What follows belongs to an exercise in optimizing a design on an open flow for small area and a short achievable clock period; a production flow would make more cautious choices.
At most, simulation tests tie the RTL to the original design; equivalence was not proved.
Some runs may be left out. An edit can pass the tests and still lose a function that they never use.
Function not checked in runs 2, 3 and 5: the RTL went through the layout flow alone.
No activity file was given, so power comes from the tool's default toggle rates.

Figure 1. Sequential cells colored by netlist name (run 1).
The bar under the picture is 100 µm long. Other sequential cells in the stronger gray, the rest of the logic in the fainter gray.
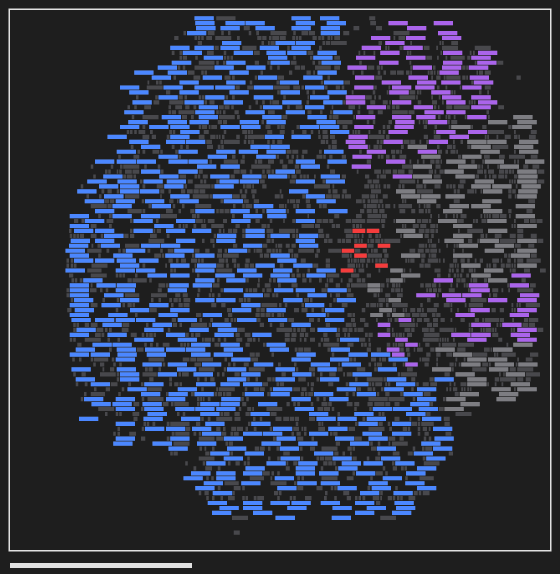
Figure 2. Placement by cell class (run 1).
Fill, decap, tap and diode cells in gray.
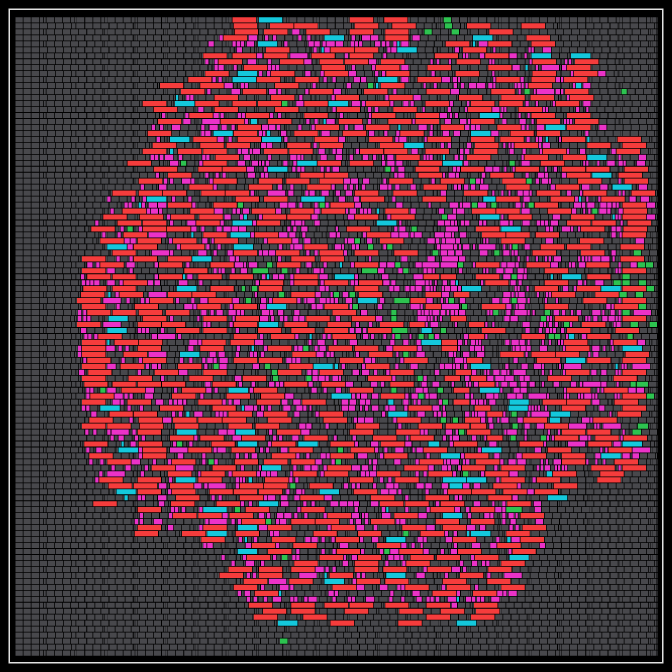
Figure 3. Clock wiring as the flow saved it (run 1).
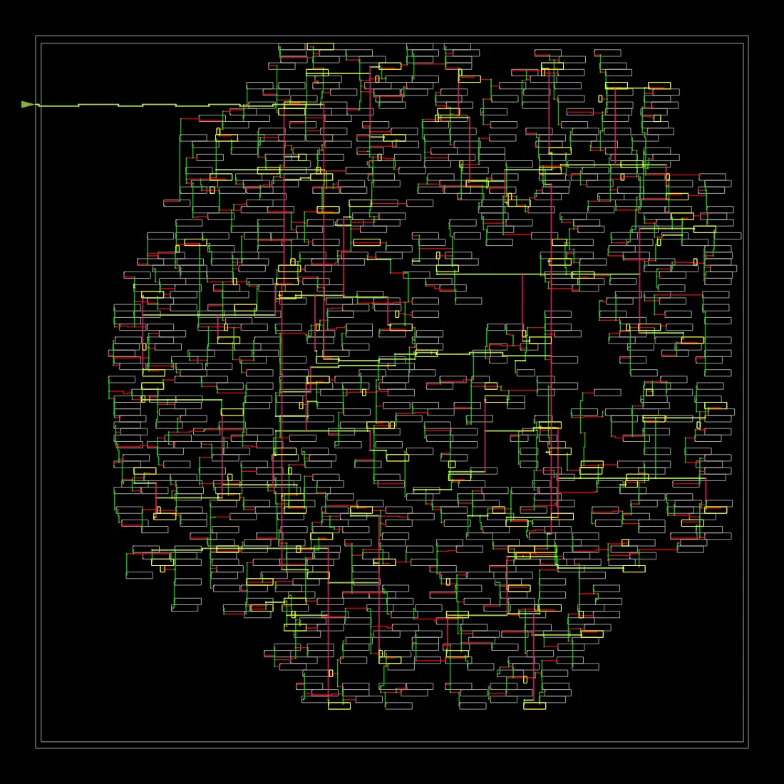
--- flow/run.sh ---
#!/bin/bash
# synth_recipe.tcl (not shown) runs the flow's synth.tcl, then flattens the netlist and writes it again
# the make line also repeats each setting of config.mk as NAME=value (left out here)
make -C /OpenROAD-flow-scripts/flow DESIGN_CONFIG=/design/flow/config.mk WORK_HOME=/design/flow/orfs CLKGATE_MAP_FILE= SYNTH_SCRIPT=/design/flow/synth_recipe.tcl finish
--- flow/config.mk ---
export PLATFORM = sky130hd
export DESIGN_NAME = MemorySystem
export DESIGN_NICKNAME = MemorySystem
export VERILOG_FILES = /design/flow/design.v
export SDC_FILE = /design/flow/constraint.sdc
export NUM_CORES = 4
export LEC_CHECK = 0
export CAP_MARGIN = 20
export CORE_MARGIN = 2
export CORE_UTILIZATION = 40
export PLACE_DENSITY = 0.6
export SLEW_MARGIN = 20
--- flow/constraint.sdc ---
create_clock -name core_clock -period 10.0 [get_ports {clk}]
set_input_delay 2.0000 -clock core_clock [delete_from_list [all_inputs] [get_ports {clk}]]
set_output_delay 2.0000 -clock core_clock [all_outputs]
set_load 0.01 [all_outputs]
--- flow/design.v ---
module RAM (ReadData, WriteData, Reset,readAddress,writeAddress, Clk, writeEn,readEn);
  output [7 : 0] ReadData;
  input [7 : 0] WriteData;
  input [5 : 0] readAddress,writeAddress;
  input Clk  ,writeEn , readEn , Reset;
  reg [7 : 0] Memory [0 : 63];
  integer i;
  assign ReadData =(readEn)? Memory[readAddress]:8'b00000000;
  always @(posedge Clk)
   if (Reset) begin
	for(i=0;i<64;i=i+1)
      Memory [i] <= 8'b00000000;		
    end else  if (writeEn)
      Memory [writeAddress] <= WriteData;
endmodule
module Cache (
	input [5:0] address,
	input [7:0] WriteData, MemoryToCache,
	input WriteEn,
	input reset,
	input clk,
	output hit, RAMWE,
	output [7:0] ReadData, 
	output [7:0] CacheToMemory,
	output [5:0] AddressToMemory
) ;
	reg [12:0] Way1 [7:0] ;
	reg [7:0] LRU ;				 
	reg [12:0] Way0 [7:0] ;
	wire hit1 ;
	wire hit0 ;
	assign hit1 = ( (Way1[address[2:0]][11]) && (address[5:3] == Way1[address[2:0]][10:8]) ) ;
	assign hit0 = ( (Way0[address[2:0]][11]) && (address[5:3] == Way0[address[2:0]][10:8]) ) ;
	assign hit = hit1 || hit0 ;
	assign ReadData = (hit1)? Way1[address[2:0]][7:0] : Way0[address[2:0]][7:0] ;
	assign RAMWE = (hit)? 1'b0 : ((LRU[address[2:0]]) && (Way1[address[2:0]][12])) 
							 || (!(LRU[address[2:0]]) && (Way0[address[2:0]][12])) ;
	assign CacheToMemory = (LRU[address[2:0]])? Way1[address[2:0]][7:0] : Way0[address[2:0]][7:0] ;
	assign AddressToMemory = (LRU[address[2:0]])? {Way1[address[2:0]][10:8], address[2:0]}
							 : {Way0[address[2:0]][10:8], address[2:0]} ;
	integer i ;
	always @(posedge clk)
		begin
			if(reset)
			begin
				LRU <= 8'd0 ;
				for (i = 0 ; i < 8 ; i = i + 1)
					begin
						Way1[i] <= 13'd0 ;
						Way0[i] <= 12'd0 ;	
					end
			end
			else
			begin
				if(WriteEn)								 
				begin
					if(hit)	
					begin
						if(hit0)
							begin
								Way0[address[2:0]][12] <= 1'b1 ;
								Way0[address[2:0]][7:0] <= WriteData ;	
							end
						else
							begin
								Way1[address[2:0]][12] <= 1'b1 ;
								Way1[address[2:0]][7:0] <= WriteData ;
							end
					end
					else if(!hit)						 
						if (LRU[address[2:0]])
							begin
								Way1[address[2:0]][11] <= 1'b1 ;
								Way1[address[2:0]][10:8] <= address[5:3] ; 
								Way1[address[2:0]][12] <= 1'b1 ;
								Way1[address[2:0]][7:0] <= WriteData ;
							end
						else
							begin
								Way0[address[2:0]][11] <= 1'b1 ;
								Way0[address[2:0]][10:8] <= address[5:3] ;
								Way0[address[2:0]][12] <= 1'b1 ;
								Way0[address[2:0]][7:0] <= WriteData ;
							end
				end
				else if(!hit)							 
					if (LRU[address[2:0]])
						begin
							Way1[address[2:0]][7:0] <= MemoryToCache ;
							Way1[address[2:0]][10:8] <= address[5:3] ;
							Way1[address[2:0]][11] <= 1'b1 ;	
							Way1[address[2:0]][12] <= 1'b0 ;
						end
					else
						begin
							Way0[address[2:0]][7:0] <= MemoryToCache ;
							Way0[address[2:0]][10:8] <= address[5:3] ;
							Way0[address[2:0]][11] <= 1'b1 ;	
							Way0[address[2:0]][12] <= 1'b0 ;	
						end
				if (hit)								 
					LRU[address[2:0]] <= hit0 ;
				else
					LRU[address[2:0]] <= !(LRU[address[2:0]]) ;
			end	
		end 
endmodule 
module MemorySystem	(
	input clk,
	input reset,
	input RWB,
	input [5:0] address,
	input [7:0] data,
	output hit,
	output [7:0] MemSysOut 
);
	wire [7:0] MemoryToCache, ReadDataCache, CacheToMemory ;
	wire [5:0] AddressToMemory ;
	wire RAMWE ;
	Cache cache1 (address,data,MemoryToCache,RWB,reset,clk,hit,RAMWE,ReadDataCache,CacheToMemory,AddressToMemory) ;
	RAM ram1 (MemoryToCache,CacheToMemory,reset,address,AddressToMemory,clk,RAMWE,(!hit)) ;
	assign MemSysOut = (RWB) ? 8'd0 : ((hit) ? ReadDataCache : MemoryToCache) ;
endmodule 
==> impl_metrics.yaml, run 1 <==
logic_synthesis:
  syn_area_um2: 34300
  ys_seq_elements: 728
  synth_ff_type: "edfxtp_1"
  syn_avg_cell_area_um2: 12.5
  syn_nets: 2757
grt:
  grt_pass1_wl_mm: 167
  grt_start_max_net_pins: 86
  grt_pass1_vias: 24115
  track_usage_pct: 25.3
sta:
  hold_violations: 0
  setup_viol: 0
  finalSetupTns_ns: 0
placement:
  dp.cells: 3683
pwr:
  netSwitchingFraction_pct: 26.7
  p_int_mw: 5.34
route:
  drtIter0Drc: 3789
  avgViaCountPerCell: 6.51
job:
  max-cap-violations: 0
layout:
  num-fill-cells: 7711
  layout.cells.non_filler: 3823
die:
  dieArea_um2: 88200
run_status:
  outcome: "complete, no violations"
cts:
  hold_buffers: 0
  cts-resized-gates: 0
worst_setup_path:
  critical-path-max-stage-delay_ns: 0.73
hold_path:
  hold_path_class: "flop to flop"
About Figure 1:
netlist name	color	placed flops
`cache1.Way1`	purple	104
`ram1.Memory`	blue	512
`cache1.LRU`	red	8
fin util: 44.5%
register area: 21600 µm²
Seq/total area: 57.1%
Seq power: 3.50 mW

About Figure 2:
class	color	cells
flip-flops	red	728
all other logic	magenta	1698
other buffers and delay cells	green	113
clock drivers and dummy loads	cyan	140
core area: 85100 µm²
Design Area, Final: 37900 µm²
std cell rows: 107

About Figure 3:
Clock Sinks: 728
Num CTS Buffers: 77

[run 1: final cells by class]
| cell class | count | share of cell area (%) |
|---|---|---|
| timing repair buffer | 113 | 2.58 |
| clock inverter | 36 | 0.830 |
| sequential | 728 | 57.1 |
| tap | 1144 | 3.78 |
| multi-input combinational | 1672 | 29.6 |
| inverter | 26 | 0.258 |
| clock buffer | 104 | 5.79 |
[run 1: flip-flops by register name (all words and copies together) (netlist names)]
register,count
cache1.LRU,8
cache1.Way1,104
cache1.Way0,104
ram1.Memory,512
[run 1: power groups by stage]
| stage | Combinational, mW | Sequential [mW] | Clock [mW] |
|---|---|---|---|
| after global routing | 0.928 | 3.51 | 3.02 |
| final | 0.898 | 3.50 | 2.89 |
| after global placement | 0.864 | 3.56 | 0 |
| after CTS | 0.874 | 3.50 | 2.91 |
| after detailed placement | 0.872 | 3.57 | 0 |
| after floorplan | 0.554 | 3.55 | 0 |
[run 1: cells in the final DEF, fill, tap and decap left out, types with 11 or more instances in the layout]
cell,count
o21ai_0,43
a21oi_1,50
a21o_1,16
o21bai_1,64
clkdlybuf4s50_1,20
nor2_1,210
a221oi_1,60
nand2b_1,22
o22ai_1,22
nand3_1,21
clkinv_1,21
clkbuf_16,83
nand2_1,90
mux2i_1,97
edfxtp_1,704
nor2b_1,18
o211ai_1,12
nor3_1,532
o2bb2ai_1,22
nand2_2,11
a221o_1,32
o221ai_1,16
clkbuf_1,16
mux4_2,32
inv_1,20
dfxtp_1,24
a22oi_1,58
mux2_2,101
buf_4,84
[run 1: per-layer routing]
layer	vias to the layer above	global-route usage (%)	part of all wire (%)
met2	1727	39.2	46
met4	2	10.1	4.1
met1	12552	34.5	39
li1	10314	-	-
met5	-	0	0.011
met3	294	5.63	12
[run 1: worst max-delay path, delay by kind of cell]
kind | cells | cell delay (ns)
buf+inv | 3 | 1.86
compound gates | 6 | 1.74
mux | 1 | 0.43
[run 1: per-stage QoR]
step	utilization, %	setup WS [ns]	total power [mW]	area (µm²)	hold slack, ns
2_1_floorplan	-	3.71	4.10	34300	0.431
3_3_place_gp	41.5	1.95	4.43	35300	0.441
3_5_place_dp	41.5	1.93	4.44	35300	0.451
4_1_cts	44.5	1.93	7.28	37900	0.461
5_1_grt	44.5	1.73	7.46	37900	0.485
6_report	44.5	1.80	7.29	37900	0.462
[run 1: cells in the mapped netlist, types with 43 or more instances]
master,instances,area share [%]
mux2_2,101,3.3
edfxtp_1,704,62
buf_2,130,1.9
o21ai_0,43,0.63
nor3_1,533,7.8
clkbuf_1,137,1.5
a21oi_1,50,0.73
mux2i_1,97,2.8
nand2_1,93,1.0
o21bai_1,65,1.4
a22oi_1,58,1.3
nor2_1,213,2.3
a221oi_1,60,1.5
[run 1: kinds of logic after synthesis]
logic type	synth area share (%)
XOR/XNOR	0.179
adder cells (fa/ha/maj)	0.146
buffers and inverters	4.50
AND/OR/NAND/NOR	13.4
multiplexers	8.28
flip-flops	63.0
AO/OA/AOI/OAI	10.6
[run 1: path summary, 6_finish.rpt]
| path | from | endpoint | slack, ns | depth (start not counted) |
|---|---|---|---|---|
| max | address[2] | MemSysOut[0] | 1.80 | 10 |
| min | cache1.Way0[0][11] | cache1.Way0[0][11] | 0.46 | 2 |
| max reg2reg | cache1.Way0[7][9] | ram1.Memory[10][4] | 5.36 | 9 |
| min reg2reg | cache1.Way0[0][11] | cache1.Way0[0][11] | 0.46 | 2 |
Figure 4. Selected gate families (run 1).
The bar under the picture is 100 µm long.
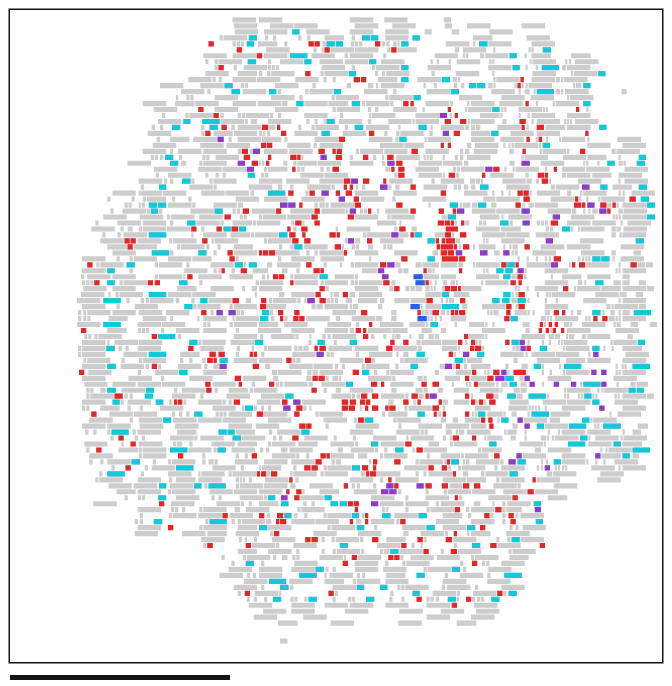

## Run 2: what changed since run 1
==> flow/design.v (replaced) <==
module RAM (
	input        clk,
	input        reset,
	input        we,
	input  [5:0] address,
	input  [7:0] wdata,
	output [7:0] rdata
);
	reg [7:0] mem [0:63];
	wire [7:0] lo = 8'd1 << address[2:0];
	wire [7:0] hi = 8'd1 << address[5:3];
	wire [7:0] wd  = reset ? 8'd0 : wdata;
	wire [7:0] wlo = lo | {8{reset}};
	wire [7:0] whi = (hi & {8{we}}) | {8{reset}};
	genvar t, s, b;
	generate
		for (t = 0; t < 8; t = t + 1) begin : row_g
			for (s = 0; s < 8; s = s + 1) begin : col_g
				always @(posedge clk)
					if (wlo[s] && whi[t])
						mem[t*8+s] <= wd;
			end
		end
	endgenerate
	wire [7:0] row [0:7];
	generate
		for (t = 0; t < 8; t = t + 1) begin : rrow_g
			for (b = 0; b < 8; b = b + 1) begin : rbit_g
				AndOr8 col_mux (
					.sel(lo),
					.d({mem[t*8+7][b], mem[t*8+6][b], mem[t*8+5][b], mem[t*8+4][b],
					    mem[t*8+3][b], mem[t*8+2][b], mem[t*8+1][b], mem[t*8+0][b]}),
					.y(row[t][b])
				);
			end
		end
		for (b = 0; b < 8; b = b + 1) begin : rout_g
			AndOr8 row_mux (
				.sel(hi),
				.d({row[7][b], row[6][b], row[5][b], row[4][b],
				    row[3][b], row[2][b], row[1][b], row[0][b]}),
				.y(rdata[b])
			);
		end
	endgenerate
endmodule
module AndOr8 (
	input  [7:0] sel,
	input  [7:0] d,
	output       y
);
	wire n0, n1;
	Aoi222 g0 (.a(sel[2:0]), .b(d[2:0]), .y(n0));
	Aoi222 g1 (.a(sel[5:3]), .b(d[5:3]), .y(n1));
	assign y = ~(n0 & n1) | (sel[6] & d[6]) | (sel[7] & d[7]);
endmodule
module Aoi222 (
	input  [2:0] a,
	input  [2:0] b,
	output       y
);
	assign y = ~|(a & b);
endmodule
module Cache (
	input        clk,
	input        reset,
	input  [5:0] address,
	output       hit
);
	reg [2:0] mru [0:7];
	reg [2:0] lru [0:7];
	reg [7:0] valid;
	wire [2:0] set = address[2:0];
	wire [2:0] tag = address[5:3];
	wire hit_m = valid[set] && (mru[set] == tag);
	wire hit_l = valid[set] && (lru[set] == tag);
	assign hit = hit_m || hit_l;
	genvar g;
	generate
		for (g = 0; g < 8; g = g + 1) begin : set_g
			wire sel = !reset && (set == g);
			always @(posedge clk) begin
				if (reset)
					valid[g] <= 1'b0;
				else if (sel)
					valid[g] <= 1'b1;
				if (sel)
					mru[g] <= tag;
				if (sel && !hit_m)
					lru[g] <= valid[g] ? mru[g] : tag;
			end
		end
	endgenerate
endmodule
module MemorySystem	(
	input clk,
	input reset,
	input RWB,
	input [5:0] address,
	input [7:0] data,
	output hit,
	output [7:0] MemSysOut
);
	wire [7:0] rdata ;
	Cache cache1 (.clk(clk), .reset(reset), .address(address), .hit(hit)) ;
	RAM ram1 (.clk(clk), .reset(reset), .we(RWB), .address(address), .wdata(data), .rdata(rdata)) ;
	assign MemSysOut = RWB ? 8'd0 : rdata ;
endmodule
--- a/flow/config.mk
+++ b/flow/config.mk
@@ -11,2 +11,4 @@
 export PLACE_DENSITY = 0.6
+export SETUP_SLACK_MARGIN = 3.5
 export SLEW_MARGIN = 20
+export SYNTH_HIERARCHICAL = 1
Figure 5. Selected gate families (run 2).
The bar under the picture is 50 µm long.
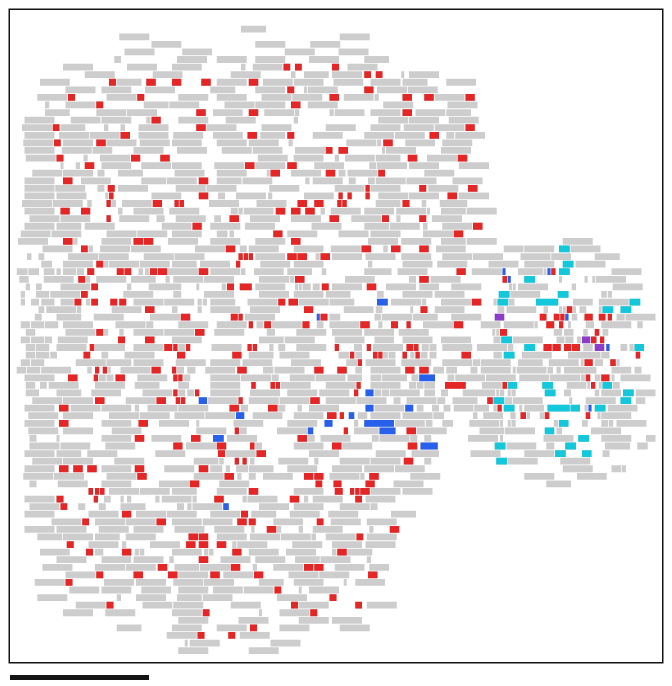
family	color	cells
multiplexers	cyan	34
inverting AOI/OAI gates	red	312
AND-OR and OR-AND gates	purple	3
inverters	blue	22
commonest non-fill, non-tap cell in the layout: edfxtp_1
non-filler cells, final: 2031
multi-input combinational area share: 16.3%

Figure 6. Placement by cell class (run 2).
Fill, decap, tap and diode cells in gray.
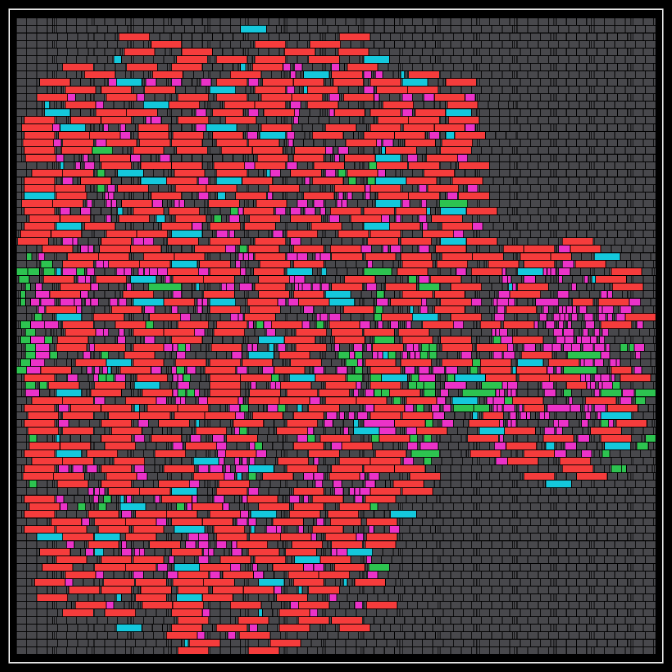
class	color	cells
other buffers and delay cells	green	117
all other logic	magenta	553
flip-flops	red	568
clock drivers and dummy loads	cyan	105
std cell rows: 84
Design Area, Final: 25200 µm²
fin util: 48.1%
core area: 52400 µm²

==> impl_metrics.yaml, run 2 <==
run_status:
  outcome: "complete, no violations"
grt:
  grtUsageMet1_pct: 29.3
  use_met2_pct: 33.6
  gr-max-usage-layer: "met2"
  grt_start_max_net_pins: 65
  grt_pass1_vias: 12449
  grtUsageMet3_pct: 4.47
  track_usage_pct: 21.2
cts:
  insertion_delay_ns: 0.62
  hold_buffers: 0
  clock_sinks: 568
  cts_made_buffers: 58
logic_synthesis:
  yosysTopAreaCell: "edfxtp_1"
  synth_ff_type: "edfxtp_1"
  ys_top_cells_by_area: "edfxtp_1, a222oi_1, a22oi_1, nand3_1, mux2_2"
  syn_nets: 1162
  syn_avg_cell_area_um2: 18.5
  synth.most_common_cell: "edfxtp_1"
  syn_area_um2: 21200
  yosysTopAreaCellShare_pct: 79.5
  synth_common_cells: "edfxtp_1, a222oi_1, nand3_1"
route:
  wl_per_cell_um: 28.6
  avgViaCountPerCell: 6.27
  drtIter0Drc: 2342
worst_setup_path:
  r2r_cells: 6
  critical-path-max-stage-delay_ns: 0.54
  critPathTopFamily: "buffers and inverters"
  critical_path_depth: 11
  crit_buf_inv: 5
die:
  dieWidth_um: 234
  dieArea_um2: 54800
sta:
  hold_violations: 0
  setup_viol: 0
  finalSetupTns_ns: 0
  rsz0062_at_grt: "yes"
layout:
  reg_top3: "ram1.mem x512, cache1.lru x24, cache1.mru x24"
  area_growth_pct: 19.3
  regMostFlops: "ram1.mem"
  most-common-layout-cells: "edfxtp_1, a222oi_1, nand3_1, a22oi_1, buf_4"
  nNetsFinal: 1315
  largest_reg_flops: 512
placement:
  dp.cells: 1883
  postPlaceCellArea_um2: 22600
hold_path:
  hold_path_class: "flop to flop"
  holdPathStages: 2
job:
  max-cap-violations: 0
Figure 7. Sequential cells colored by netlist name (run 2).
The bar under the picture is 50 µm long. Other sequential cells in the stronger gray, the rest of the logic in the fainter gray.
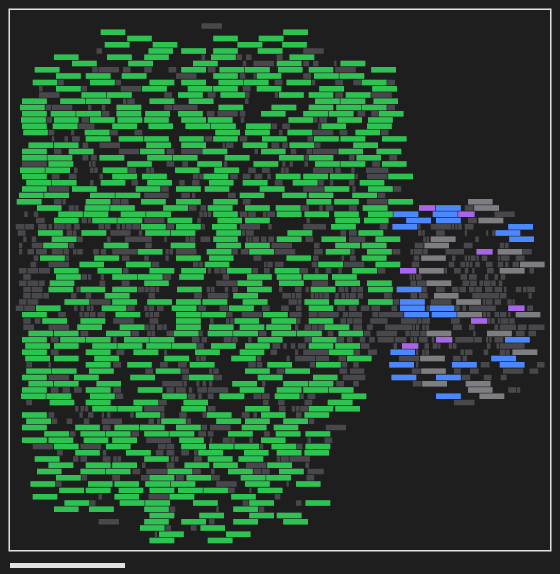
netlist name	color	placed flops
`cache1.valid`	purple	8
`cache1.mru`	blue	24
`ram1.mem`	green	512
Seq power: 2.88 mW
register area: 17000 µm²

[run 2: cell count changes after synthesis, sizes merged, moves of 60 or more]
cell / change
mux2i: -90
a221oi: -60
mux2: -77
buf: -151
edfxtp: -144
nor3: -523
nor2: -196
o21bai: -65
clkbuf: -125
nand2: -88
a222oi: +139
[run 2: Yosys stat by module (local to each module, per instance)]
module	times used	flip-flops and latches	area (µm²)	cells
Cache	1	56	2690	212
MemorySystem	1	0	50.0	8
RAM	1	512	16100	637
Aoi222	144	0	10.0	1
AndOr8	72	0	12.5	2
[run 2: repair_timing]
item                                    CTS  global route
pin swaps                                59            29
gates cloned                             16             0
endpoints found under the setup margin    9             9
buffers inserted                         23             4
resized for setup                       112            17
[run 2: final timing paths]
check | to | start | slack [ns]
setup / recovery | MemSysOut[0] | address[1] | 3.27
hold / removal | cache1.valid[0] | cache1.valid[0] | 0.52
setup reg to reg | cache1.lru[7][0] | cache1.mru[1][1] | 7.74
hold reg to reg | cache1.valid[0] | cache1.valid[0] | 0.52
[run 2: cell type report]
type | instances | area share [%]
clock buffers | 65 | 5.85
multi-input cells | 531 | 16.3
clock inverters | 40 | 1.60
repair buffers | 117 | 4.78
flip-flops and latches | 568 | 67.2
inverters | 14 | 0.515
well taps | 688 | 3.41
repair inverters | 8 | 0.278
[run 2: logic make-up after synthesis]
group                  after synthesis  synth area share, %
flip-flops                         568                 80.2
XOR/XNOR                             6                0.248
AND/OR/NAND/NOR                    174                 4.54
AO/OA/AOI/OAI                      315                 12.0
buffers and inverters               48                 1.08
multiplexers                        34                 1.87
[run 2: through the flow]
stage	hold WS, ns	power [mW]	setup WS [ns]
after detailed placement	0.511	3.28	1.73
final	0.517	5.40	3.27
after global placement	0.501	3.27	1.75
after global routing	0.562	5.56	3.29
after floorplan	0.475	3.10	3.64
after CTS	0.521	5.42	3.39
[run 2: per-layer routing]
metal	wire, µm	up-vias
met2	27200	789
met1	23000	6451
met5	13	-
met4	1780	2
li1	-	5376
met3	6020	113
[run 2: tightest hold or removal path, delay by kind of cell, from the launching register on]
family	cells	cell delay (ns)
flops	1	0.35
compound gates	1	0.05
buf+inv	1	0.07
[run 2: power by group]
| part | total [mW] | switching [mW] | internal (mW) |
|---|---|---|---|
| clock | 2.13 | 0.910 | 1.22 |
| sequential | 2.88 | 0.0520 | 2.82 |
| combinational | 0.396 | 0.264 | 0.131 |
| total | 5.40 | 1.23 | 4.18 |
## Run 3: what changed since run 2
--- a/flow/config.mk
+++ b/flow/config.mk
@@ -11,3 +11,3 @@
 export PLACE_DENSITY = 0.6
-export SETUP_SLACK_MARGIN = 3.5
+export SETUP_SLACK_MARGIN = 4.5
 export SLEW_MARGIN = 20
Figure 8. Placement by cell class (run 3).
Fill, decap, tap and diode cells in gray.
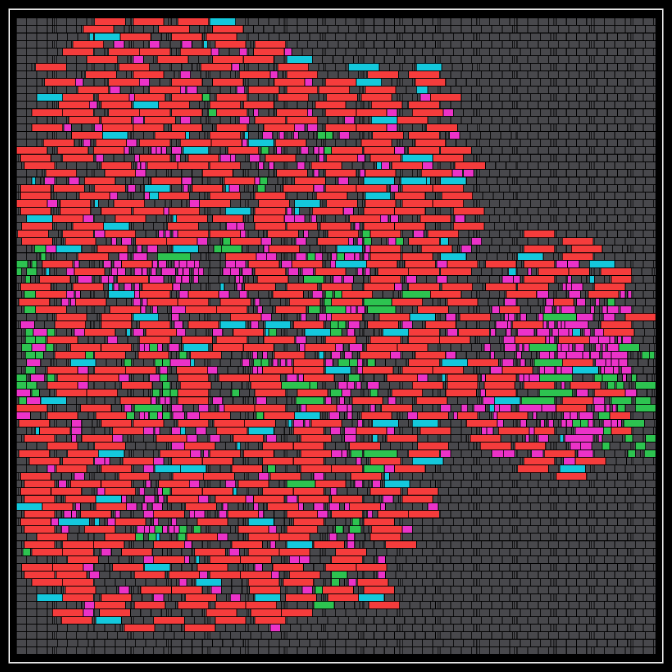
class	color	cells
clock drivers and dummy loads	cyan	101
flip-flops	red	568
all other logic	magenta	545
other buffers and delay cells	green	133
Seq/total area: 66.6%
fin util: 48.6%
Design Area, Final: 25500 µm²

Figure 9. Selected gate families (run 3).
The bar under the picture is 50 µm long.
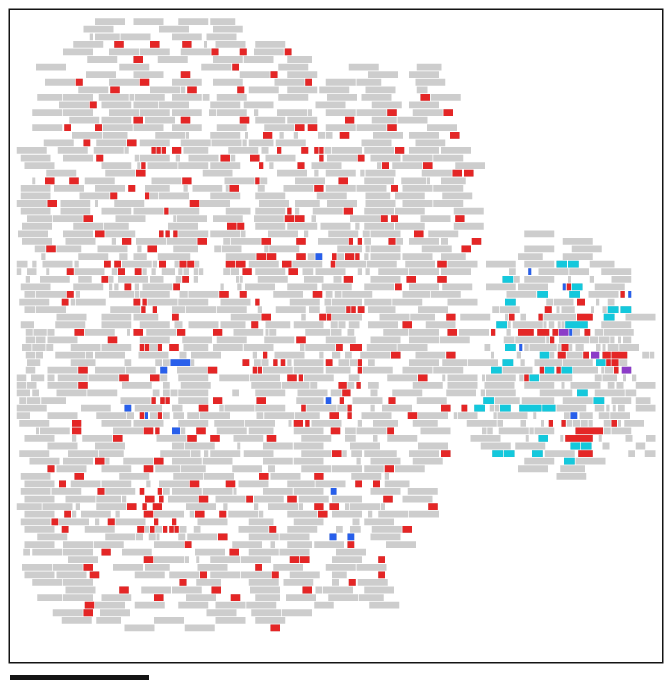
family	color	cells
multiplexers	cyan	34
inverting AOI/OAI gates	red	312
AND-OR and OR-AND gates	purple	3
inverters	blue	16
non-filler cells, final: 2035
multi-input combinational area share: 16.5%

Figure 10. Clock wiring as the flow saved it (run 3).
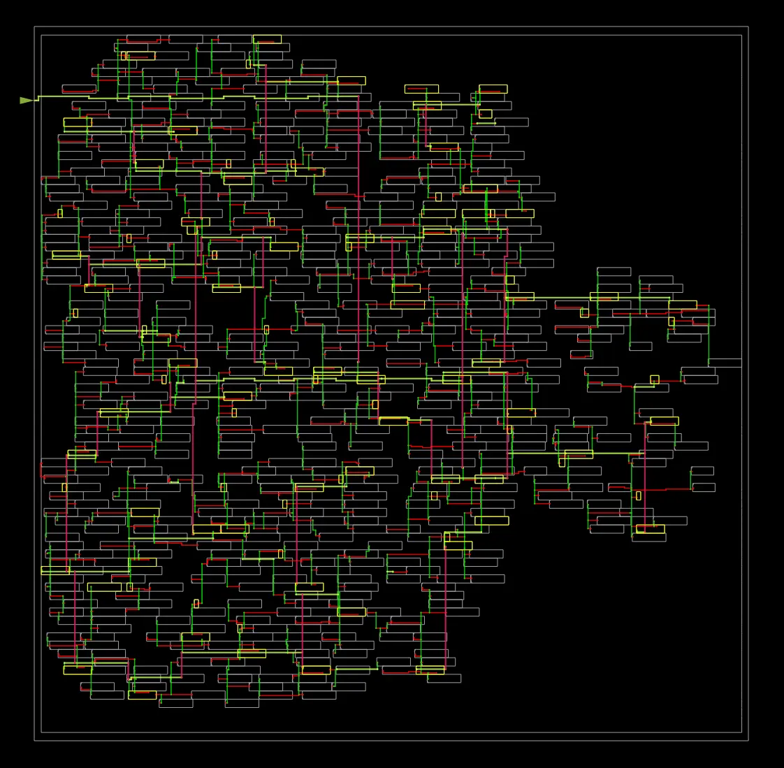
Clock Sinks: 568
Power Clock: 2.07 mW
Worst-Skew Late Latency: 0.61 ns

==> impl_metrics.yaml, run 3 <==
logic_synthesis:
  synth_top_family_by_area: "compound AO/OA/AOI/OAI gates"
  synth.most_common_cell: "edfxtp_1"
  synth_ff_type: "edfxtp_1"
  synth_adder_area_share_pct: 0
  synthXorXnorAreaFrac_pct: 0.248
  syn_avg_cell_area_um2: 18.5
  synthSimpleGateAreaFrac_pct: 4.54
  synth_compound_area_share_pct: 12.0
  syn_nets: 1162
  yosysTopAreaCellShare_pct: 79.5
  ys_seq_elements: 568
run_status:
  outcome: "complete, no violations"
job:
  max-cap-violations: 0
pwr:
  total_power_mw: 5.36
layout:
  layout.area.seq_um2: 17000
  area_growth_pct: 20.5
  final_common_cell: "edfxtp_1"
  num-fill-cells: 4283
hold_path:
  holdPathStages: 2
  hold_path_class: "flop to flop"
die:
  dieWidth_um: 234
  num_rows: 84
  core-area_um2: 52400
grt:
  grtUsageMet3_pct: 4.58
  gr-max-usage-layer: "met2"
  grt_pass1_vias: 12693
worst_setup_path:
  r2r_cells: 7
sta:
  finalSetupTns_ns: 0
  setup_viol: 0
## run 3: per-stage QoR
step	setup WS (ns)	util, %	hold slack, ns	instances	area, µm²
after floorplan	3.88	-	0.475	1145	21200
after global placement	1.62	43.2	0.505	1887	22700
after detailed placement	1.69	43.2	0.526	1887	22700
final	3.15	48.6	0.523	2035	25500
after global routing	3.19	48.6	0.588	2035	25500
after CTS	3.24	48.4	0.528	2031	25400
## run 3: worst max-delay path, cell delays in order
cell and delay, ns:
buf_8 0.10, buf_12 0.13, or3b_4 0.25, clkinvlp_4 0.12, buf_6 0.14, buf_12 0.13
a222oi_1 0.62, nand3_1 0.14, a222oi_1 0.66, nand3_1 0.19, nor2b_4 0.17, buf_6 0.16
## run 3: repair_timing
action                     CTS  global route
cloned                      16             0
buffers inserted            27             4
resized for setup          140            17
pin swaps                   67            23
hold buffers                 0             0
setup endpoints to repair    9             9
## run 3: layout make-up
type | instances | area share (%)
multi-input cells | 529 | 16.5
clock inverters | 29 | 1.18
repair buffers | 133 | 6.03
repair inverters | 2 | 0.0638
inverters | 14 | 0.363
clock buffers | 72 | 5.90
flip-flops and latches | 568 | 66.6
well taps | 688 | 3.38
## run 3: per-module statistics from Yosys (local to each module, per instance)
module | flops+latches | times used | area [µm²]
RAM | 512 | 1 | 16100
Cache | 56 | 1 | 2690
Aoi222 | 0 | 144 | 10.0
AndOr8 | 0 | 72 | 12.5
MemorySystem | 0 | 1 | 50.0
## run 3: kinds of logic after synthesis
group	Yosys count
flip-flops	568
AO/OA/AOI/OAI	315
AND/OR/NAND/NOR	174
multiplexers	34
buffers and inverters	48
XOR/XNOR	6
## run 3: report_power, final
group          leakage (nW)  total [mW]  internal (mW)  switching (mW)
logic                  2.15       0.409          0.143           0.266
registers              5.35        2.88           2.83          0.0535
clock network         0.871        2.07           1.17           0.902
total                  8.37        5.36           4.14            1.22
## run 3: final timing paths
| kind | from | end | slack [ns] |
|---|---|---|---|
| hold reg to reg | cache1.valid[0] | cache1.valid[0] | 0.52 |
| setup / recovery | address[1] | MemSysOut[3] | 3.15 |
| hold / removal | cache1.valid[0] | cache1.valid[0] | 0.52 |
| setup reg to reg | cache1.mru[7][0] | cache1.lru[3][2] | 7.60 |
## run 3: per-layer routing
layer / share of wire, % / up-vias
met1: 40 / 6613
met5: 0 / -
met3: 9.2 / 124
met4: 3.2 / 0
li1: - / 5374
met2: 47 / 680
Figure 11. Close-up of the layout (run 3).
Window x 107 to 127, y 154 to 174 µm. Cells in gray, sequential cells in the stronger gray; small squares are vias.
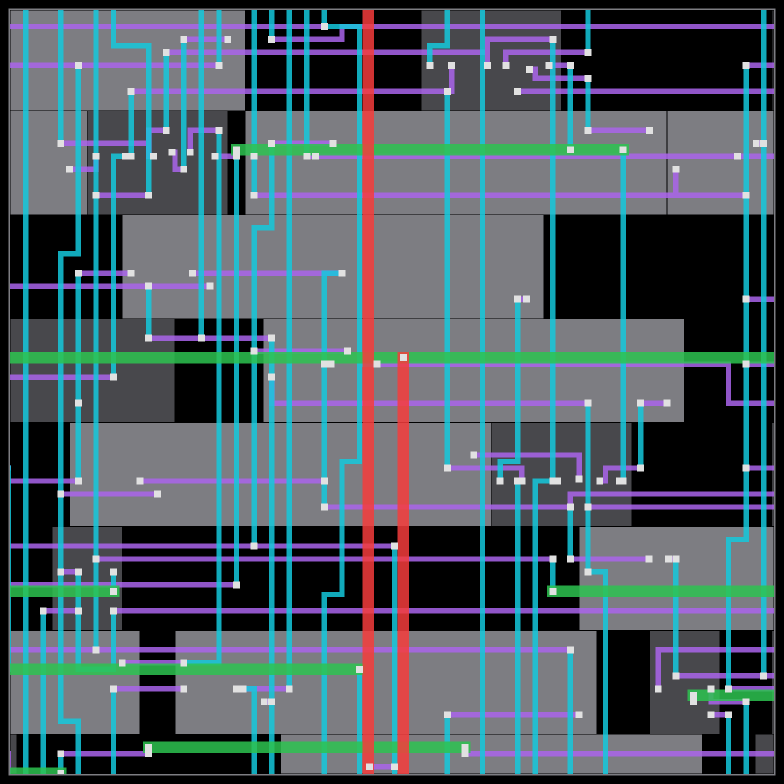

## Run 4: what changed since run 3
==> flow/design.v (replaced) <==
module RAM (
	input        clk,
	input        reset,
	input        we,
	input  [5:0] address,
	input  [7:0] wdata,
	output [7:0] rdata
);
	reg [7:0] mem [0:63];
	wire [7:0] wd = reset ? 8'd0 : wdata;
	genvar g;
	generate
		for (g = 0; g < 64; g = g + 1) begin : byte_g
			always @(posedge clk)
				if (reset || (we && address == g))
					mem[g] <= wd;
		end
	endgenerate
	assign rdata = mem[address];
endmodule
module Cache (
	input        clk,
	input        reset,
	input  [5:0] address,
	output       hit
);
	reg [2:0] mru [0:7];
	reg [2:0] lru [0:7];
	reg [7:0] valid;
	wire [2:0] set = address[2:0];
	wire [2:0] tag = address[5:3];
	wire hit_m = valid[set] && (mru[set] == tag);
	wire hit_l = valid[set] && (lru[set] == tag);
	assign hit = hit_m || hit_l;
	genvar g;
	generate
		for (g = 0; g < 8; g = g + 1) begin : set_g
			wire sel = !reset && (set == g);
			always @(posedge clk) begin
				if (reset)
					valid[g] <= 1'b0;
				else if (sel)
					valid[g] <= 1'b1;
				if (sel)
					mru[g] <= tag;
				if (sel && !hit_m)
					lru[g] <= valid[g] ? mru[g] : tag;
			end
		end
	endgenerate
endmodule
module MemorySystem	(
	input clk,
	input reset,
	input RWB,
	input [5:0] address,
	input [7:0] data,
	output hit,
	output [7:0] MemSysOut
);
	wire [7:0] rdata ;
	Cache cache1 (.clk(clk), .reset(reset), .address(address), .hit(hit)) ;
	RAM ram1 (.clk(clk), .reset(reset), .we(RWB), .address(address), .wdata(data), .rdata(rdata)) ;
	assign MemSysOut = RWB ? 8'd0 : rdata ;
endmodule
--- a/flow/config.mk
+++ b/flow/config.mk
@@ -11,4 +11,2 @@
 export PLACE_DENSITY = 0.6
-export SETUP_SLACK_MARGIN = 4.5
 export SLEW_MARGIN = 20
-export SYNTH_HIERARCHICAL = 1
Figure 12. Close-up of the layout (run 4).
Window x 111 to 131, y 159 to 179 µm. Cells in gray, sequential cells in the stronger gray; small squares are vias.
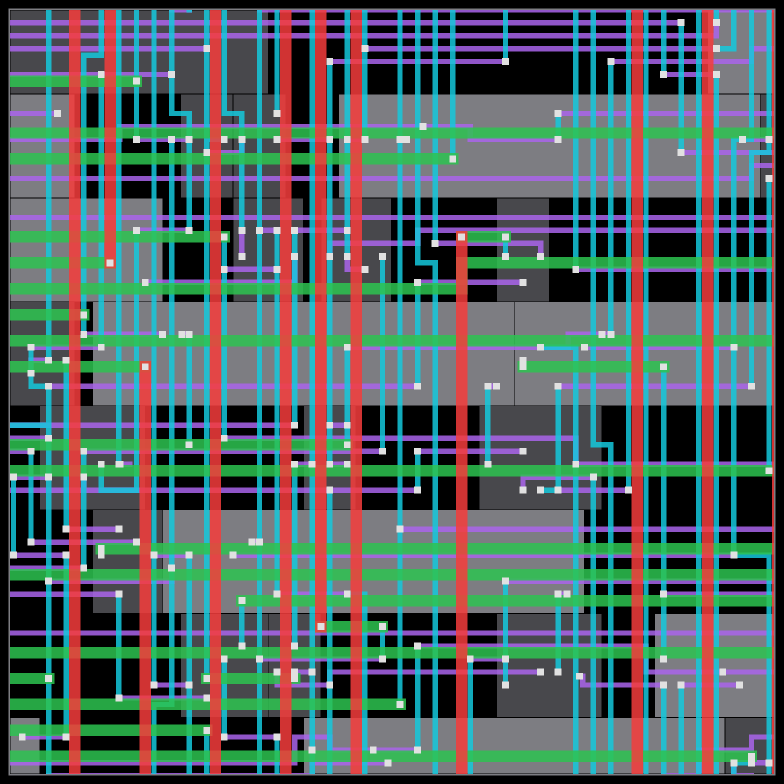
layer	color
met4	red
met1	purple
met2	cyan
met3	green
most frequent	nand2_1 (5), edfxtp_1 (5), nand3_1 (3)
cells with their middle in the window	19
sequential cells in the window	5
netlist names of flops here include	`ram1.mem` (5)

Figure 13. Placement by cell class (run 4).
Fill, decap, tap and diode cells in gray.
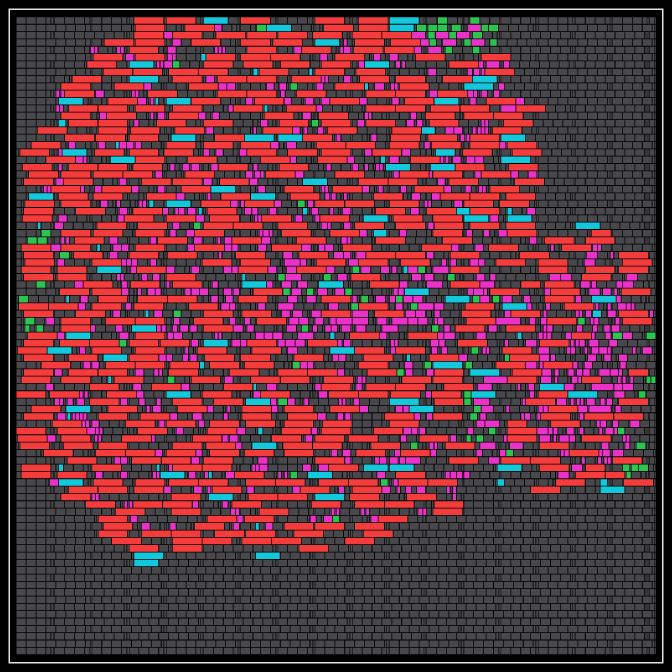
class	color	cells
other buffers and delay cells	green	81
all other logic	magenta	760
clock drivers and dummy loads	cyan	105
flip-flops	red	568
core area: 56200 µm²
fin util: 46.1%
Design Area, Final: 25900 µm²
std cell rows: 87
Seq/total area: 65.6%

==> impl_metrics.yaml, run 4 <==
logic_synthesis:
  synthSimpleGateAreaFrac_pct: 11.1
  synth_mux_area_share_pct: 1.49
  ys_top_cells_by_area: "edfxtp_1, a22oi_1, nand2_1, a32oi_1, nor3_2"
  synth.most_common_cell: "edfxtp_1"
  synth_adder_area_share_pct: 0
  synthDistinctLibCells: 62
  syn_nets: 1426
  synth_top_family_by_area: "simple AND/OR/NAND/NOR gates"
  yosysTopAreaCellShare_pct: 74.3
  synth_compound_area_share_pct: 10.2
  ys_seq_elements: 568
  synth_edf_count: 560
  syn_area_um2: 22600
  synth_common_cells: "edfxtp_1, nand2_1, a22oi_1"
  synthXorXnorAreaFrac_pct: 0.155
hold_path:
  worstHoldStart: "cache1.mru[6][1]"
  hold_path_class: "flop to flop"
job:
  max-cap-violations: 0
sta:
  rsz0062_at_grt: "no"
  hold_violations: 0
  hold_ws_ns: 0.560
  drv_slew: 0
cts:
  cts_made_buffers: 56
  insertion_delay_ns: 0.62
  clock_sinks: 568
  cts-resized-gates: 0
  post_cts_buffers: 0
  hold_buffers: 0
grt:
  grt_start_max_net_pins: 73
  track_usage_pct: 27.8
  grt_pass1_vias: 14211
layout:
  most-common-layout-cells: "edfxtp_1, nand2_1, a22oi_1, and3_1, clkbuf_16"
  final_common_cell: "edfxtp_1"
  nNetsFinal: 1484
  largest_reg_flops: 512
  reg_top3: "ram1.mem x512, cache1.lru x24, cache1.mru x24"
  area_growth_pct: 14.2
  regMostFlops: "ram1.mem"
route:
  wl_per_cell_um: 36.4
  drt.antenna.violating_nets: 0
  avgViaCountPerCell: 6.57
  drtIter0Drc: 2627
worst_setup_path:
  startpoint: "address[2]"
  r2r-start: "cache1.mru[4][2]"
  worstPathRequired_ns: 8.00
die:
  dieWidth_um: 242
pwr:
  total_power_mw: 5.46
run_status:
  outcome: "complete, no violations"
placement:
  postPlaceCellArea_um2: 23900
Figure 14. Sequential cells colored by netlist name (run 4).
The bar under the picture is 50 µm long. Other sequential cells in the stronger gray, the rest of the logic in the fainter gray.
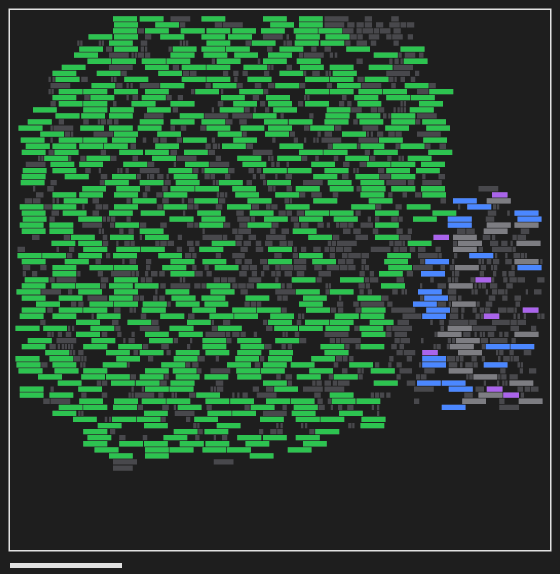
netlist name	color	placed flops
`ram1.mem`	green	512
`cache1.valid`	purple	8
`cache1.mru`	blue	24
Seq power: 2.89 mW

[run 4: cell count changes in the layout (fill, tap and decap cells not counted), sizes merged, moves of 21 or more]
| cell | previous run | this run |
|---|---|---|
| a222oi | 144 | 0 |
| nand2 | 13 | 141 |
| and3 | 3 | 60 |
| buf | 115 | 60 |
| a32oi | 0 | 53 |
| nor3 | 11 | 63 |
| o21ai | 54 | 9 |
| nand3 | 76 | 32 |
| a22oi | 73 | 111 |
| nand4 | 0 | 32 |
| a221oi | 0 | 21 |
[run 4: final cells by class]
type / count / area [µm²]
sequential: 568 / 17000
clock inverter: 42 / 494
tap: 756 / 946
inverter: 8 / 30.0
multi-input combinational: 752 / 5320
clock buffer: 63 / 1460
timing repair buffer: 81 / 646
fill: 4919 / 30300
[run 4: path summary, 6_finish.rpt]
path,to,cells past startpoint
max,MemSysOut[6],8
min,cache1.lru[6][1],2
max reg2reg,cache1.lru[6][0],5
min reg2reg,cache1.lru[6][1],2
[run 4: per-layer routing]
| layer | vias to the layer above | global-route usage (%) | part of all wire (%) |
|---|---|---|---|
| met3 | 251 | 7.64 | 13 |
| met2 | 1255 | 41.3 | 44 |
| li1 | 5893 | - | - |
| met1 | 7515 | 36.9 | 36 |
| met5 | - | 0 | 0 |
| met4 | 0 | 15.8 | 6.6 |
[run 4: critical path, cell delays in order]
cell	delay, ns
buf_2	0.68
nand2_1	0.85
nor3_2	1.16
a22oi_1	0.48
nand4_1	0.47
nor4_1	0.13
a31oi_1	0.48
clkdlybuf4s50_1	0.65
[run 4: power by group]
group	internal (mW)	switching [mW]
sequential	2.82	0.0667
clock	1.31	0.942
combinational	0.0671	0.248
[run 4: cells by family (layout without fill, tap and decap cells)]
family,Yosys count,after routing
xor gates and xnor gates,4,4
buffers and inverters,89,194
DFF,568,568
muxes,29,29
and+or+nand+nor,425,425
AOI/OAI and AO/OA,294,294
[run 4: metrics by stage]
stage,std cells,worst slack (ns)
CTS,2269,1.55
global route,2270,1.15
floorplan,1409,4.30
detailed placement,2164,1.56
finish,2270,1.07
global placement,2163,1.10
## Run 5: what changed since run 4
==> flow/design.v (replaced) <==
module RAM (
	input        clk,
	input        reset,
	input        we,
	input  [7:0] col_oh,
	input  [7:0] row_oh,
	input  [7:0] wdata,
	output [7:0] rdata
);
	reg [7:0] mem [0:63];
	wire [7:0] wd  = reset ? 8'd0 : wdata;
	wire [7:0] wcol_n = ~(col_oh | {8{reset}});
	wire [7:0] wrow_n = ~((row_oh & {8{we}}) | {8{reset}});
	wire [7:0] rrow = row_oh & {8{!we}};
	genvar t, s, b;
	generate
		for (t = 0; t < 8; t = t + 1) begin : row_g
			for (s = 0; s < 8; s = s + 1) begin : col_g
				wire en;
				Nor2 en_g (.a(wcol_n[s]), .b(wrow_n[t]), .y(en));
				always @(posedge clk)
					if (en)
						mem[t*8+s] <= wd;
			end
		end
	endgenerate
	wire [7:0] row [0:7];
	generate
		for (t = 0; t < 8; t = t + 1) begin : rrow_g
			for (b = 0; b < 8; b = b + 1) begin : rbit_g
				AndOr8 col_mux (
					.sel(col_oh),
					.d({mem[t*8+7][b], mem[t*8+6][b], mem[t*8+5][b], mem[t*8+4][b],
					    mem[t*8+3][b], mem[t*8+2][b], mem[t*8+1][b], mem[t*8+0][b]}),
					.y(row[t][b])
				);
			end
		end
		for (b = 0; b < 8; b = b + 1) begin : rout_g
			AndOr8 row_mux (
				.sel(rrow),
				.d({row[7][b], row[6][b], row[5][b], row[4][b],
				    row[3][b], row[2][b], row[1][b], row[0][b]}),
				.y(rdata[b])
			);
		end
	endgenerate
endmodule
module AndOr8 (
	input  [7:0] sel,
	input  [7:0] d,
	output       y
);
	wire n0, n1;
	Aoi222 g0 (.a(sel[2:0]), .b(d[2:0]), .y(n0));
	Aoi222 g1 (.a(sel[5:3]), .b(d[5:3]), .y(n1));
	assign y = ~(n0 & n1) | (sel[6] & d[6]) | (sel[7] & d[7]);
endmodule
module Aoi222 (
	input  [2:0] a,
	input  [2:0] b,
	output       y
);
	assign y = ~|(a & b);
endmodule
module Nor2 (
	input  a,
	input  b,
	output y
);
	assign y = ~(a | b);
endmodule
module Cache (
	input        clk,
	input        reset,
	input  [7:0] set_oh,
	input  [2:0] tag,
	output       hit
);
	reg [2:0] mru [0:7];
	reg [2:0] lru [0:7];
	reg [7:0] valid;
	wire [2:0] mru_s, lru_s;
	wire       valid_s;
	genvar b, g;
	generate
		for (b = 0; b < 3; b = b + 1) begin : sel_g
			AndOr8 mru_mux (
				.sel(set_oh),
				.d({mru[7][b], mru[6][b], mru[5][b], mru[4][b],
				    mru[3][b], mru[2][b], mru[1][b], mru[0][b]}),
				.y(mru_s[b])
			);
			AndOr8 lru_mux (
				.sel(set_oh),
				.d({lru[7][b], lru[6][b], lru[5][b], lru[4][b],
				    lru[3][b], lru[2][b], lru[1][b], lru[0][b]}),
				.y(lru_s[b])
			);
		end
	endgenerate
	AndOr8 valid_mux (.sel(set_oh), .d(valid), .y(valid_s));
	wire hit_m = valid_s && (mru_s == tag);
	wire hit_l = valid_s && (lru_s == tag);
	assign hit = hit_m || hit_l;
	wire [2:0] lru_d = valid_s ? mru_s : tag;
	generate
		for (g = 0; g < 8; g = g + 1) begin : set_g
			always @(posedge clk) begin
				if (reset)
					valid[g] <= 1'b0;
				else if (set_oh[g])
					valid[g] <= 1'b1;
				if (set_oh[g])
					mru[g] <= tag;
				if (set_oh[g] && !hit_m)
					lru[g] <= lru_d;
			end
		end
	endgenerate
endmodule
module MemorySystem	(
	input clk,
	input reset,
	input RWB,
	input [5:0] address,
	input [7:0] data,
	output hit,
	output [7:0] MemSysOut
);
	wire [7:0] set_oh = 8'd1 << address[2:0];
	wire [7:0] tag_oh = 8'd1 << address[5:3];
	Cache cache1 (
		.clk(clk), .reset(reset), .set_oh(set_oh), .tag(address[5:3]), .hit(hit)
	) ;
	RAM ram1 (
		.clk(clk), .reset(reset), .we(RWB), .col_oh(set_oh), .row_oh(tag_oh),
		.wdata(data), .rdata(MemSysOut)
	) ;
endmodule
--- a/flow/config.mk
+++ b/flow/config.mk
@@ -10,3 +10,6 @@
 export CORE_UTILIZATION = 40
+export CTS_BUF_LIST = sky130_fd_sc_hd__clkbuf_4
 export PLACE_DENSITY = 0.6
+export SETUP_SLACK_MARGIN = 4
 export SLEW_MARGIN = 20
+export SYNTH_HIERARCHICAL = 1
Figure 15. Selected gate families (run 5).
The bar under the picture is 50 µm long.
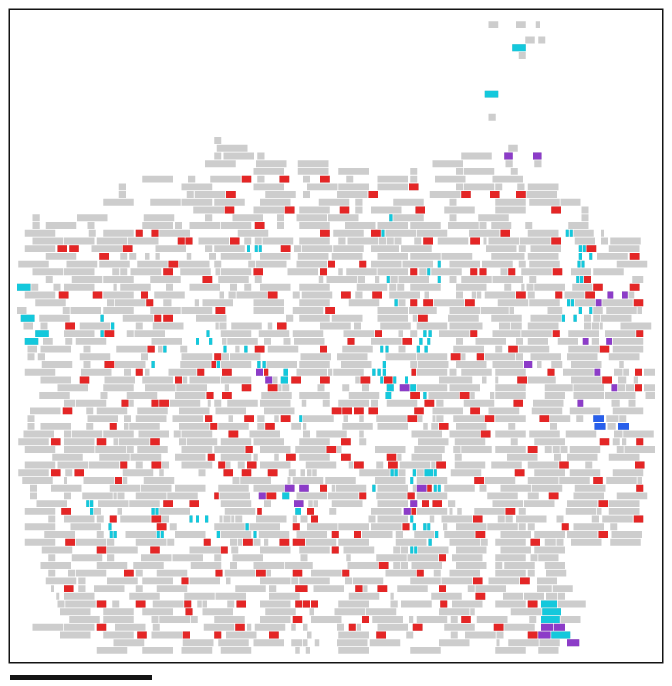
family	color	cells
NOR gates	cyan	106
multiplexers	blue	3
inverting AOI/OAI gates	red	245
AND and OR gates	purple	25
multi-input combinational area share: 14.4%
non-filler cells, final: 2030

Figure 16. Sequential cells colored by netlist name (run 5).
The bar under the picture is 50 µm long. Other sequential cells in the stronger gray, the rest of the logic in the fainter gray.
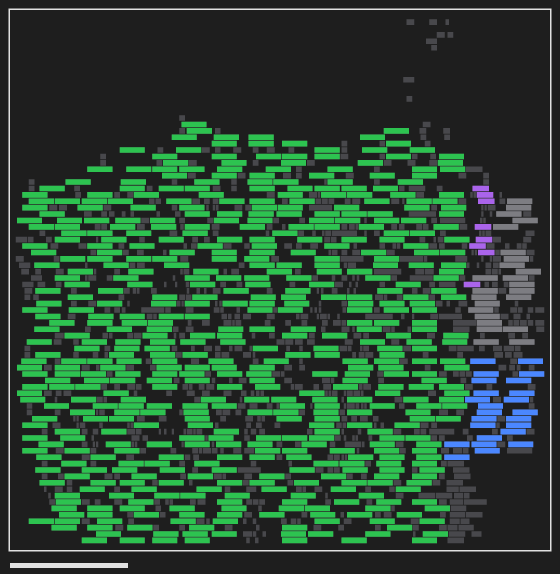
netlist name	color	placed flops
`cache1.valid`	purple	8
`cache1.mru`	blue	24
`ram1.mem`	green	512
not colored	24
fin util: 48.3%
Seq/total area: 70.0%

==> impl_metrics.yaml, run 5 <==
run_status:
  outcome: "complete, no violations"
logic_synthesis:
  synth.most_common_cell: "edfxtp_1"
  ys_top_cells_by_area: "edfxtp_1, a222oi_1, a22oi_1, nand3_1, nor2_1"
  yosysTopAreaCell: "edfxtp_1"
  syn_area_um2: 20300
worst_setup_path:
  r2r_cells: 7
  ff2ff_setup_slack_ns: 7.88
  r2r-start: "cache1.mru[3][2]"
  worstPathRequired_ns: 8.00
  r2r-end: "cache1.lru[7][2]"
route:
  wl_per_cell_um: 27.3
  drtIter0Drc: 1837
layout:
  area_growth_pct: 19.2
  nNetsFinal: 1284
  regMostFlops: "ram1.mem"
  largest_reg_flops: 512
  most-common-layout-cells: "edfxtp_1, clkbuf_4, a222oi_1, nor2_1"
sta:
  rsz0062_at_grt: "yes"
  setup_viol: 0
  hold_ws_ns: 0.473
  finalSetupTns_ns: 0
  hold_violations: 0
  drv_slew: 0
  timing.final.ws_setup_ns: 3.69
die:
  dieArea_um2: 52700
grt:
  track_usage_pct: 21.0
  grt_start_max_net_pins: 65
  grt_pass1_wl_mm: 80.3
pwr:
  total_power_mw: 5.17
hold_path:
  whs_endpoint: "cache1.valid[6]"
  holdPathStages: 2
  hold_path_class: "flop to flop"
placement:
  postPlaceCellArea_um2: 21700
job:
  max-cap-violations: 0
cts:
  insertion_delay_ns: 0.83
Figure 17. Placement by cell class (run 5).
Fill, decap, tap and diode cells in gray.
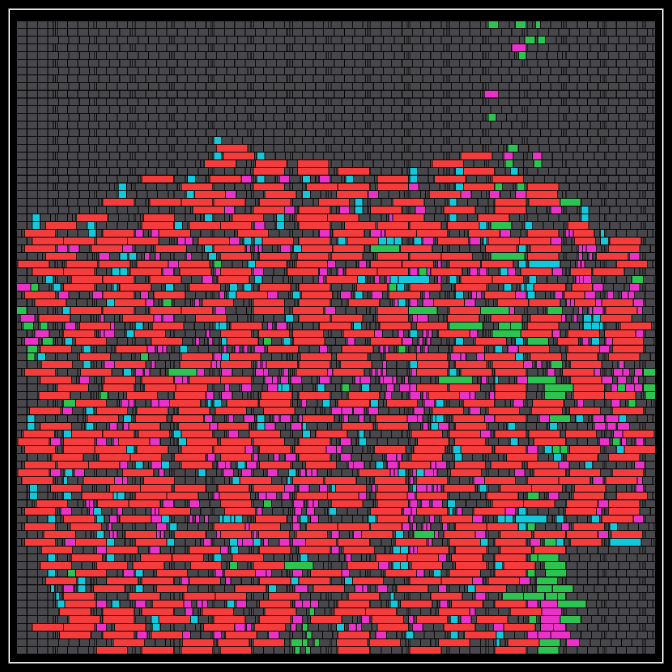
class	color	cells
flip-flops	red	568
all other logic	magenta	467
clock drivers and dummy loads	cyan	232
other buffers and delay cells	green	90
core area: 50200 µm²
Design Area, Final: 24200 µm²
std cell rows: 82

[run 5: worst max-delay path by stage]
stage / startpoint / end / slack (ns) / cells past startpoint
final: address[1] / MemSysOut[7] / 3.69 / 9
after floorplan: address[1] / hit / 3.69 / 6
after global placement: address[1] / MemSysOut[3] / 2.41 / 8
after detailed placement: address[1] / MemSysOut[7] / 2.36 / 9
after global routing: address[1] / MemSysOut[7] / 3.68 / 9
after CTS: address[1] / MemSysOut[3] / 3.71 / 8
[run 5: cell type report]
class / count / area (µm²)
antenna: 1 / 2.50
timing repair buffer: 90 / 1190
tap: 672 / 841
clock buffer: 203 / 1520
multi-input combinational: 467 / 3500
fill: 4185 / 25900
sequential: 568 / 17000
clock inverter: 29 / 216
[run 5: critical path, cell delays in order]
cell	delay, ns
buf_12	0.11
nor3b_4	0.19
buf_12	0.15
buf_4	0.16
a222oi_1	0.49
nand3_1	0.18
a222oi_1	0.57
nand3_1	0.24
buf_2	0.21
[run 5: modules after synthesis (local to each module, per instance)]
module        area [µm²]  cells  flops+latches  copies in the design
Nor2                3.75      1              0                    64
AndOr8              12.5      2              0                    79
Aoi222              10.0      1              0                   158
MemorySystem         130     16              0                     1
RAM                15600    547            512                     1
Cache               1820     93             56                     1
[run 5: layer usage]
layer | wire length [µm] | GRT usage (%) | vias up
li1 | - | - | 5210
met1 | 22100 | 28.3 | 6191
met2 | 26500 | 32.8 | 690
met3 | 5390 | 6.08 | 99
met4 | 1490 | 7.31 | 2
met5 | 13 | 0 | -
[run 5: kinds of logic (layout without fill, tap and decap cells)]
logic type,count (synthesis),in the layout,share of synthesized area [%]
other,0,1,0
flip-flops,568,568,83.4
AND/OR/NAND/NOR,210,213,5.09
buffers and inverters,4,322,0.148
multiplexers,3,3,0.166
AO/OA/AOI/OAI,245,245,10.9
XOR/XNOR,6,6,0.258
[run 5: where the power goes]
part	switching, mW	leakage [nW]	total [mW]	internal [mW]
combinational	0.268	1.73	0.381	0.113
clock	0.870	1.04	1.90	1.03
sequential	0.0500	5.06	2.89	2.84
[run 5: repair_timing]
item / 4_1_cts / 5_1_grt
pin swaps: 62 / 25
setup buffers: 23 / 3
resized for setup: 109 / 7
setup endpoints to repair: 9 / 9
cloned: 15 / 0
## Run 6: what changed since run 5
--- a/flow/design.v
+++ b/flow/design.v
@@ -53,13 +53,3 @@
 );
-	wire n0, n1;
-	Aoi222 g0 (.a(sel[2:0]), .b(d[2:0]), .y(n0));
-	Aoi222 g1 (.a(sel[5:3]), .b(d[5:3]), .y(n1));
-	assign y = ~(n0 & n1) | (sel[6] & d[6]) | (sel[7] & d[7]);
-endmodule
-module Aoi222 (
-	input  [2:0] a,
-	input  [2:0] b,
-	output       y
-);
-	assign y = ~|(a & b);
+	assign y = |(sel & d);
 endmodule
Figure 18. Clock wiring as the flow saved it (run 6).
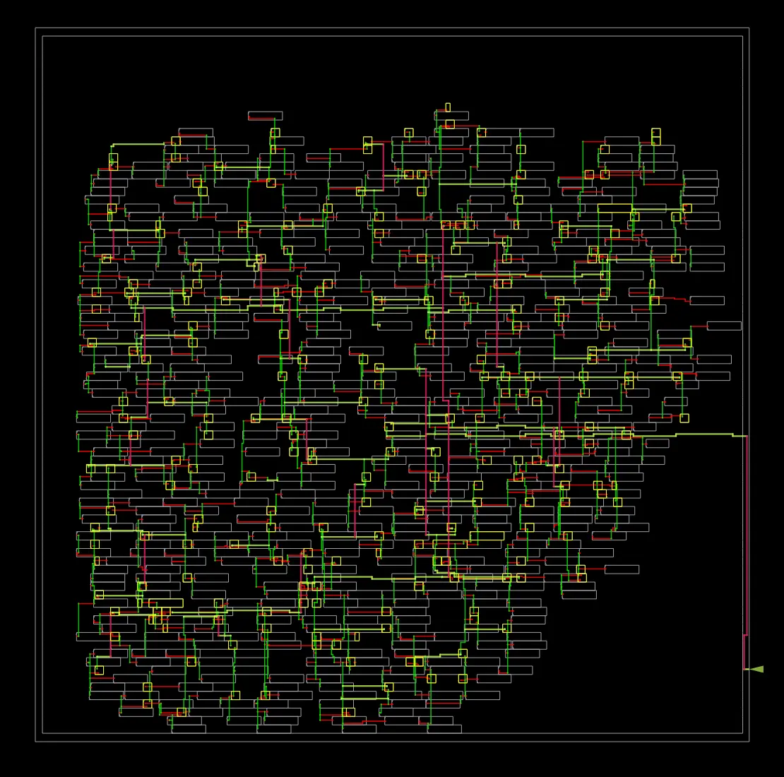
Worst-Skew Late Latency: 0.84 ns
CLK BUF: 218
Power Clock: 1.98 mW
Num CTS Buffers: 145

Figure 19. Close-up of the layout (run 6).
Window x 106 to 126, y 152 to 172 µm. Cells in gray, sequential cells in the stronger gray; small squares are vias.
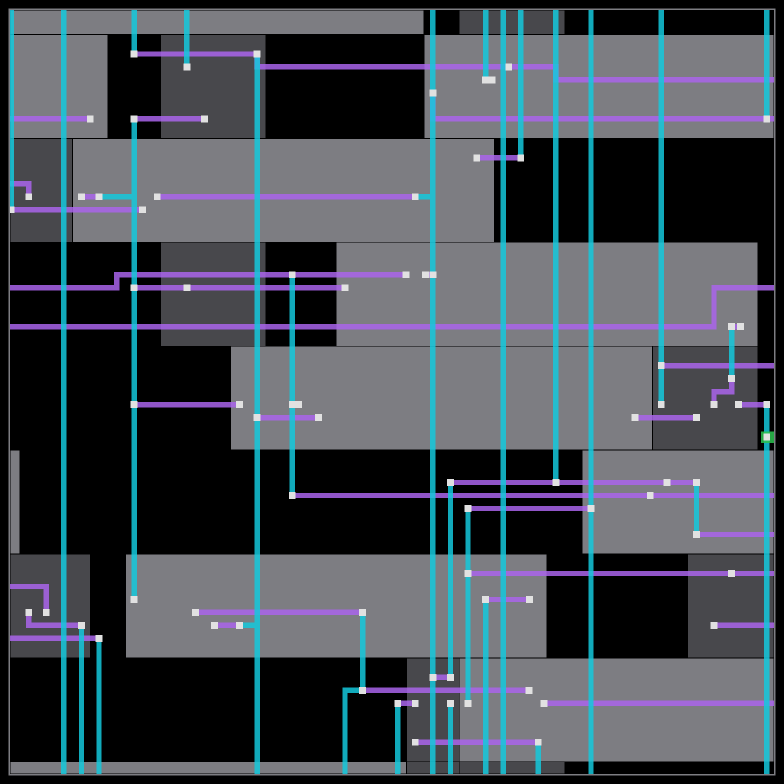
layer	color
met2	cyan
met1	purple
met3	green
cells with their middle in the window	11
most frequent	edfxtp_1 (6), clkbuf_4 (3)
sequential cells in the window	6
netlist names of flops here include	`ram1.mem` (6)

Figure 20. Selected gate families (run 6).
The bar under the picture is 50 µm long.
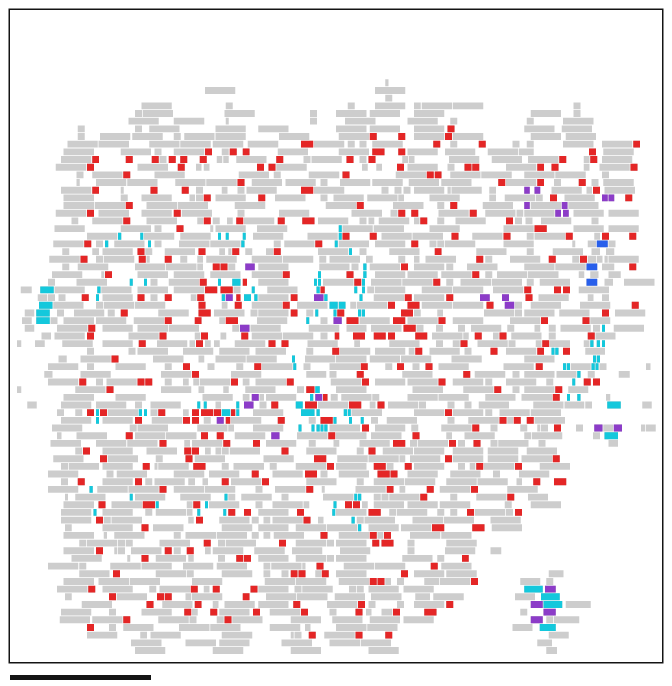
family	color	cells
NOR gates	cyan	106
AND and OR gates	purple	27
multiplexers	blue	3
inverting AOI/OAI gates	red	324
multi-input combinational area share: 16.4%
non-filler cells, final: 2098

==> impl_metrics.yaml, run 6 <==
run_status:
  outcome: "complete, no violations"
sta:
  hold_ws_ns: 0.471
  final.period_utilization_pct: 59.6
  rsz0062_at_grt: "yes"
  hold_violations: 0
  drv_slew: 0
  setup_viol: 0
logic_synthesis:
  synthSimpleGateAreaFrac_pct: 5.50
  synth_compound_area_share_pct: 11.7
  synth_mux_area_share_pct: 0.164
  synth_ff_type: "edfxtp_1"
  syn_avg_cell_area_um2: 18.5
  synth_common_cells: "edfxtp_1, a22oi_1, nor2_1"
  synth_adder_area_share_pct: 0
  yosysTopAreaCellShare_pct: 81.5
  synth_edf_count: 560
  yosysTopAreaCell: "edfxtp_1"
  synth_top_family_by_area: "compound AO/OA/AOI/OAI gates"
  ys_top_cells_by_area: "edfxtp_1, a22oi_1, nand4_1, nor2_1, dfxtp_1"
  syn_area_um2: 20600
  synth.most_common_cell: "edfxtp_1"
  synthDistinctLibCells: 22
  syn_nets: 1132
layout:
  multi_input_area_um2: 3970
  regMostFlops: "ram1.mem"
  largest_reg_flops: 512
  area_growth_pct: 17.6
  layout.area.seq_um2: 17000
  final_area_um2: 24300
  reg_top3: "ram1.mem x512, cache1.lru x24, cache1.mru x24"
  fin_util_pct: 47.4
  num-fill-cells: 4355
  final_common_cell: "edfxtp_1"
  most-common-layout-cells: "edfxtp_1, a22oi_1, clkbuf_4, nor2_1, nand4_1"
grt:
  grt_pass1_vias: 12218
  grt_start_max_net_pins: 78
  grt_pass1_wl_mm: 77.5
die:
  num_rows: 83
  core-area_um2: 51200
  dieArea_um2: 53400
placement:
  dp_slack_ns: 2.37
  dp.cells: 1837
  postPlaceCellArea_um2: 22000
hold_path:
  hold_path_class: "flop to flop"
worst_setup_path:
  worstPathRequired_ns: 8.00
job:
  max-cap-violations: 0
route:
  drtIter0Drc: 1391
  wl_per_cell_um: 25.7
  avgViaCountPerCell: 5.81
pwr:
  vdd_drop_max_v: 0.000116
  total_power_mw: 5.23
cts:
  clock_sinks: 568
  h-tree-depth: 4
[run 6: final timing paths]
check | from | end | slack, ns | cells past startpoint
worst max-delay path | address[1] | MemSysOut[6] | 4.04 | 8
worst min-delay path | cache1.valid[7] | cache1.valid[7] | 0.47 | 2
worst max register to register | cache1.mru[3][2] | cache1.lru[3][1] | 8.28 | 6
worst min register to register | cache1.valid[7] | cache1.valid[7] | 0.47 | 2
[run 6: timing repair]
item,4_1_cts,5_1_grt
pin swaps,7,18
gates resized for setup,99,34
endpoints found under the setup margin,9,9
gates cloned,5,2
setup buffers,6,2
[run 6: logic make-up after synthesis]
family	count (synthesis)
flops	568
compound gates	324
simple gates	210
xor+xnor	6
buf+inv	4
mux	3
[run 6: final cells by class]
cell class	instances	share of cell area, %
Clock inverter	26	0.871
Tap cell	680	3.51
Antenna cell	2	0.0206
Timing Repair Buffer	56	2.55
Clock buffer	218	6.74
Multi-Input combinational cell	548	16.4
Sequential cell	568	69.9
[run 6: worst max-delay path: stages]
cell,delay (ns)
buf_8,0.16
and3b_4,0.25
buf_6,0.23
a22oi_1,0.29
nand4_1,0.25
a22oi_2,0.22
nand4_1,0.22
clkdlybuf4s15_1,0.30
[run 6: where the power goes]
group,internal (mW),leakage (nW),switching (mW),total (mW)
registers,2.84,5.06,0.0528,2.90
logic,0.0958,1.42,0.258,0.354
clock network,1.09,1.10,0.887,1.98
total,4.03,7.59,1.20,5.23
[run 6: metal layers]
layer | part of all wire [%] | global-route usage, %
met1 | 43 | 27.5
met2 | 47 | 30.0
met3 | 8.2 | 5.50
met4 | 2.6 | 7.48
met5 | 0 | 0
[run 6: per-module statistics from Yosys (local to each module, per instance)]
module,copies in the design,cells inside,area [µm²],flip-flops and latches
AndOr8,79,5,36.3,0
Cache,1,93,1820,56
MemorySystem,1,16,130,0
Nor2,64,1,3.75,0
RAM,1,547,15600,512
## Run 7: what changed since run 6
--- a/flow/config.mk
+++ b/flow/config.mk
@@ -10,5 +10,7 @@
 export CORE_UTILIZATION = 40
-export CTS_BUF_LIST = sky130_fd_sc_hd__clkbuf_4
+export CTS_BUF_LIST = sky130_fd_sc_hd__clkbuf_16
+export CTS_CLUSTER_DIAMETER = 100
+export CTS_CLUSTER_SIZE = 30
 export PLACE_DENSITY = 0.6
-export SETUP_SLACK_MARGIN = 4
+export SETUP_SLACK_MARGIN = 5
 export SLEW_MARGIN = 20
==> impl_metrics.yaml, run 7 <==
route:
  drt.antenna.violating_nets: 0
  avgViaCountPerCell: 6.16
  drtIter0Drc: 1556
  wl_per_cell_um: 29.3
hold_path:
  worstHoldStart: "cache1.valid[7]"
  hold_path_class: "flop to flop"
  whs_endpoint: "cache1.valid[7]"
sta:
  hold_violations: 0
  finalSetupTns_ns: 0
  timing.final.ws_setup_ns: 4.12
  final.period_utilization_pct: 58.8
  setup_viol: 0
  drv_slew: 0
logic_synthesis:
  ys_top_cells_by_area: "edfxtp_1, a22oi_1, nand4_1, nor2_1, dfxtp_1"
  yosysTopAreaCellShare_pct: 81.5
  ys_seq_elements: 568
  synth_edf_count: 560
  synth.most_common_cell: "edfxtp_1"
  synth_common_cells: "edfxtp_1, a22oi_1, nor2_1"
  yosysTopAreaCell: "edfxtp_1"
layout:
  num-fill-cells: 4268
  area_growth_pct: 15.9
  largest_reg_flops: 512
  layout.cells.non_filler: 1904
  final_common_cell: "edfxtp_1"
  reg_top3: "ram1.mem x512, cache1.lru x24, cache1.mru x24"
  num_antenna_cells: 0
  nNetsFinal: 1234
  most-common-layout-cells: "edfxtp_1, a22oi_1, a22oi_2, nor2_1, nand4_1"
cts:
  h-tree-depth: 1
  clock_sinks: 568
  hold_buffers: 0
worst_setup_path:
  r2r-start: "cache1.mru[3][1]"
  worstPathRequired_ns: 8.00
  r2r_cells: 6
  r2r-end: "cache1.lru[1][2]"
placement:
  dp_slack_ns: 2.37
die:
  core-area_um2: 51200
  dieArea_um2: 53400
  dieWidth_um: 231
grt:
  track_usage_pct: 19.9
  grt_start_max_net_pins: 78
  grt_pass1_wl_mm: 77.7
job:
  max-cap-violations: 0
run_status:
  outcome: "complete, no violations"
pwr:
  total_power_mw: 4.39
==> run 7: cell counts after synthesis <==
Identical to the previous run, type by type.
==> run 7: cells by family (layout without fill, tap and decap cells) <==
family,after synthesis,count (layout),synth area share (%)
muxes,3,3,0.164
DFF,568,568,82.2
AOI/OAI and AO/OA,324,324,11.7
xor gates and xnor gates,6,6,0.255
and+or+nand+nor,210,215,5.50
buffers and inverters,4,108,0.145
==> run 7: worst max-delay path by stage <==
stage / startpoint / end / cells after the start
after floorplan: address[1] / hit / 6
after global placement: address[2] / hit / 9
after detailed placement: address[2] / hit / 9
after CTS: address[1] / MemSysOut[0] / 9
after global routing: address[1] / hit / 9
final: address[1] / MemSysOut[0] / 9
==> run 7: layout make-up <==
| class | instances | area, µm² | share of cell area (%) |
|---|---|---|---|
| repair buffers | 77 | 1200 | 5.02 |
| clock buffers | 23 | 576 | 2.41 |
| multi-input cells | 548 | 4280 | 17.9 |
| flip-flops and latches | 568 | 17000 | 71.0 |
| clock inverters | 8 | 30.0 | 0.126 |
| well taps | 680 | 851 | 3.56 |
==> run 7: metal layers <==
layer | track usage, % | wire, µm
met3 | 3.31 | 4130
met1 | 28.9 | 23700
met4 | 6.59 | 2030
met5 | 0 | 23
met2 | 30.6 | 25800
==> run 7: report_power, final <==
| part | internal [mW] | switching (mW) | leakage, nW |
|---|---|---|---|
| Sequential | 2.84 | 0.0595 | 5.06 |
| Clock | 0.420 | 0.676 | 0.322 |
| Combinational | 0.120 | 0.274 | 1.69 |
==> run 7: critical path, cell delays in order <==
cell and delay [ns]:
buf_16 0.12, nor3b_4 0.16, buf_12 0.16, buf_16 0.16
a22oi_2 0.18, nand4_1 0.23, a22oi_2 0.37, nand4_1 0.24
buf_2 0.22
==> run 7: what timing repair did <==
item,CTS,global route
endpoints found under the setup margin,169,9
gates resized for setup,192,42
cloned,14,10
pin swaps,46,48
setup buffers,10,2
endpoints found under the hold margin,0,0
==> run 7: Yosys stat by module, one instance, submodules excluded <==
module        flip-flops and latches  cells inside  copies in the design  cell area [µm²]
MemorySystem                       0            16                     1              130
Nor2                               0             1                    64             3.75
AndOr8                             0             5                    79             36.3
Cache                             56            93                     1             1820
RAM                              512           547                     1            15600
Figure 21. Close-up of the layout (run 7).
Window x 106 to 126, y 152 to 172 µm. Cells in gray, sequential cells in the stronger gray; small squares are vias.
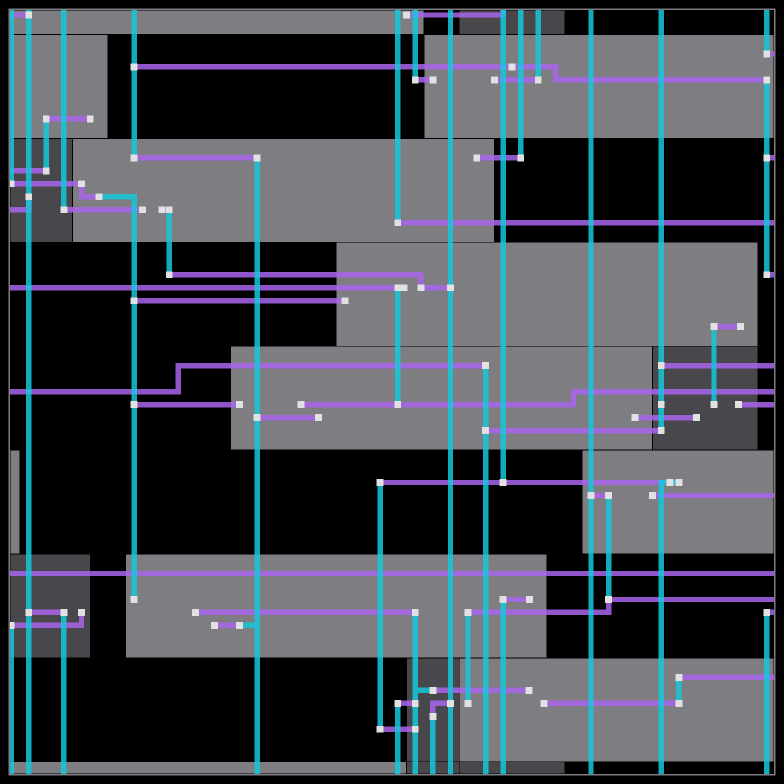
layer	color
met2	cyan
met1	purple
sequential cells in the window	6
cells with their middle in the window	8
netlist names of flops here include	`ram1.mem` (6)
most frequent	edfxtp_1 (6), nor2_1 (1), a22oi_1 (1)

Figure 22. Clock wiring as the flow saved it (run 7).
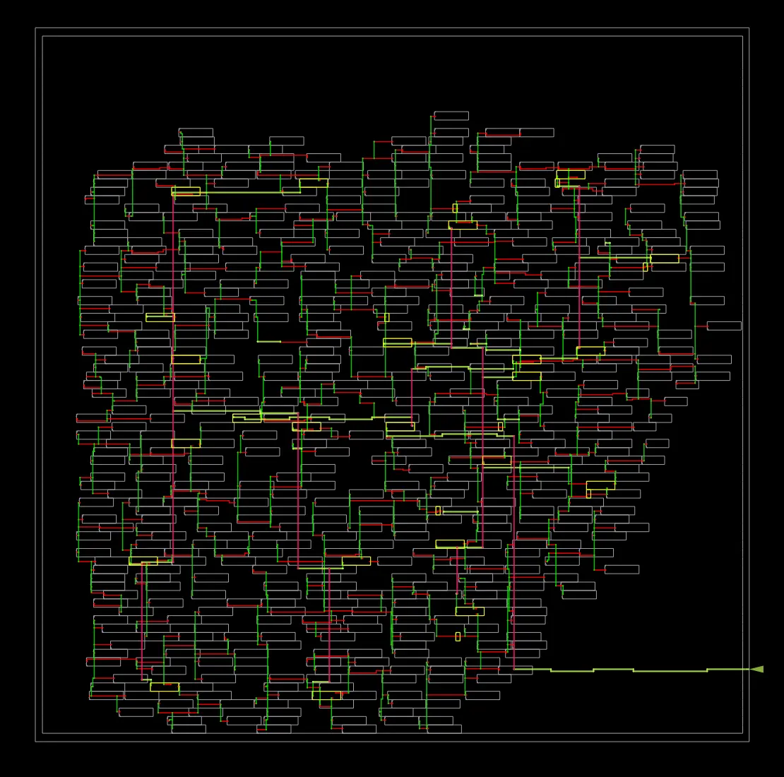
Worst-Skew Late Latency: 0.57 ns
Num CTS Buffers: 22

Figure 23. Sequential cells colored by netlist name (run 7).
The bar under the picture is 50 µm long. Other sequential cells in the stronger gray, the rest of the logic in the fainter gray.
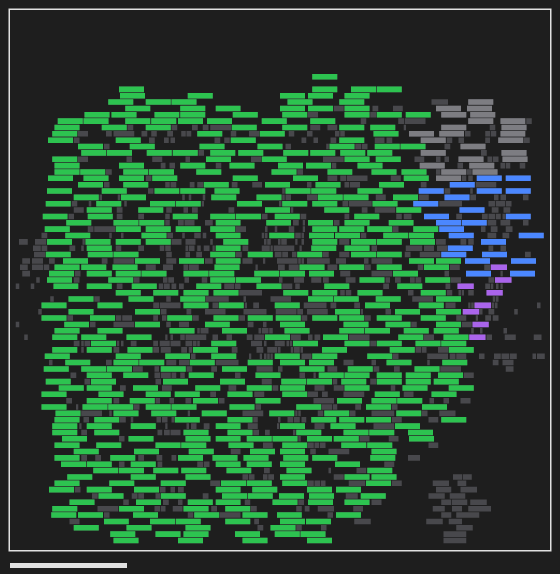
netlist name	color	placed flops
`cache1.valid`	purple	8
`ram1.mem`	green	512
`cache1.mru`	blue	24
not colored	24
Seq power: 2.90 mW
fin util: 46.7%
Seq/total area: 71.0%

## Run 8: what changed since run 7
--- a/flow/config.mk
+++ b/flow/config.mk
@@ -17 +17,2 @@
 export SYNTH_HIERARCHICAL = 1
+export TNS_END_PERCENT = 5
Figure 24. Placement by cell class (run 8).
Fill, decap, tap and diode cells in gray.
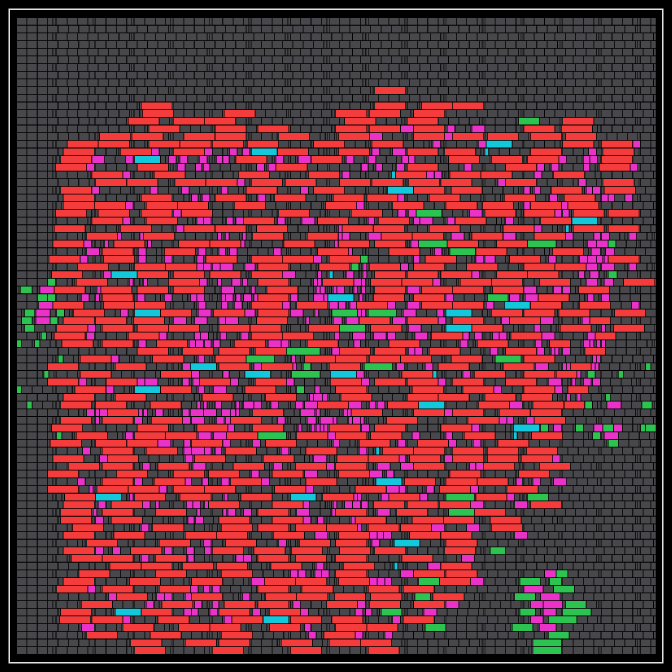
class	color	cells
other buffers and delay cells	green	72
all other logic	magenta	548
flip-flops	red	568
clock drivers and dummy loads	cyan	31
core area: 51200 µm²
fin util: 46.3%
Design Area, Final: 23700 µm²
std cell rows: 83

Figure 25. Clock wiring as the flow saved it (run 8).
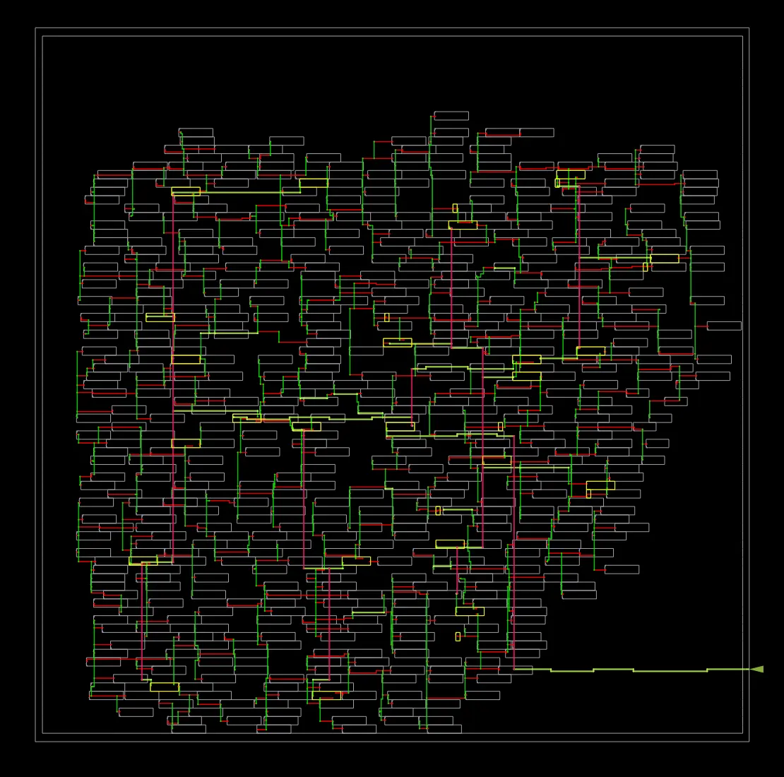
CLK BUF: 23
Seq cells: 568

==> impl_metrics.yaml, run 8 <==
logic_synthesis:
  synth.most_common_cell: "edfxtp_1"
  syn_area_um2: 20600
  synthDistinctLibCells: 22
  ys_top_cells_by_area: "edfxtp_1, a22oi_1, nand4_1, nor2_1, dfxtp_1"
  yosysTopAreaCellShare_pct: 81.5
  synth_edf_count: 560
  syn_avg_cell_area_um2: 18.5
  ys_seq_elements: 568
  synth_ff_type: "edfxtp_1"
pwr:
  p_int_mw: 3.37
  pwr-share-seq_pct: 66.3
  switchingPower_mw: 0.996
  total_power_mw: 4.37
route:
  avgViaCountPerCell: 6.15
  wl_per_cell_um: 28.9
  drt.antenna.violating_nets: 0
grt:
  grt_pass1_wl_mm: 77.7
  grt_start_max_net_pins: 78
  grt_pass1_vias: 11252
hold_path:
  holdPathStages: 2
  hold_path_class: "flop to flop"
  worstHoldStart: "cache1.valid[7]"
  whs_endpoint: "cache1.valid[7]"
layout:
  nNetsFinal: 1229
  regMostFlops: "ram1.mem"
  largest_reg_flops: 512
  num-fill-cells: 4290
  layout.cells.non_filler: 1900
  most-common-layout-cells: "edfxtp_1, a22oi_1, nor2_1, nand4_1, a22oi_2"
  reg_top3: "ram1.mem x512, cache1.lru x24, cache1.mru x24"
run_status:
  outcome: "complete, no violations"
cts:
  h-tree-depth: 1
  insertion_delay_ns: 0.57
  cts_made_buffers: 22
  clock_sinks: 568
sta:
  drv_slew: 0
  hold_violations: 0
  setup_viol: 0
  final.period_utilization_pct: 58.5
worst_setup_path:
  ff2ff_setup_slack_ns: 8.24
  worstPathRequired_ns: 8.00
  r2r-end: "cache1.lru[1][2]"
  r2r_cells: 6
  r2r-start: "cache1.mru[3][1]"
placement:
  dp.cells: 1837
  dp_slack_ns: 2.37
job:
  max-cap-violations: 0
die:
  dieArea_um2: 53400
Figure 26. Close-up of the layout (run 8).
Window x 106 to 126, y 152 to 172 µm. Cells in gray, sequential cells in the stronger gray; small squares are vias.
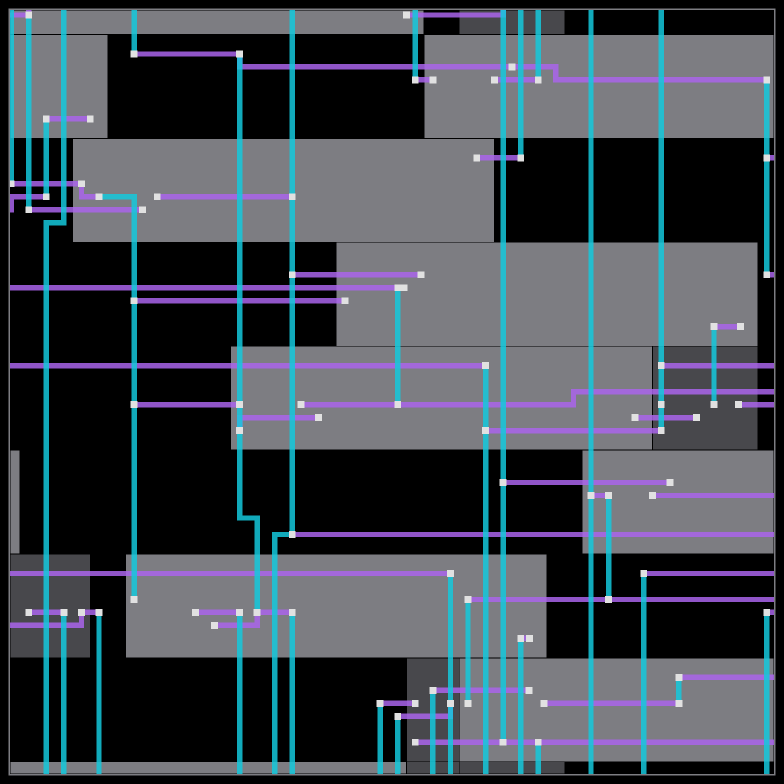
layer	color
met1	purple
met2	cyan
sequential cells in the window	6
netlist names of flops here include	`ram1.mem` (6)
cells with their middle in the window	8
most frequent	edfxtp_1 (6), nor2_1 (1), a22oi_1 (1)

run 8: metrics by stage:
stage | hold slack (ns) | util (%) | instance area (µm²)
floorplan | 0.441 | - | 20700
CTS | 0.486 | 45.8 | 23400
detailed placement | 0.459 | 42.9 | 22000
finish | 0.483 | 46.3 | 23700
global placement | 0.450 | 42.9 | 22000
global route | 0.513 | 46.3 | 23700
run 8: worst max path at each step:
stage                     from           end  slack (ns)  depth (start not counted)
global placement    address[2]           hit        2.40                          9
CTS                 address[1]  MemSysOut[0]        4.25                          9
finish              address[1]  MemSysOut[0]        4.15                          9
detailed placement  address[2]           hit        2.37                          9
global route        address[1]  MemSysOut[0]        4.13                          9
floorplan           address[1]           hit        3.64                          6
run 8: power groups by stage:
| stage | logic, mW | clock network, mW | registers, mW |
|---|---|---|---|
| after floorplan | 0.183 | 0 | 2.93 |
| after global routing | 0.408 | 1.17 | 2.91 |
| final | 0.385 | 1.09 | 2.90 |
| after CTS | 0.372 | 1.11 | 2.89 |
| after detailed placement | 0.331 | 0 | 2.94 |
| after global placement | 0.326 | 0 | 2.93 |
run 8: cell families after synthesis:
| family | share of synthesized area, % |
|---|---|
| flops | 82.2 |
| xor+xnor | 0.255 |
| simple gates | 5.50 |
| compound gates | 11.7 |
| buf+inv | 0.145 |
| mux | 0.164 |
run 8: layout make-up:
type	instances	area (µm²)	area share, %
tap	680	851	3.59
timing repair buffer	72	1090	4.58
clock inverter	8	30.0	0.127
clock buffer	23	576	2.43
antenna	1	2.50	0.0106
multi-input combinational	548	4180	17.6
sequential	568	17000	71.6
run 8: Yosys stat by module, one instance, submodules excluded:
module | flops+latches | times used
RAM | 512 | 1
MemorySystem | 0 | 1
Cache | 56 | 1
AndOr8 | 0 | 79
Nor2 | 0 | 64
run 8: layer usage:
layer	part of all wire, %	GRT usage [%]	vias up
met5	0.022	0	-
met4	3.5	6.59	2
met3	8.2	3.31	91
met2	46	30.6	597
met1	42	28.9	6027
li1	-	-	4968
run 8: repair_timing:
action,in CTS,in global routing
hold buffers,0,0
gates cloned,14,6
setup endpoints to repair,169,9
gates resized for setup,191,19
buffers inserted,10,1
pin swaps,46,18
run 8: critical path, cell delays in order:
cell     delay, ns
buf_16        0.12
nor3b_4       0.16
buf_12        0.16
buf_16        0.17
a22oi_2       0.19
nand4_1       0.22
a22oi_2       0.35
nand4_1       0.24
buf_2         0.22
## Run 9: what changed since run 8
--- a/flow/config.mk
+++ b/flow/config.mk
@@ -10,5 +10,5 @@
 export CORE_UTILIZATION = 40
-export CTS_BUF_LIST = sky130_fd_sc_hd__clkbuf_16
-export CTS_CLUSTER_DIAMETER = 100
-export CTS_CLUSTER_SIZE = 30
+export CTS_BUF_LIST = sky130_fd_sc_hd__clkbuf_8
+export CTS_CLUSTER_DIAMETER = 80
+export CTS_CLUSTER_SIZE = 16
 export PLACE_DENSITY = 0.6
Figure 27. Placement by cell class (run 9).
Fill, decap, tap and diode cells in gray.
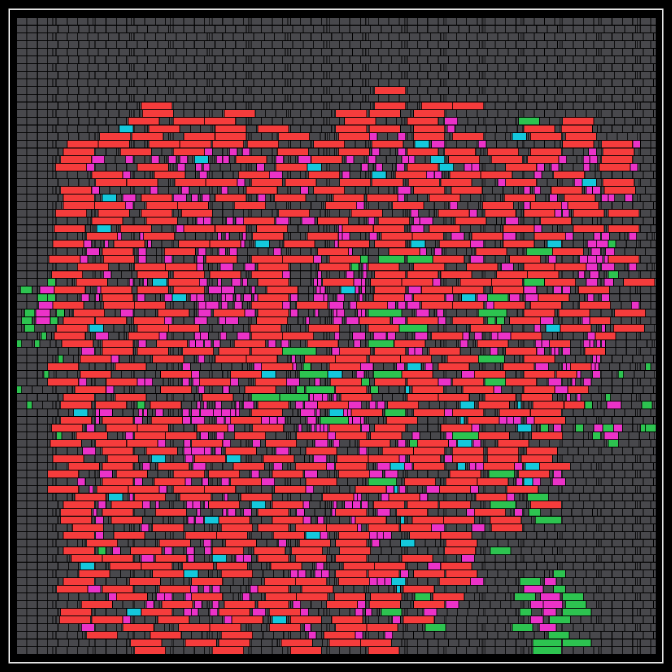
class	color	cells
flip-flops	red	568
clock drivers and dummy loads	cyan	51
all other logic	magenta	548
other buffers and delay cells	green	87
Seq/total area: 70.7%
Design Area, Final: 24000 µm²
fin util: 46.9%

Figure 28. Sequential cells colored by netlist name (run 9).
The bar under the picture is 50 µm long. Other sequential cells in the stronger gray, the rest of the logic in the fainter gray.
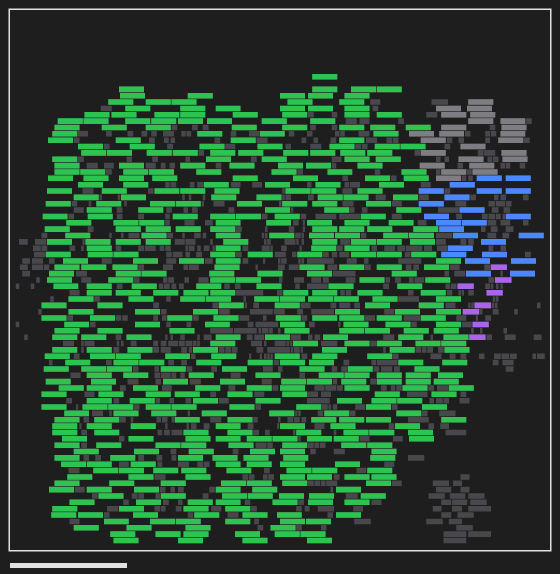
netlist name	color	placed flops
`cache1.mru`	blue	24
`ram1.mem`	green	512
`cache1.valid`	purple	8

==> impl_metrics.yaml, run 9 <==
sta:
  hold_violations: 0
  finalSetupTns_ns: 0
  setup_viol: 0
  drv_slew: 0
worst_setup_path:
  critPathTopFamily: "simple AND/OR/NAND/NOR gates"
  worstPathRequired_ns: 8.00
  crit_buf_inv: 4
  slowest_stage: "a22oi_2"
layout:
  reg_top3: "ram1.mem x512, cache1.lru x24, cache1.mru x24"
  largest_reg_flops: 512
  num_antenna_cells: 0
  num-fill-cells: 4307
route:
  wl_per_cell_um: 29.8
logic_synthesis:
  ys_top_cells_by_area: "edfxtp_1, a22oi_1, nand4_1, nor2_1, dfxtp_1"
  yosysTopAreaCell: "edfxtp_1"
  synth_adder_area_share_pct: 0
  synthDistinctLibCells: 22
  synth_edf_count: 560
  synth_compound_area_share_pct: 11.7
hold_path:
  hold_path_class: "flop to flop"
run_status:
  outcome: "complete, no violations"
grt:
  grt_pass1_vias: 11666
  grt_pass1_wl_mm: 80.6
cts:
  hold_buffers: 0
  clock_sinks: 568
placement:
  postPlaceCellArea_um2: 22000
Figure 29. Close-up of the layout (run 9).
Window x 106 to 126, y 152 to 172 µm. Cells in gray, sequential cells in the stronger gray; small squares are vias.
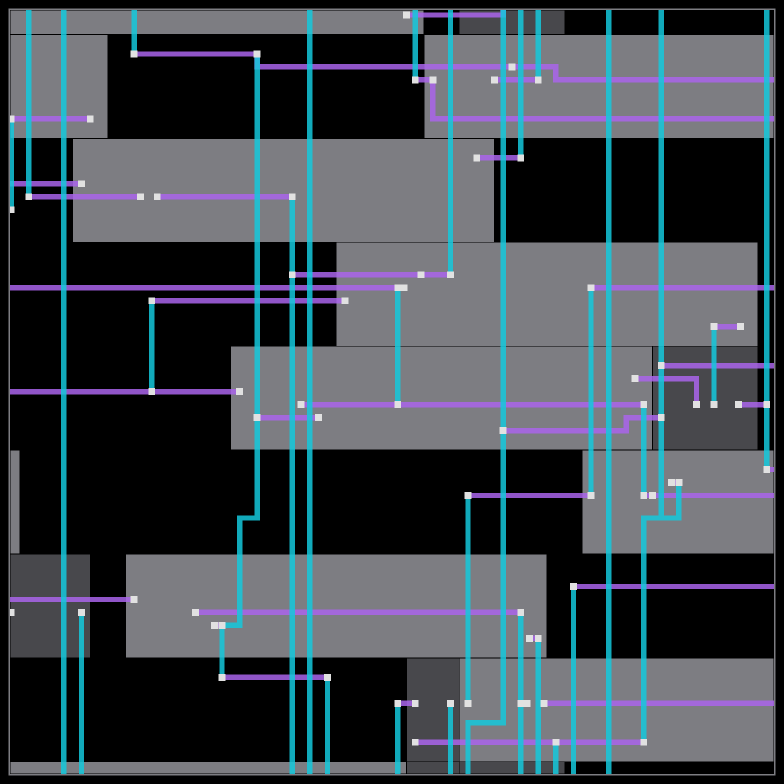
layer	color
met2	cyan
met1	purple
most frequent	edfxtp_1 (6), nor2_1 (1), a22oi_1 (1)
netlist names of flops here include	`ram1.mem` (6)
cells with their middle in the window	8
sequential cells in the window	6

[run 9: cell types whose count changed in the layout (fill, tap and decap cells not counted), sizes merged]
cell | previous run | this run
clkbuf | 29 | 52
buf | 55 | 66
bufbuf | 1 | 2
clkdlybuf4s15 | 1 | 2
clkinv | 1 | 0
clkinvlp | 0 | 1
diode | 1 | 0
dlygate4sd2 | 1 | 0
[run 9: area by class of cell]
type / count / area (µm²) / share of cell area, %
repair buffers: 87 / 1340 / 5.58
clock inverters: 8 / 38.8 / 0.162
well taps: 680 / 851 / 3.54
clock buffers: 43 / 592 / 2.47
multi-input cells: 548 / 4210 / 17.5
flip-flops and latches: 568 / 17000 / 70.7
[run 9: worst paths after layout]
check	startpoint	to	slack, ns	cells past startpoint
max	address[1]	MemSysOut[0]	4.12	9
min	cache1.valid[7]	cache1.valid[7]	0.48	2
max reg2reg	cache1.mru[3][1]	cache1.lru[1][2]	8.26	6
min reg2reg	cache1.valid[7]	cache1.valid[7]	0.48	2
[run 9: modules after synthesis, one instance, submodules excluded]
module	cells	copies in the design
Nor2	1	64
MemorySystem	16	1
AndOr8	5	79
RAM	547	1
Cache	93	1
[run 9: timing repair]
item,4_1_cts,5_1_grt
pin swaps,58,12
resized for setup,208,12
setup buffers,13,8
gates cloned,16,9
setup endpoints to repair,65,9
[run 9: tightest hold or removal path: stages (launching register included)]
cell and delay, ns:
dfxtp_1 0.34, nor2_1 0.05, nor2_1 0.07
[run 9: metal layers]
layer / wire length [µm] / GRT usage, % / part of all wire, % / up-vias
met2: 26700 / 32.0 / 46 / 596
met4: 2380 / 9.09 / 4.1 / 0
met5: 0 / 0 / 0 / -
met3: 5290 / 4.40 / 9.2 / 125
li1: - / - / - / 5030
met1: 23200 / 29.1 / 40 / 6118
[run 9: kinds of logic (layout without fill, tap and decap cells)]
logic type	Yosys count	in the layout
multiplexers	3	3
flip-flops	568	568
AND/OR/NAND/NOR	210	215
AO/OA/AOI/OAI	324	324
XOR/XNOR	6	6
buffers and inverters	4	138
[run 9: metrics by stage]
stage	instances	total power, mW	setup slack, ns	util, %
3_5_place_dp	1837	3.28	2.37	42.9
5_1_grt	1934	4.53	4.12	46.9
2_1_floorplan	1115	3.11	3.64	-
4_1_cts	1917	4.40	4.21	46.1
6_report	1934	4.40	4.12	46.9
3_3_place_gp	1837	3.26	2.40	42.9
[run 9: power breakdown]
part	total, mW	internal [mW]	switching (mW)
Sequential	2.90	2.84	0.0574
Combinational	0.400	0.123	0.277
Clock	1.10	0.392	0.712
Total	4.40	3.35	1.05
Figure 30. Selected gate families (run 9).
The bar under the picture is 50 µm long.
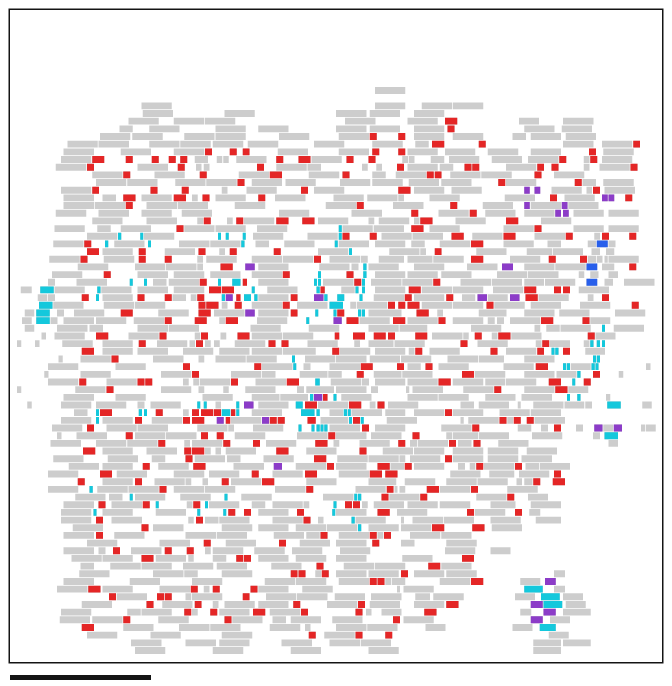

## Run 10: what changed since run 9
--- a/flow/config.mk
+++ b/flow/config.mk
@@ -9,3 +9,3 @@
 export CORE_MARGIN = 2
-export CORE_UTILIZATION = 40
+export CORE_UTILIZATION = 60
 export CTS_BUF_LIST = sky130_fd_sc_hd__clkbuf_8
@@ -13,3 +13,3 @@
 export CTS_CLUSTER_SIZE = 16
-export PLACE_DENSITY = 0.6
+export PLACE_DENSITY = 0.75
 export SETUP_SLACK_MARGIN = 5
Figure 31. Selected gate families (run 10).
The bar under the picture is 50 µm long.
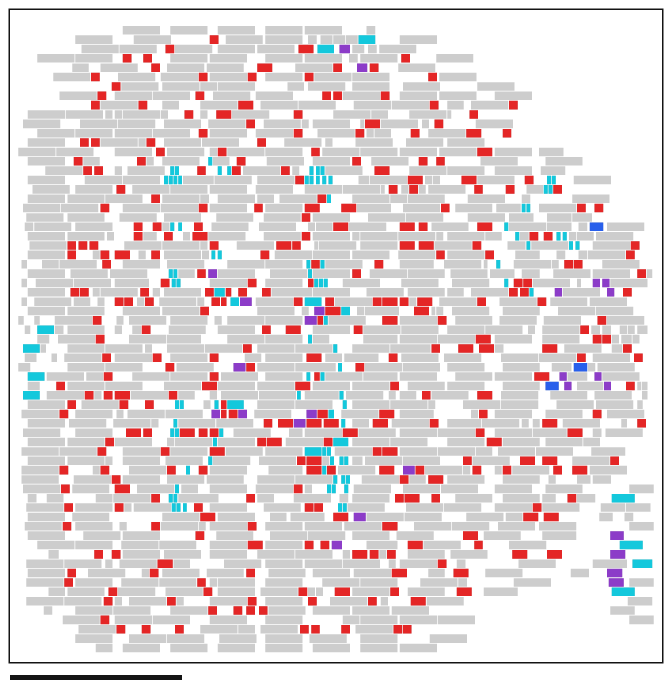
family	color	cells
inverting AOI/OAI gates	red	324
multiplexers	blue	3
NOR gates	cyan	106
AND and OR gates	purple	26
multi-input combinational area share: 17.8%
non-filler cells, final: 1701

Figure 32. Close-up of the layout (run 10).
Window x 85 to 105, y 123 to 143 µm. Cells in gray, sequential cells in the stronger gray; small squares are vias.
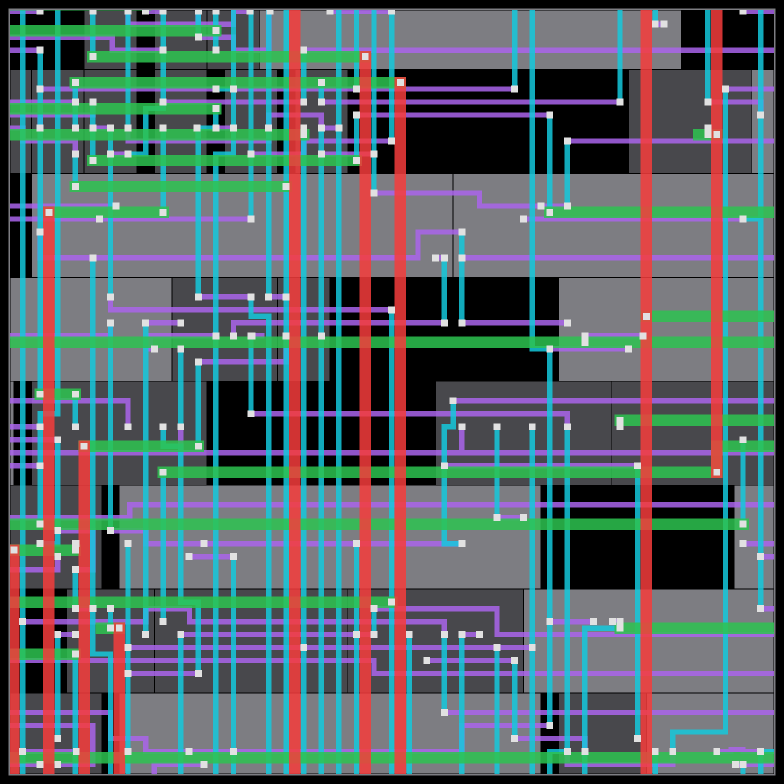
layer	color
met3	green
met4	red
met1	purple
met2	cyan
netlist names of flops here include	`ram1.mem` (7)
sequential cells in the window	7
most frequent	nor2_1 (9), edfxtp_1 (7)
cells with their middle in the window	26

==> impl_metrics.yaml, run 10 <==
hold_path:
  worstHoldStart: "cache1.valid[0]"
  holdPathStages: 2
  hold_path_class: "flop to flop"
grt:
  grt_pass1_vias: 11867
  track_usage_pct: 30.5
worst_setup_path:
  worstPathRequired_ns: 8.00
  path_cells: "buf_12 > and3b_4 > buf_16 > a22oi_2 > nand4_1 > a22oi_2 > nand4_1 > buf_2"
  ff2ff_setup_slack_ns: 8.13
  critical-path-max-stage-delay_ns: 0.39
  slowest_stage: "a22oi_2"
logic_synthesis:
  yosysTopAreaCellShare_pct: 81.5
  synth_ff_type: "edfxtp_1"
  syn_nets: 1132
  syn_avg_cell_area_um2: 18.5
  ys_seq_elements: 568
  ys_top_cells_by_area: "edfxtp_1, a22oi_1, nand4_1, nor2_1, dfxtp_1"
  yosysTopAreaCell: "edfxtp_1"
die:
  dieArea_um2: 35900
  core-area_um2: 33700
sta:
  final.period_utilization_pct: 58.5
  rsz0062_at_grt: "yes"
layout:
  reg_top3: "ram1.mem x512, cache1.lru x24, cache1.mru x24"
  largest_reg_flops: 512
  area_growth_pct: 14.6
  nNetsFinal: 1260
  final_common_cell: "edfxtp_1"
run_status:
  outcome: "complete, no violations"
cts:
  clock_sinks: 568
  cts_made_buffers: 41
  h-tree-depth: 2
placement:
  dp.cells: 1603
route:
  drt.antenna.violating_nets: 0
pwr:
  total_power_mw: 4.36
Figure 33. Sequential cells colored by netlist name (run 10).
The bar under the picture is 50 µm long. Other sequential cells in the stronger gray, the rest of the logic in the fainter gray.
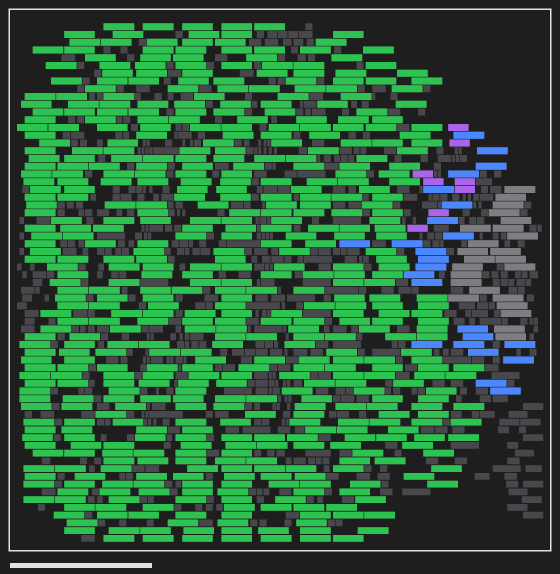
netlist name	color	placed flops
`ram1.mem`	green	512
`cache1.mru`	blue	24
`cache1.valid`	purple	8
not colored	24
Seq/total area: 71.7%
fin util: 70.2%

[run 10: cell counts after synthesis]
No cell type changed its count.
[run 10: per-module statistics from Yosys, one instance, submodules excluded]
module,area (µm²),cells inside,times used,flops+latches
Cache,1820,93,1,56
MemorySystem,130,16,1,0
RAM,15600,547,1,512
Nor2,3.75,1,64,0
AndOr8,36.3,5,79,0
[run 10: logic make-up (layout without fill, tap and decap cells)]
logic type                count (synthesis)  in the layout  share of synthesized area [%]
DFF                                     568            568                           82.2
other                                     0              1                              0
muxes                                     3              3                          0.164
AOI/OAI and AO/OA                       324            324                           11.7
xor gates and xnor gates                  6              6                          0.255
buffers and inverters                     4            137                          0.145
and+or+nand+nor                         210            214                           5.50
[run 10: report_power, final]
group / internal [mW] / switching [mW]
Clock: 0.380 / 0.687
Sequential: 2.84 / 0.0598
Combinational: 0.122 / 0.271
Total: 3.34 / 1.02
[run 10: layout make-up]
type	count	area, µm²
sequential	568	17000
fill	2102	10000
multi-input combinational	547	4220
timing repair buffer	85	1280
clock buffer	41	564
tap	448	561
clock inverter	11	60.1
antenna	1	2.50
[run 10: worst max-delay path, delay by kind of cell]
| kind | cells | cell delay [ns] |
|---|---|---|
| AND/OR/NAND/NOR | 3 | 0.76 |
| AO/OA/AOI/OAI | 2 | 0.56 |
| buffers and inverters | 3 | 0.52 |
[run 10: metrics by stage]
step / instance area, µm² / util, % / setup slack (ns)
floorplan: 20700 / - / 3.64
global placement: 21700 / 64.3 / 2.49
detailed placement: 21700 / 64.3 / 2.45
CTS: 23500 / 69.9 / 4.23
global route: 23700 / 70.2 / 4.18
finish: 23700 / 70.2 / 4.15
[run 10: layer usage]
layer,vias to the layer above,global-route usage [%],wire (µm)
met5,-,0,0
met4,0,11.7,2420
met3,177,7.45,7250
met2,988,47.4,25000
met1,6080,42.6,19700
li1,5025,-,-
[run 10: worst max path at each step]
stage | depth (start not counted) | start | slack (ns) | end
2_1_floorplan | 6 | address[1] | 3.64 | hit
3_3_place_gp | 8 | address[0] | 2.49 | hit
3_5_place_dp | 9 | address[0] | 2.45 | hit
4_1_cts | 9 | address[1] | 4.23 | MemSysOut[5]
5_1_grt | 8 | address[0] | 4.18 | MemSysOut[7]
6_report | 8 | address[0] | 4.15 | MemSysOut[7]
[run 10: timing repair]
action	4_1_cts	5_1_grt
gates resized for setup	200	30
endpoints found under the setup margin	54	9
pin swaps	50	32
hold buffers	0	0
setup buffers	22	0
cloned	21	2
## Run 11: what changed since run 10
--- a/flow/config.mk
+++ b/flow/config.mk
@@ -10,7 +10,7 @@
 export CORE_UTILIZATION = 60
-export CTS_BUF_LIST = sky130_fd_sc_hd__clkbuf_8
-export CTS_CLUSTER_DIAMETER = 80
-export CTS_CLUSTER_SIZE = 16
+export CTS_BUF_LIST = sky130_fd_sc_hd__clkbuf_16
+export CTS_CLUSTER_DIAMETER = 100
+export CTS_CLUSTER_SIZE = 30
 export PLACE_DENSITY = 0.75
-export SETUP_SLACK_MARGIN = 5
+export SETUP_SLACK_MARGIN = 4.4
 export SLEW_MARGIN = 20
Figure 34. Clock wiring as the flow saved it (run 11).
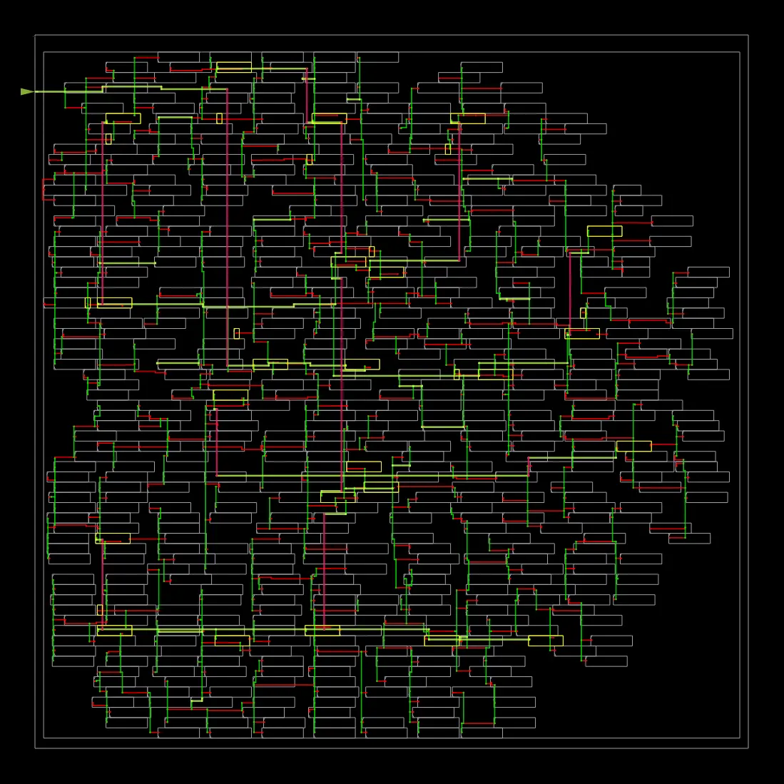
Clock Skews: 0.0217 ns
Power Clock: 1.08 mW
Worst-Skew Late Latency: 0.58 ns

Figure 35. Selected gate families (run 11).
The bar under the picture is 50 µm long.
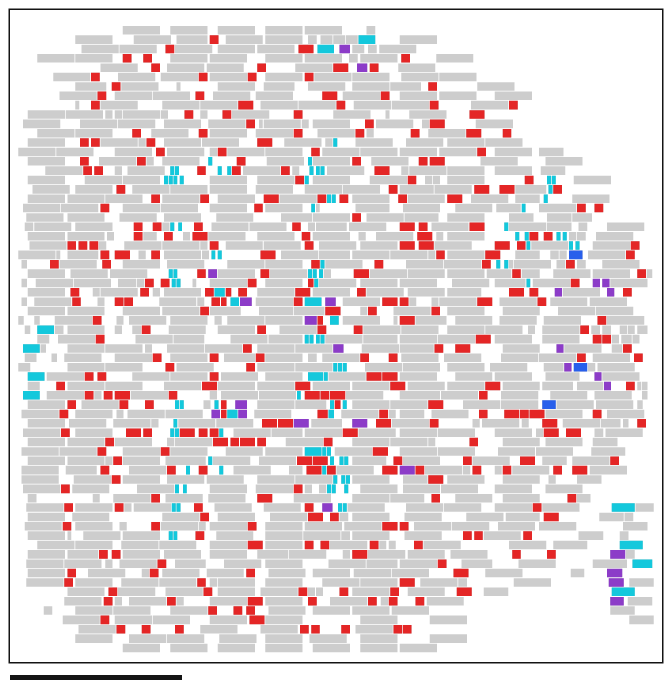
family	color	cells
multiplexers	blue	3
inverting AOI/OAI gates	red	324
AND and OR gates	purple	26
NOR gates	cyan	106
multi-input combinational area share: 17.9%
non-filler cells, final: 1681

==> impl_metrics.yaml, run 11 <==
cts:
  cts_made_buffers: 22
  hold_buffers: 0
  clock_sinks: 568
grt:
  grt_pass1_wl_mm: 76.5
  track_usage_pct: 29.6
  grt_start_max_net_pins: 65
logic_synthesis:
  syn_area_um2: 20600
  synth_common_cells: "edfxtp_1, a22oi_1, nor2_1"
  ys_top_cells_by_area: "edfxtp_1, a22oi_1, nand4_1, nor2_1, dfxtp_1"
  synthDistinctLibCells: 22
  yosysTopAreaCell: "edfxtp_1"
  synth_ff_type: "edfxtp_1"
  ys_seq_elements: 568
run_status:
  outcome: "complete, no violations"
job:
  max-cap-violations: 0
layout:
  num_antenna_cells: 0
  area_growth_pct: 14.3
  most-common-layout-cells: "edfxtp_1, a22oi_1, nor2_1, nand4_1, a22oi_2"
  final_common_cell: "edfxtp_1"
worst_setup_path:
  slowest_stage: "a22oi_2"
  worstPathRequired_ns: 8.00
die:
  dieWidth_um: 189
  dieArea_um2: 35900
sta:
  rsz0062_at_grt: "yes"
  setup_viol: 0
placement:
  postPlaceCellArea_um2: 21700
hold_path:
  holdPathStages: 2
pwr:
  vdd_drop_max_v: 0.000150
Figure 36. Placement by cell class (run 11).
Fill, decap, tap and diode cells in gray.
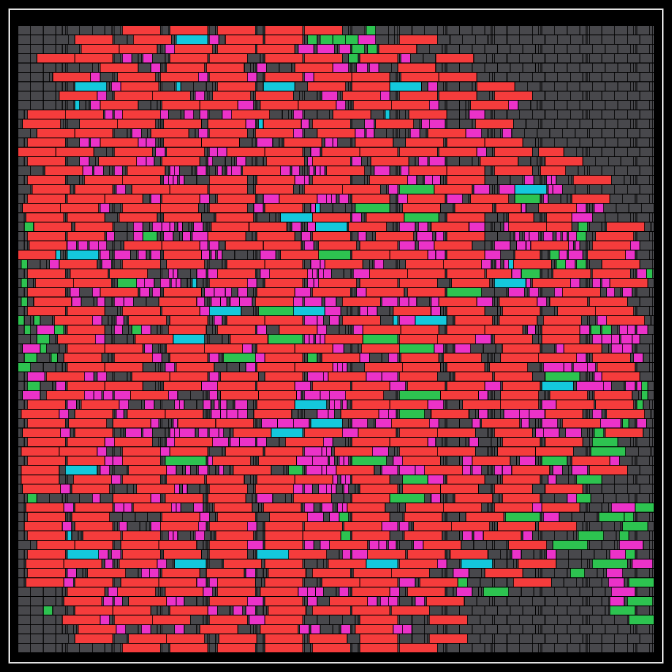
class	color	cells
other buffers and delay cells	green	85
clock drivers and dummy loads	cyan	33
flip-flops	red	568
all other logic	magenta	547
fin util: 70.0%
Design Area, Final: 23600 µm²
Seq/total area: 71.9%
core area: 33700 µm²

## run 11: final cells by class
cell class                      instances  area, µm²
Multi-Input combinational cell        547       4220
Timing Repair Buffer                   85       1220
Sequential cell                       568      17000
Clock inverter                         10       37.5
Clock buffer                           23        576
Tap cell                              448        561
Fill cell                            2092      10100
## run 11: through the flow
stage | hold WS (ns) | worst slack (ns) | utilization [%] | total power [mW]
floorplan | 0.441 | 3.64 | - | 3.11
global placement | 0.450 | 2.49 | 64.3 | 3.25
detailed placement | 0.467 | 2.45 | 64.3 | 3.26
CTS | 0.497 | 4.26 | 69.7 | 4.34
global route | 0.518 | 4.19 | 70.0 | 4.47
finish | 0.489 | 4.17 | 70.0 | 4.37
## run 11: what timing repair did
| action | in CTS | in global routing |
|---|---|---|
| setup endpoints to repair | 9 | 9 |
| pin swaps | 57 | 24 |
| gates resized for setup | 210 | 19 |
| buffers inserted | 22 | 1 |
| cloned | 19 | 2 |
## run 11: Yosys stat by module (local to each module, per instance)
| module | cells inside | times used |
|---|---|---|
| RAM | 547 | 1 |
| AndOr8 | 5 | 79 |
| Nor2 | 1 | 64 |
| MemorySystem | 16 | 1 |
| Cache | 93 | 1 |
## run 11: cell families (layout without fill, tap and decap cells)
kind of cell | count (synthesis) | in the layout | share of synthesized area, %
AOI/OAI and AO/OA | 324 | 324 | 11.7
xor gates and xnor gates | 6 | 6 | 0.255
buffers and inverters | 4 | 118 | 0.145
muxes | 3 | 3 | 0.164
DFF | 568 | 568 | 82.2
and+or+nand+nor | 210 | 214 | 5.50
## run 11: how the worst max path moves through the flow
stage / start / cells past startpoint / slack, ns / to
3_3_place_gp: address[0] / 8 / 2.49 / hit
5_1_grt: address[2] / 8 / 4.19 / MemSysOut[2]
4_1_cts: address[1] / 9 / 4.26 / MemSysOut[7]
6_report: address[0] / 10 / 4.17 / MemSysOut[3]
2_1_floorplan: address[1] / 6 / 3.64 / hit
3_5_place_dp: address[0] / 9 / 2.45 / hit
## run 11: critical path: cells and delay by family
kind / cells / cell delay, ns
compound gates: 2 / 0.52
buf+inv: 5 / 0.73
simple gates: 3 / 0.57
## run 11: metal layers
| layer | global-route usage (%) | wire (µm) | up-vias |
|---|---|---|---|
| met5 | 0 | 0 | - |
| met4 | 8.88 | 1910 | 0 |
| met3 | 4.30 | 6920 | 142 |
| met2 | 46.8 | 25300 | 991 |
| met1 | 43.7 | 19400 | 6098 |
| li1 | - | - | 5001 |
## run 11: power by group
group | switching (mW) | internal (mW) | total, mW
logic | 0.270 | 0.121 | 0.391
registers | 0.0597 | 2.84 | 2.90
clock network | 0.659 | 0.420 | 1.08
total | 0.988 | 3.38 | 4.37

==> layout pictures side by side <==
Sequential cells colored by netlist name.
The bar under the picture is 50 µm long. Other sequential cells in the stronger gray, the rest of the logic in the fainter gray.
image #1
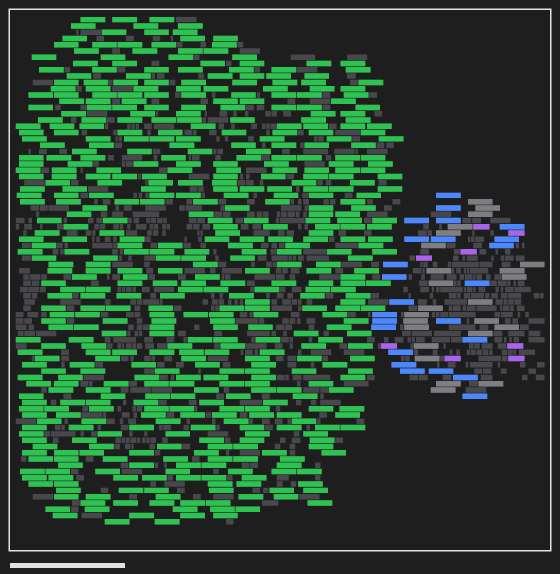
image #2
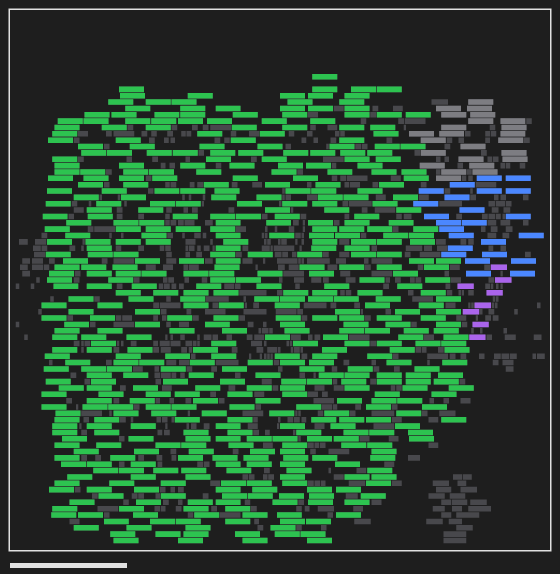
image #3
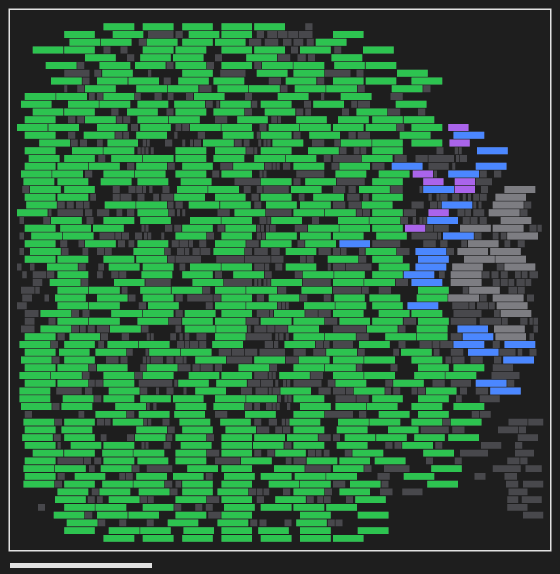
Of these, smallest die: image #3
- run 3 = image #1
- run 8 = image #2
- run 11 = image #3


==> notes/layouts.md <==
Pictures saved along the way, in no particular order.

Selected gate families.
The bar under the picture is 50 µm long.
Plate I
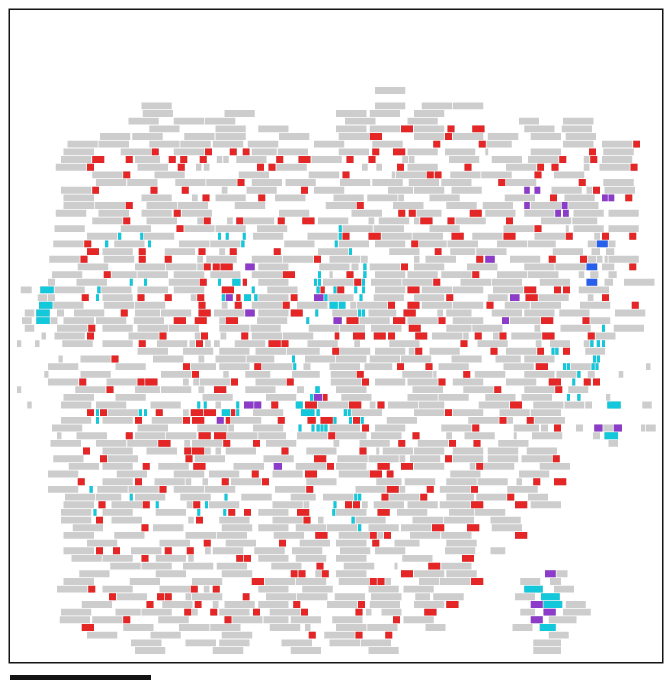
Plate II
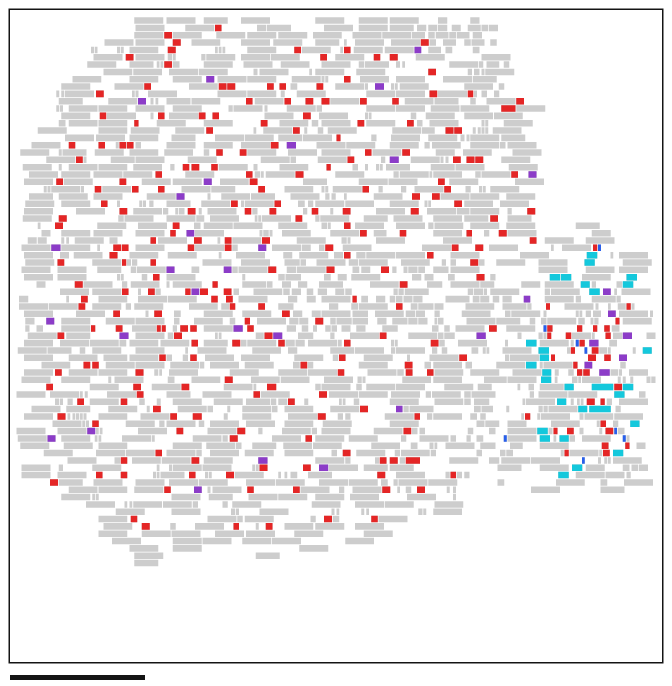
Plate I: run 8
Plate II: run 4

Key to Plate I:
family	color	cells
inverting AOI/OAI gates	red	324
NOR gates	cyan	106
AND and OR gates	purple	27
multiplexers	blue	3

[separate check: timing with driven ports]
In the flow no input, the clock included, has a driving cell. The finished layouts below were timed again as built, in two steps. Step 1 (the two cells are an assumption about what drives the block):
set clk [get_ports {clk}]
set_driving_cell -lib_cell sky130_fd_sc_hd__clkbuf_16 $clk
set_driving_cell -lib_cell sky130_fd_sc_hd__buf_2 [delete_from_list [all_inputs] $clk]
Step 2 adds t to the input delays and takes it off the output delays; t is the mean of the earliest and latest rising clock arrival at the registers after step 1. Input paths then give back, and output paths get back, about the clock's delay inside the block. Slacks: no drivers / after step 1 / after step 2; pairs: no drivers / after step 1.
| run | shift t [ns] | slack for setup (ns) | slew at the worst register clock pin (ns) |
|---|---|---|---|
| run 1 | 0.695 | 1.799 / 1.745 / 1.745 | 0.07 / 0.07 |
| run 2 | 0.670 | 3.272 / 3.136 / 3.136 | 0.06 / 0.06 |
| run 3 | 0.676 | 3.151 / 3.112 / 3.112 | 0.07 / 0.07 |
| run 4 | 0.686 | 1.067 / 1.043 / 1.043 | 0.07 / 0.07 |
| run 5 | 0.866 | 3.685 / 3.592 / 3.592 | 0.08 / 0.08 |
| run 6 | 0.889 | 4.044 / 3.991 / 3.991 | 0.07 / 0.07 |
| run 7 | 0.625 | 4.122 / 3.964 / 3.964 | 0.12 / 0.12 |
| run 8 | 0.623 | 4.150 / 4.022 / 4.022 | 0.12 / 0.12 |
| run 9 | 0.692 | 4.123 / 3.942 / 3.942 | 0.11 / 0.11 |
| run 10 | 0.652 | 4.152 / 4.018 / 4.018 | 0.11 / 0.11 |
| run 11 | 0.615 | 4.165 / 4.046 / 4.046 | 0.12 / 0.12 |
After both steps every run listed still meets setup and hold. The setup slack of run 9, which loses most, moves by -0.181 ns with the drivers and by -0.181 ns with both steps.
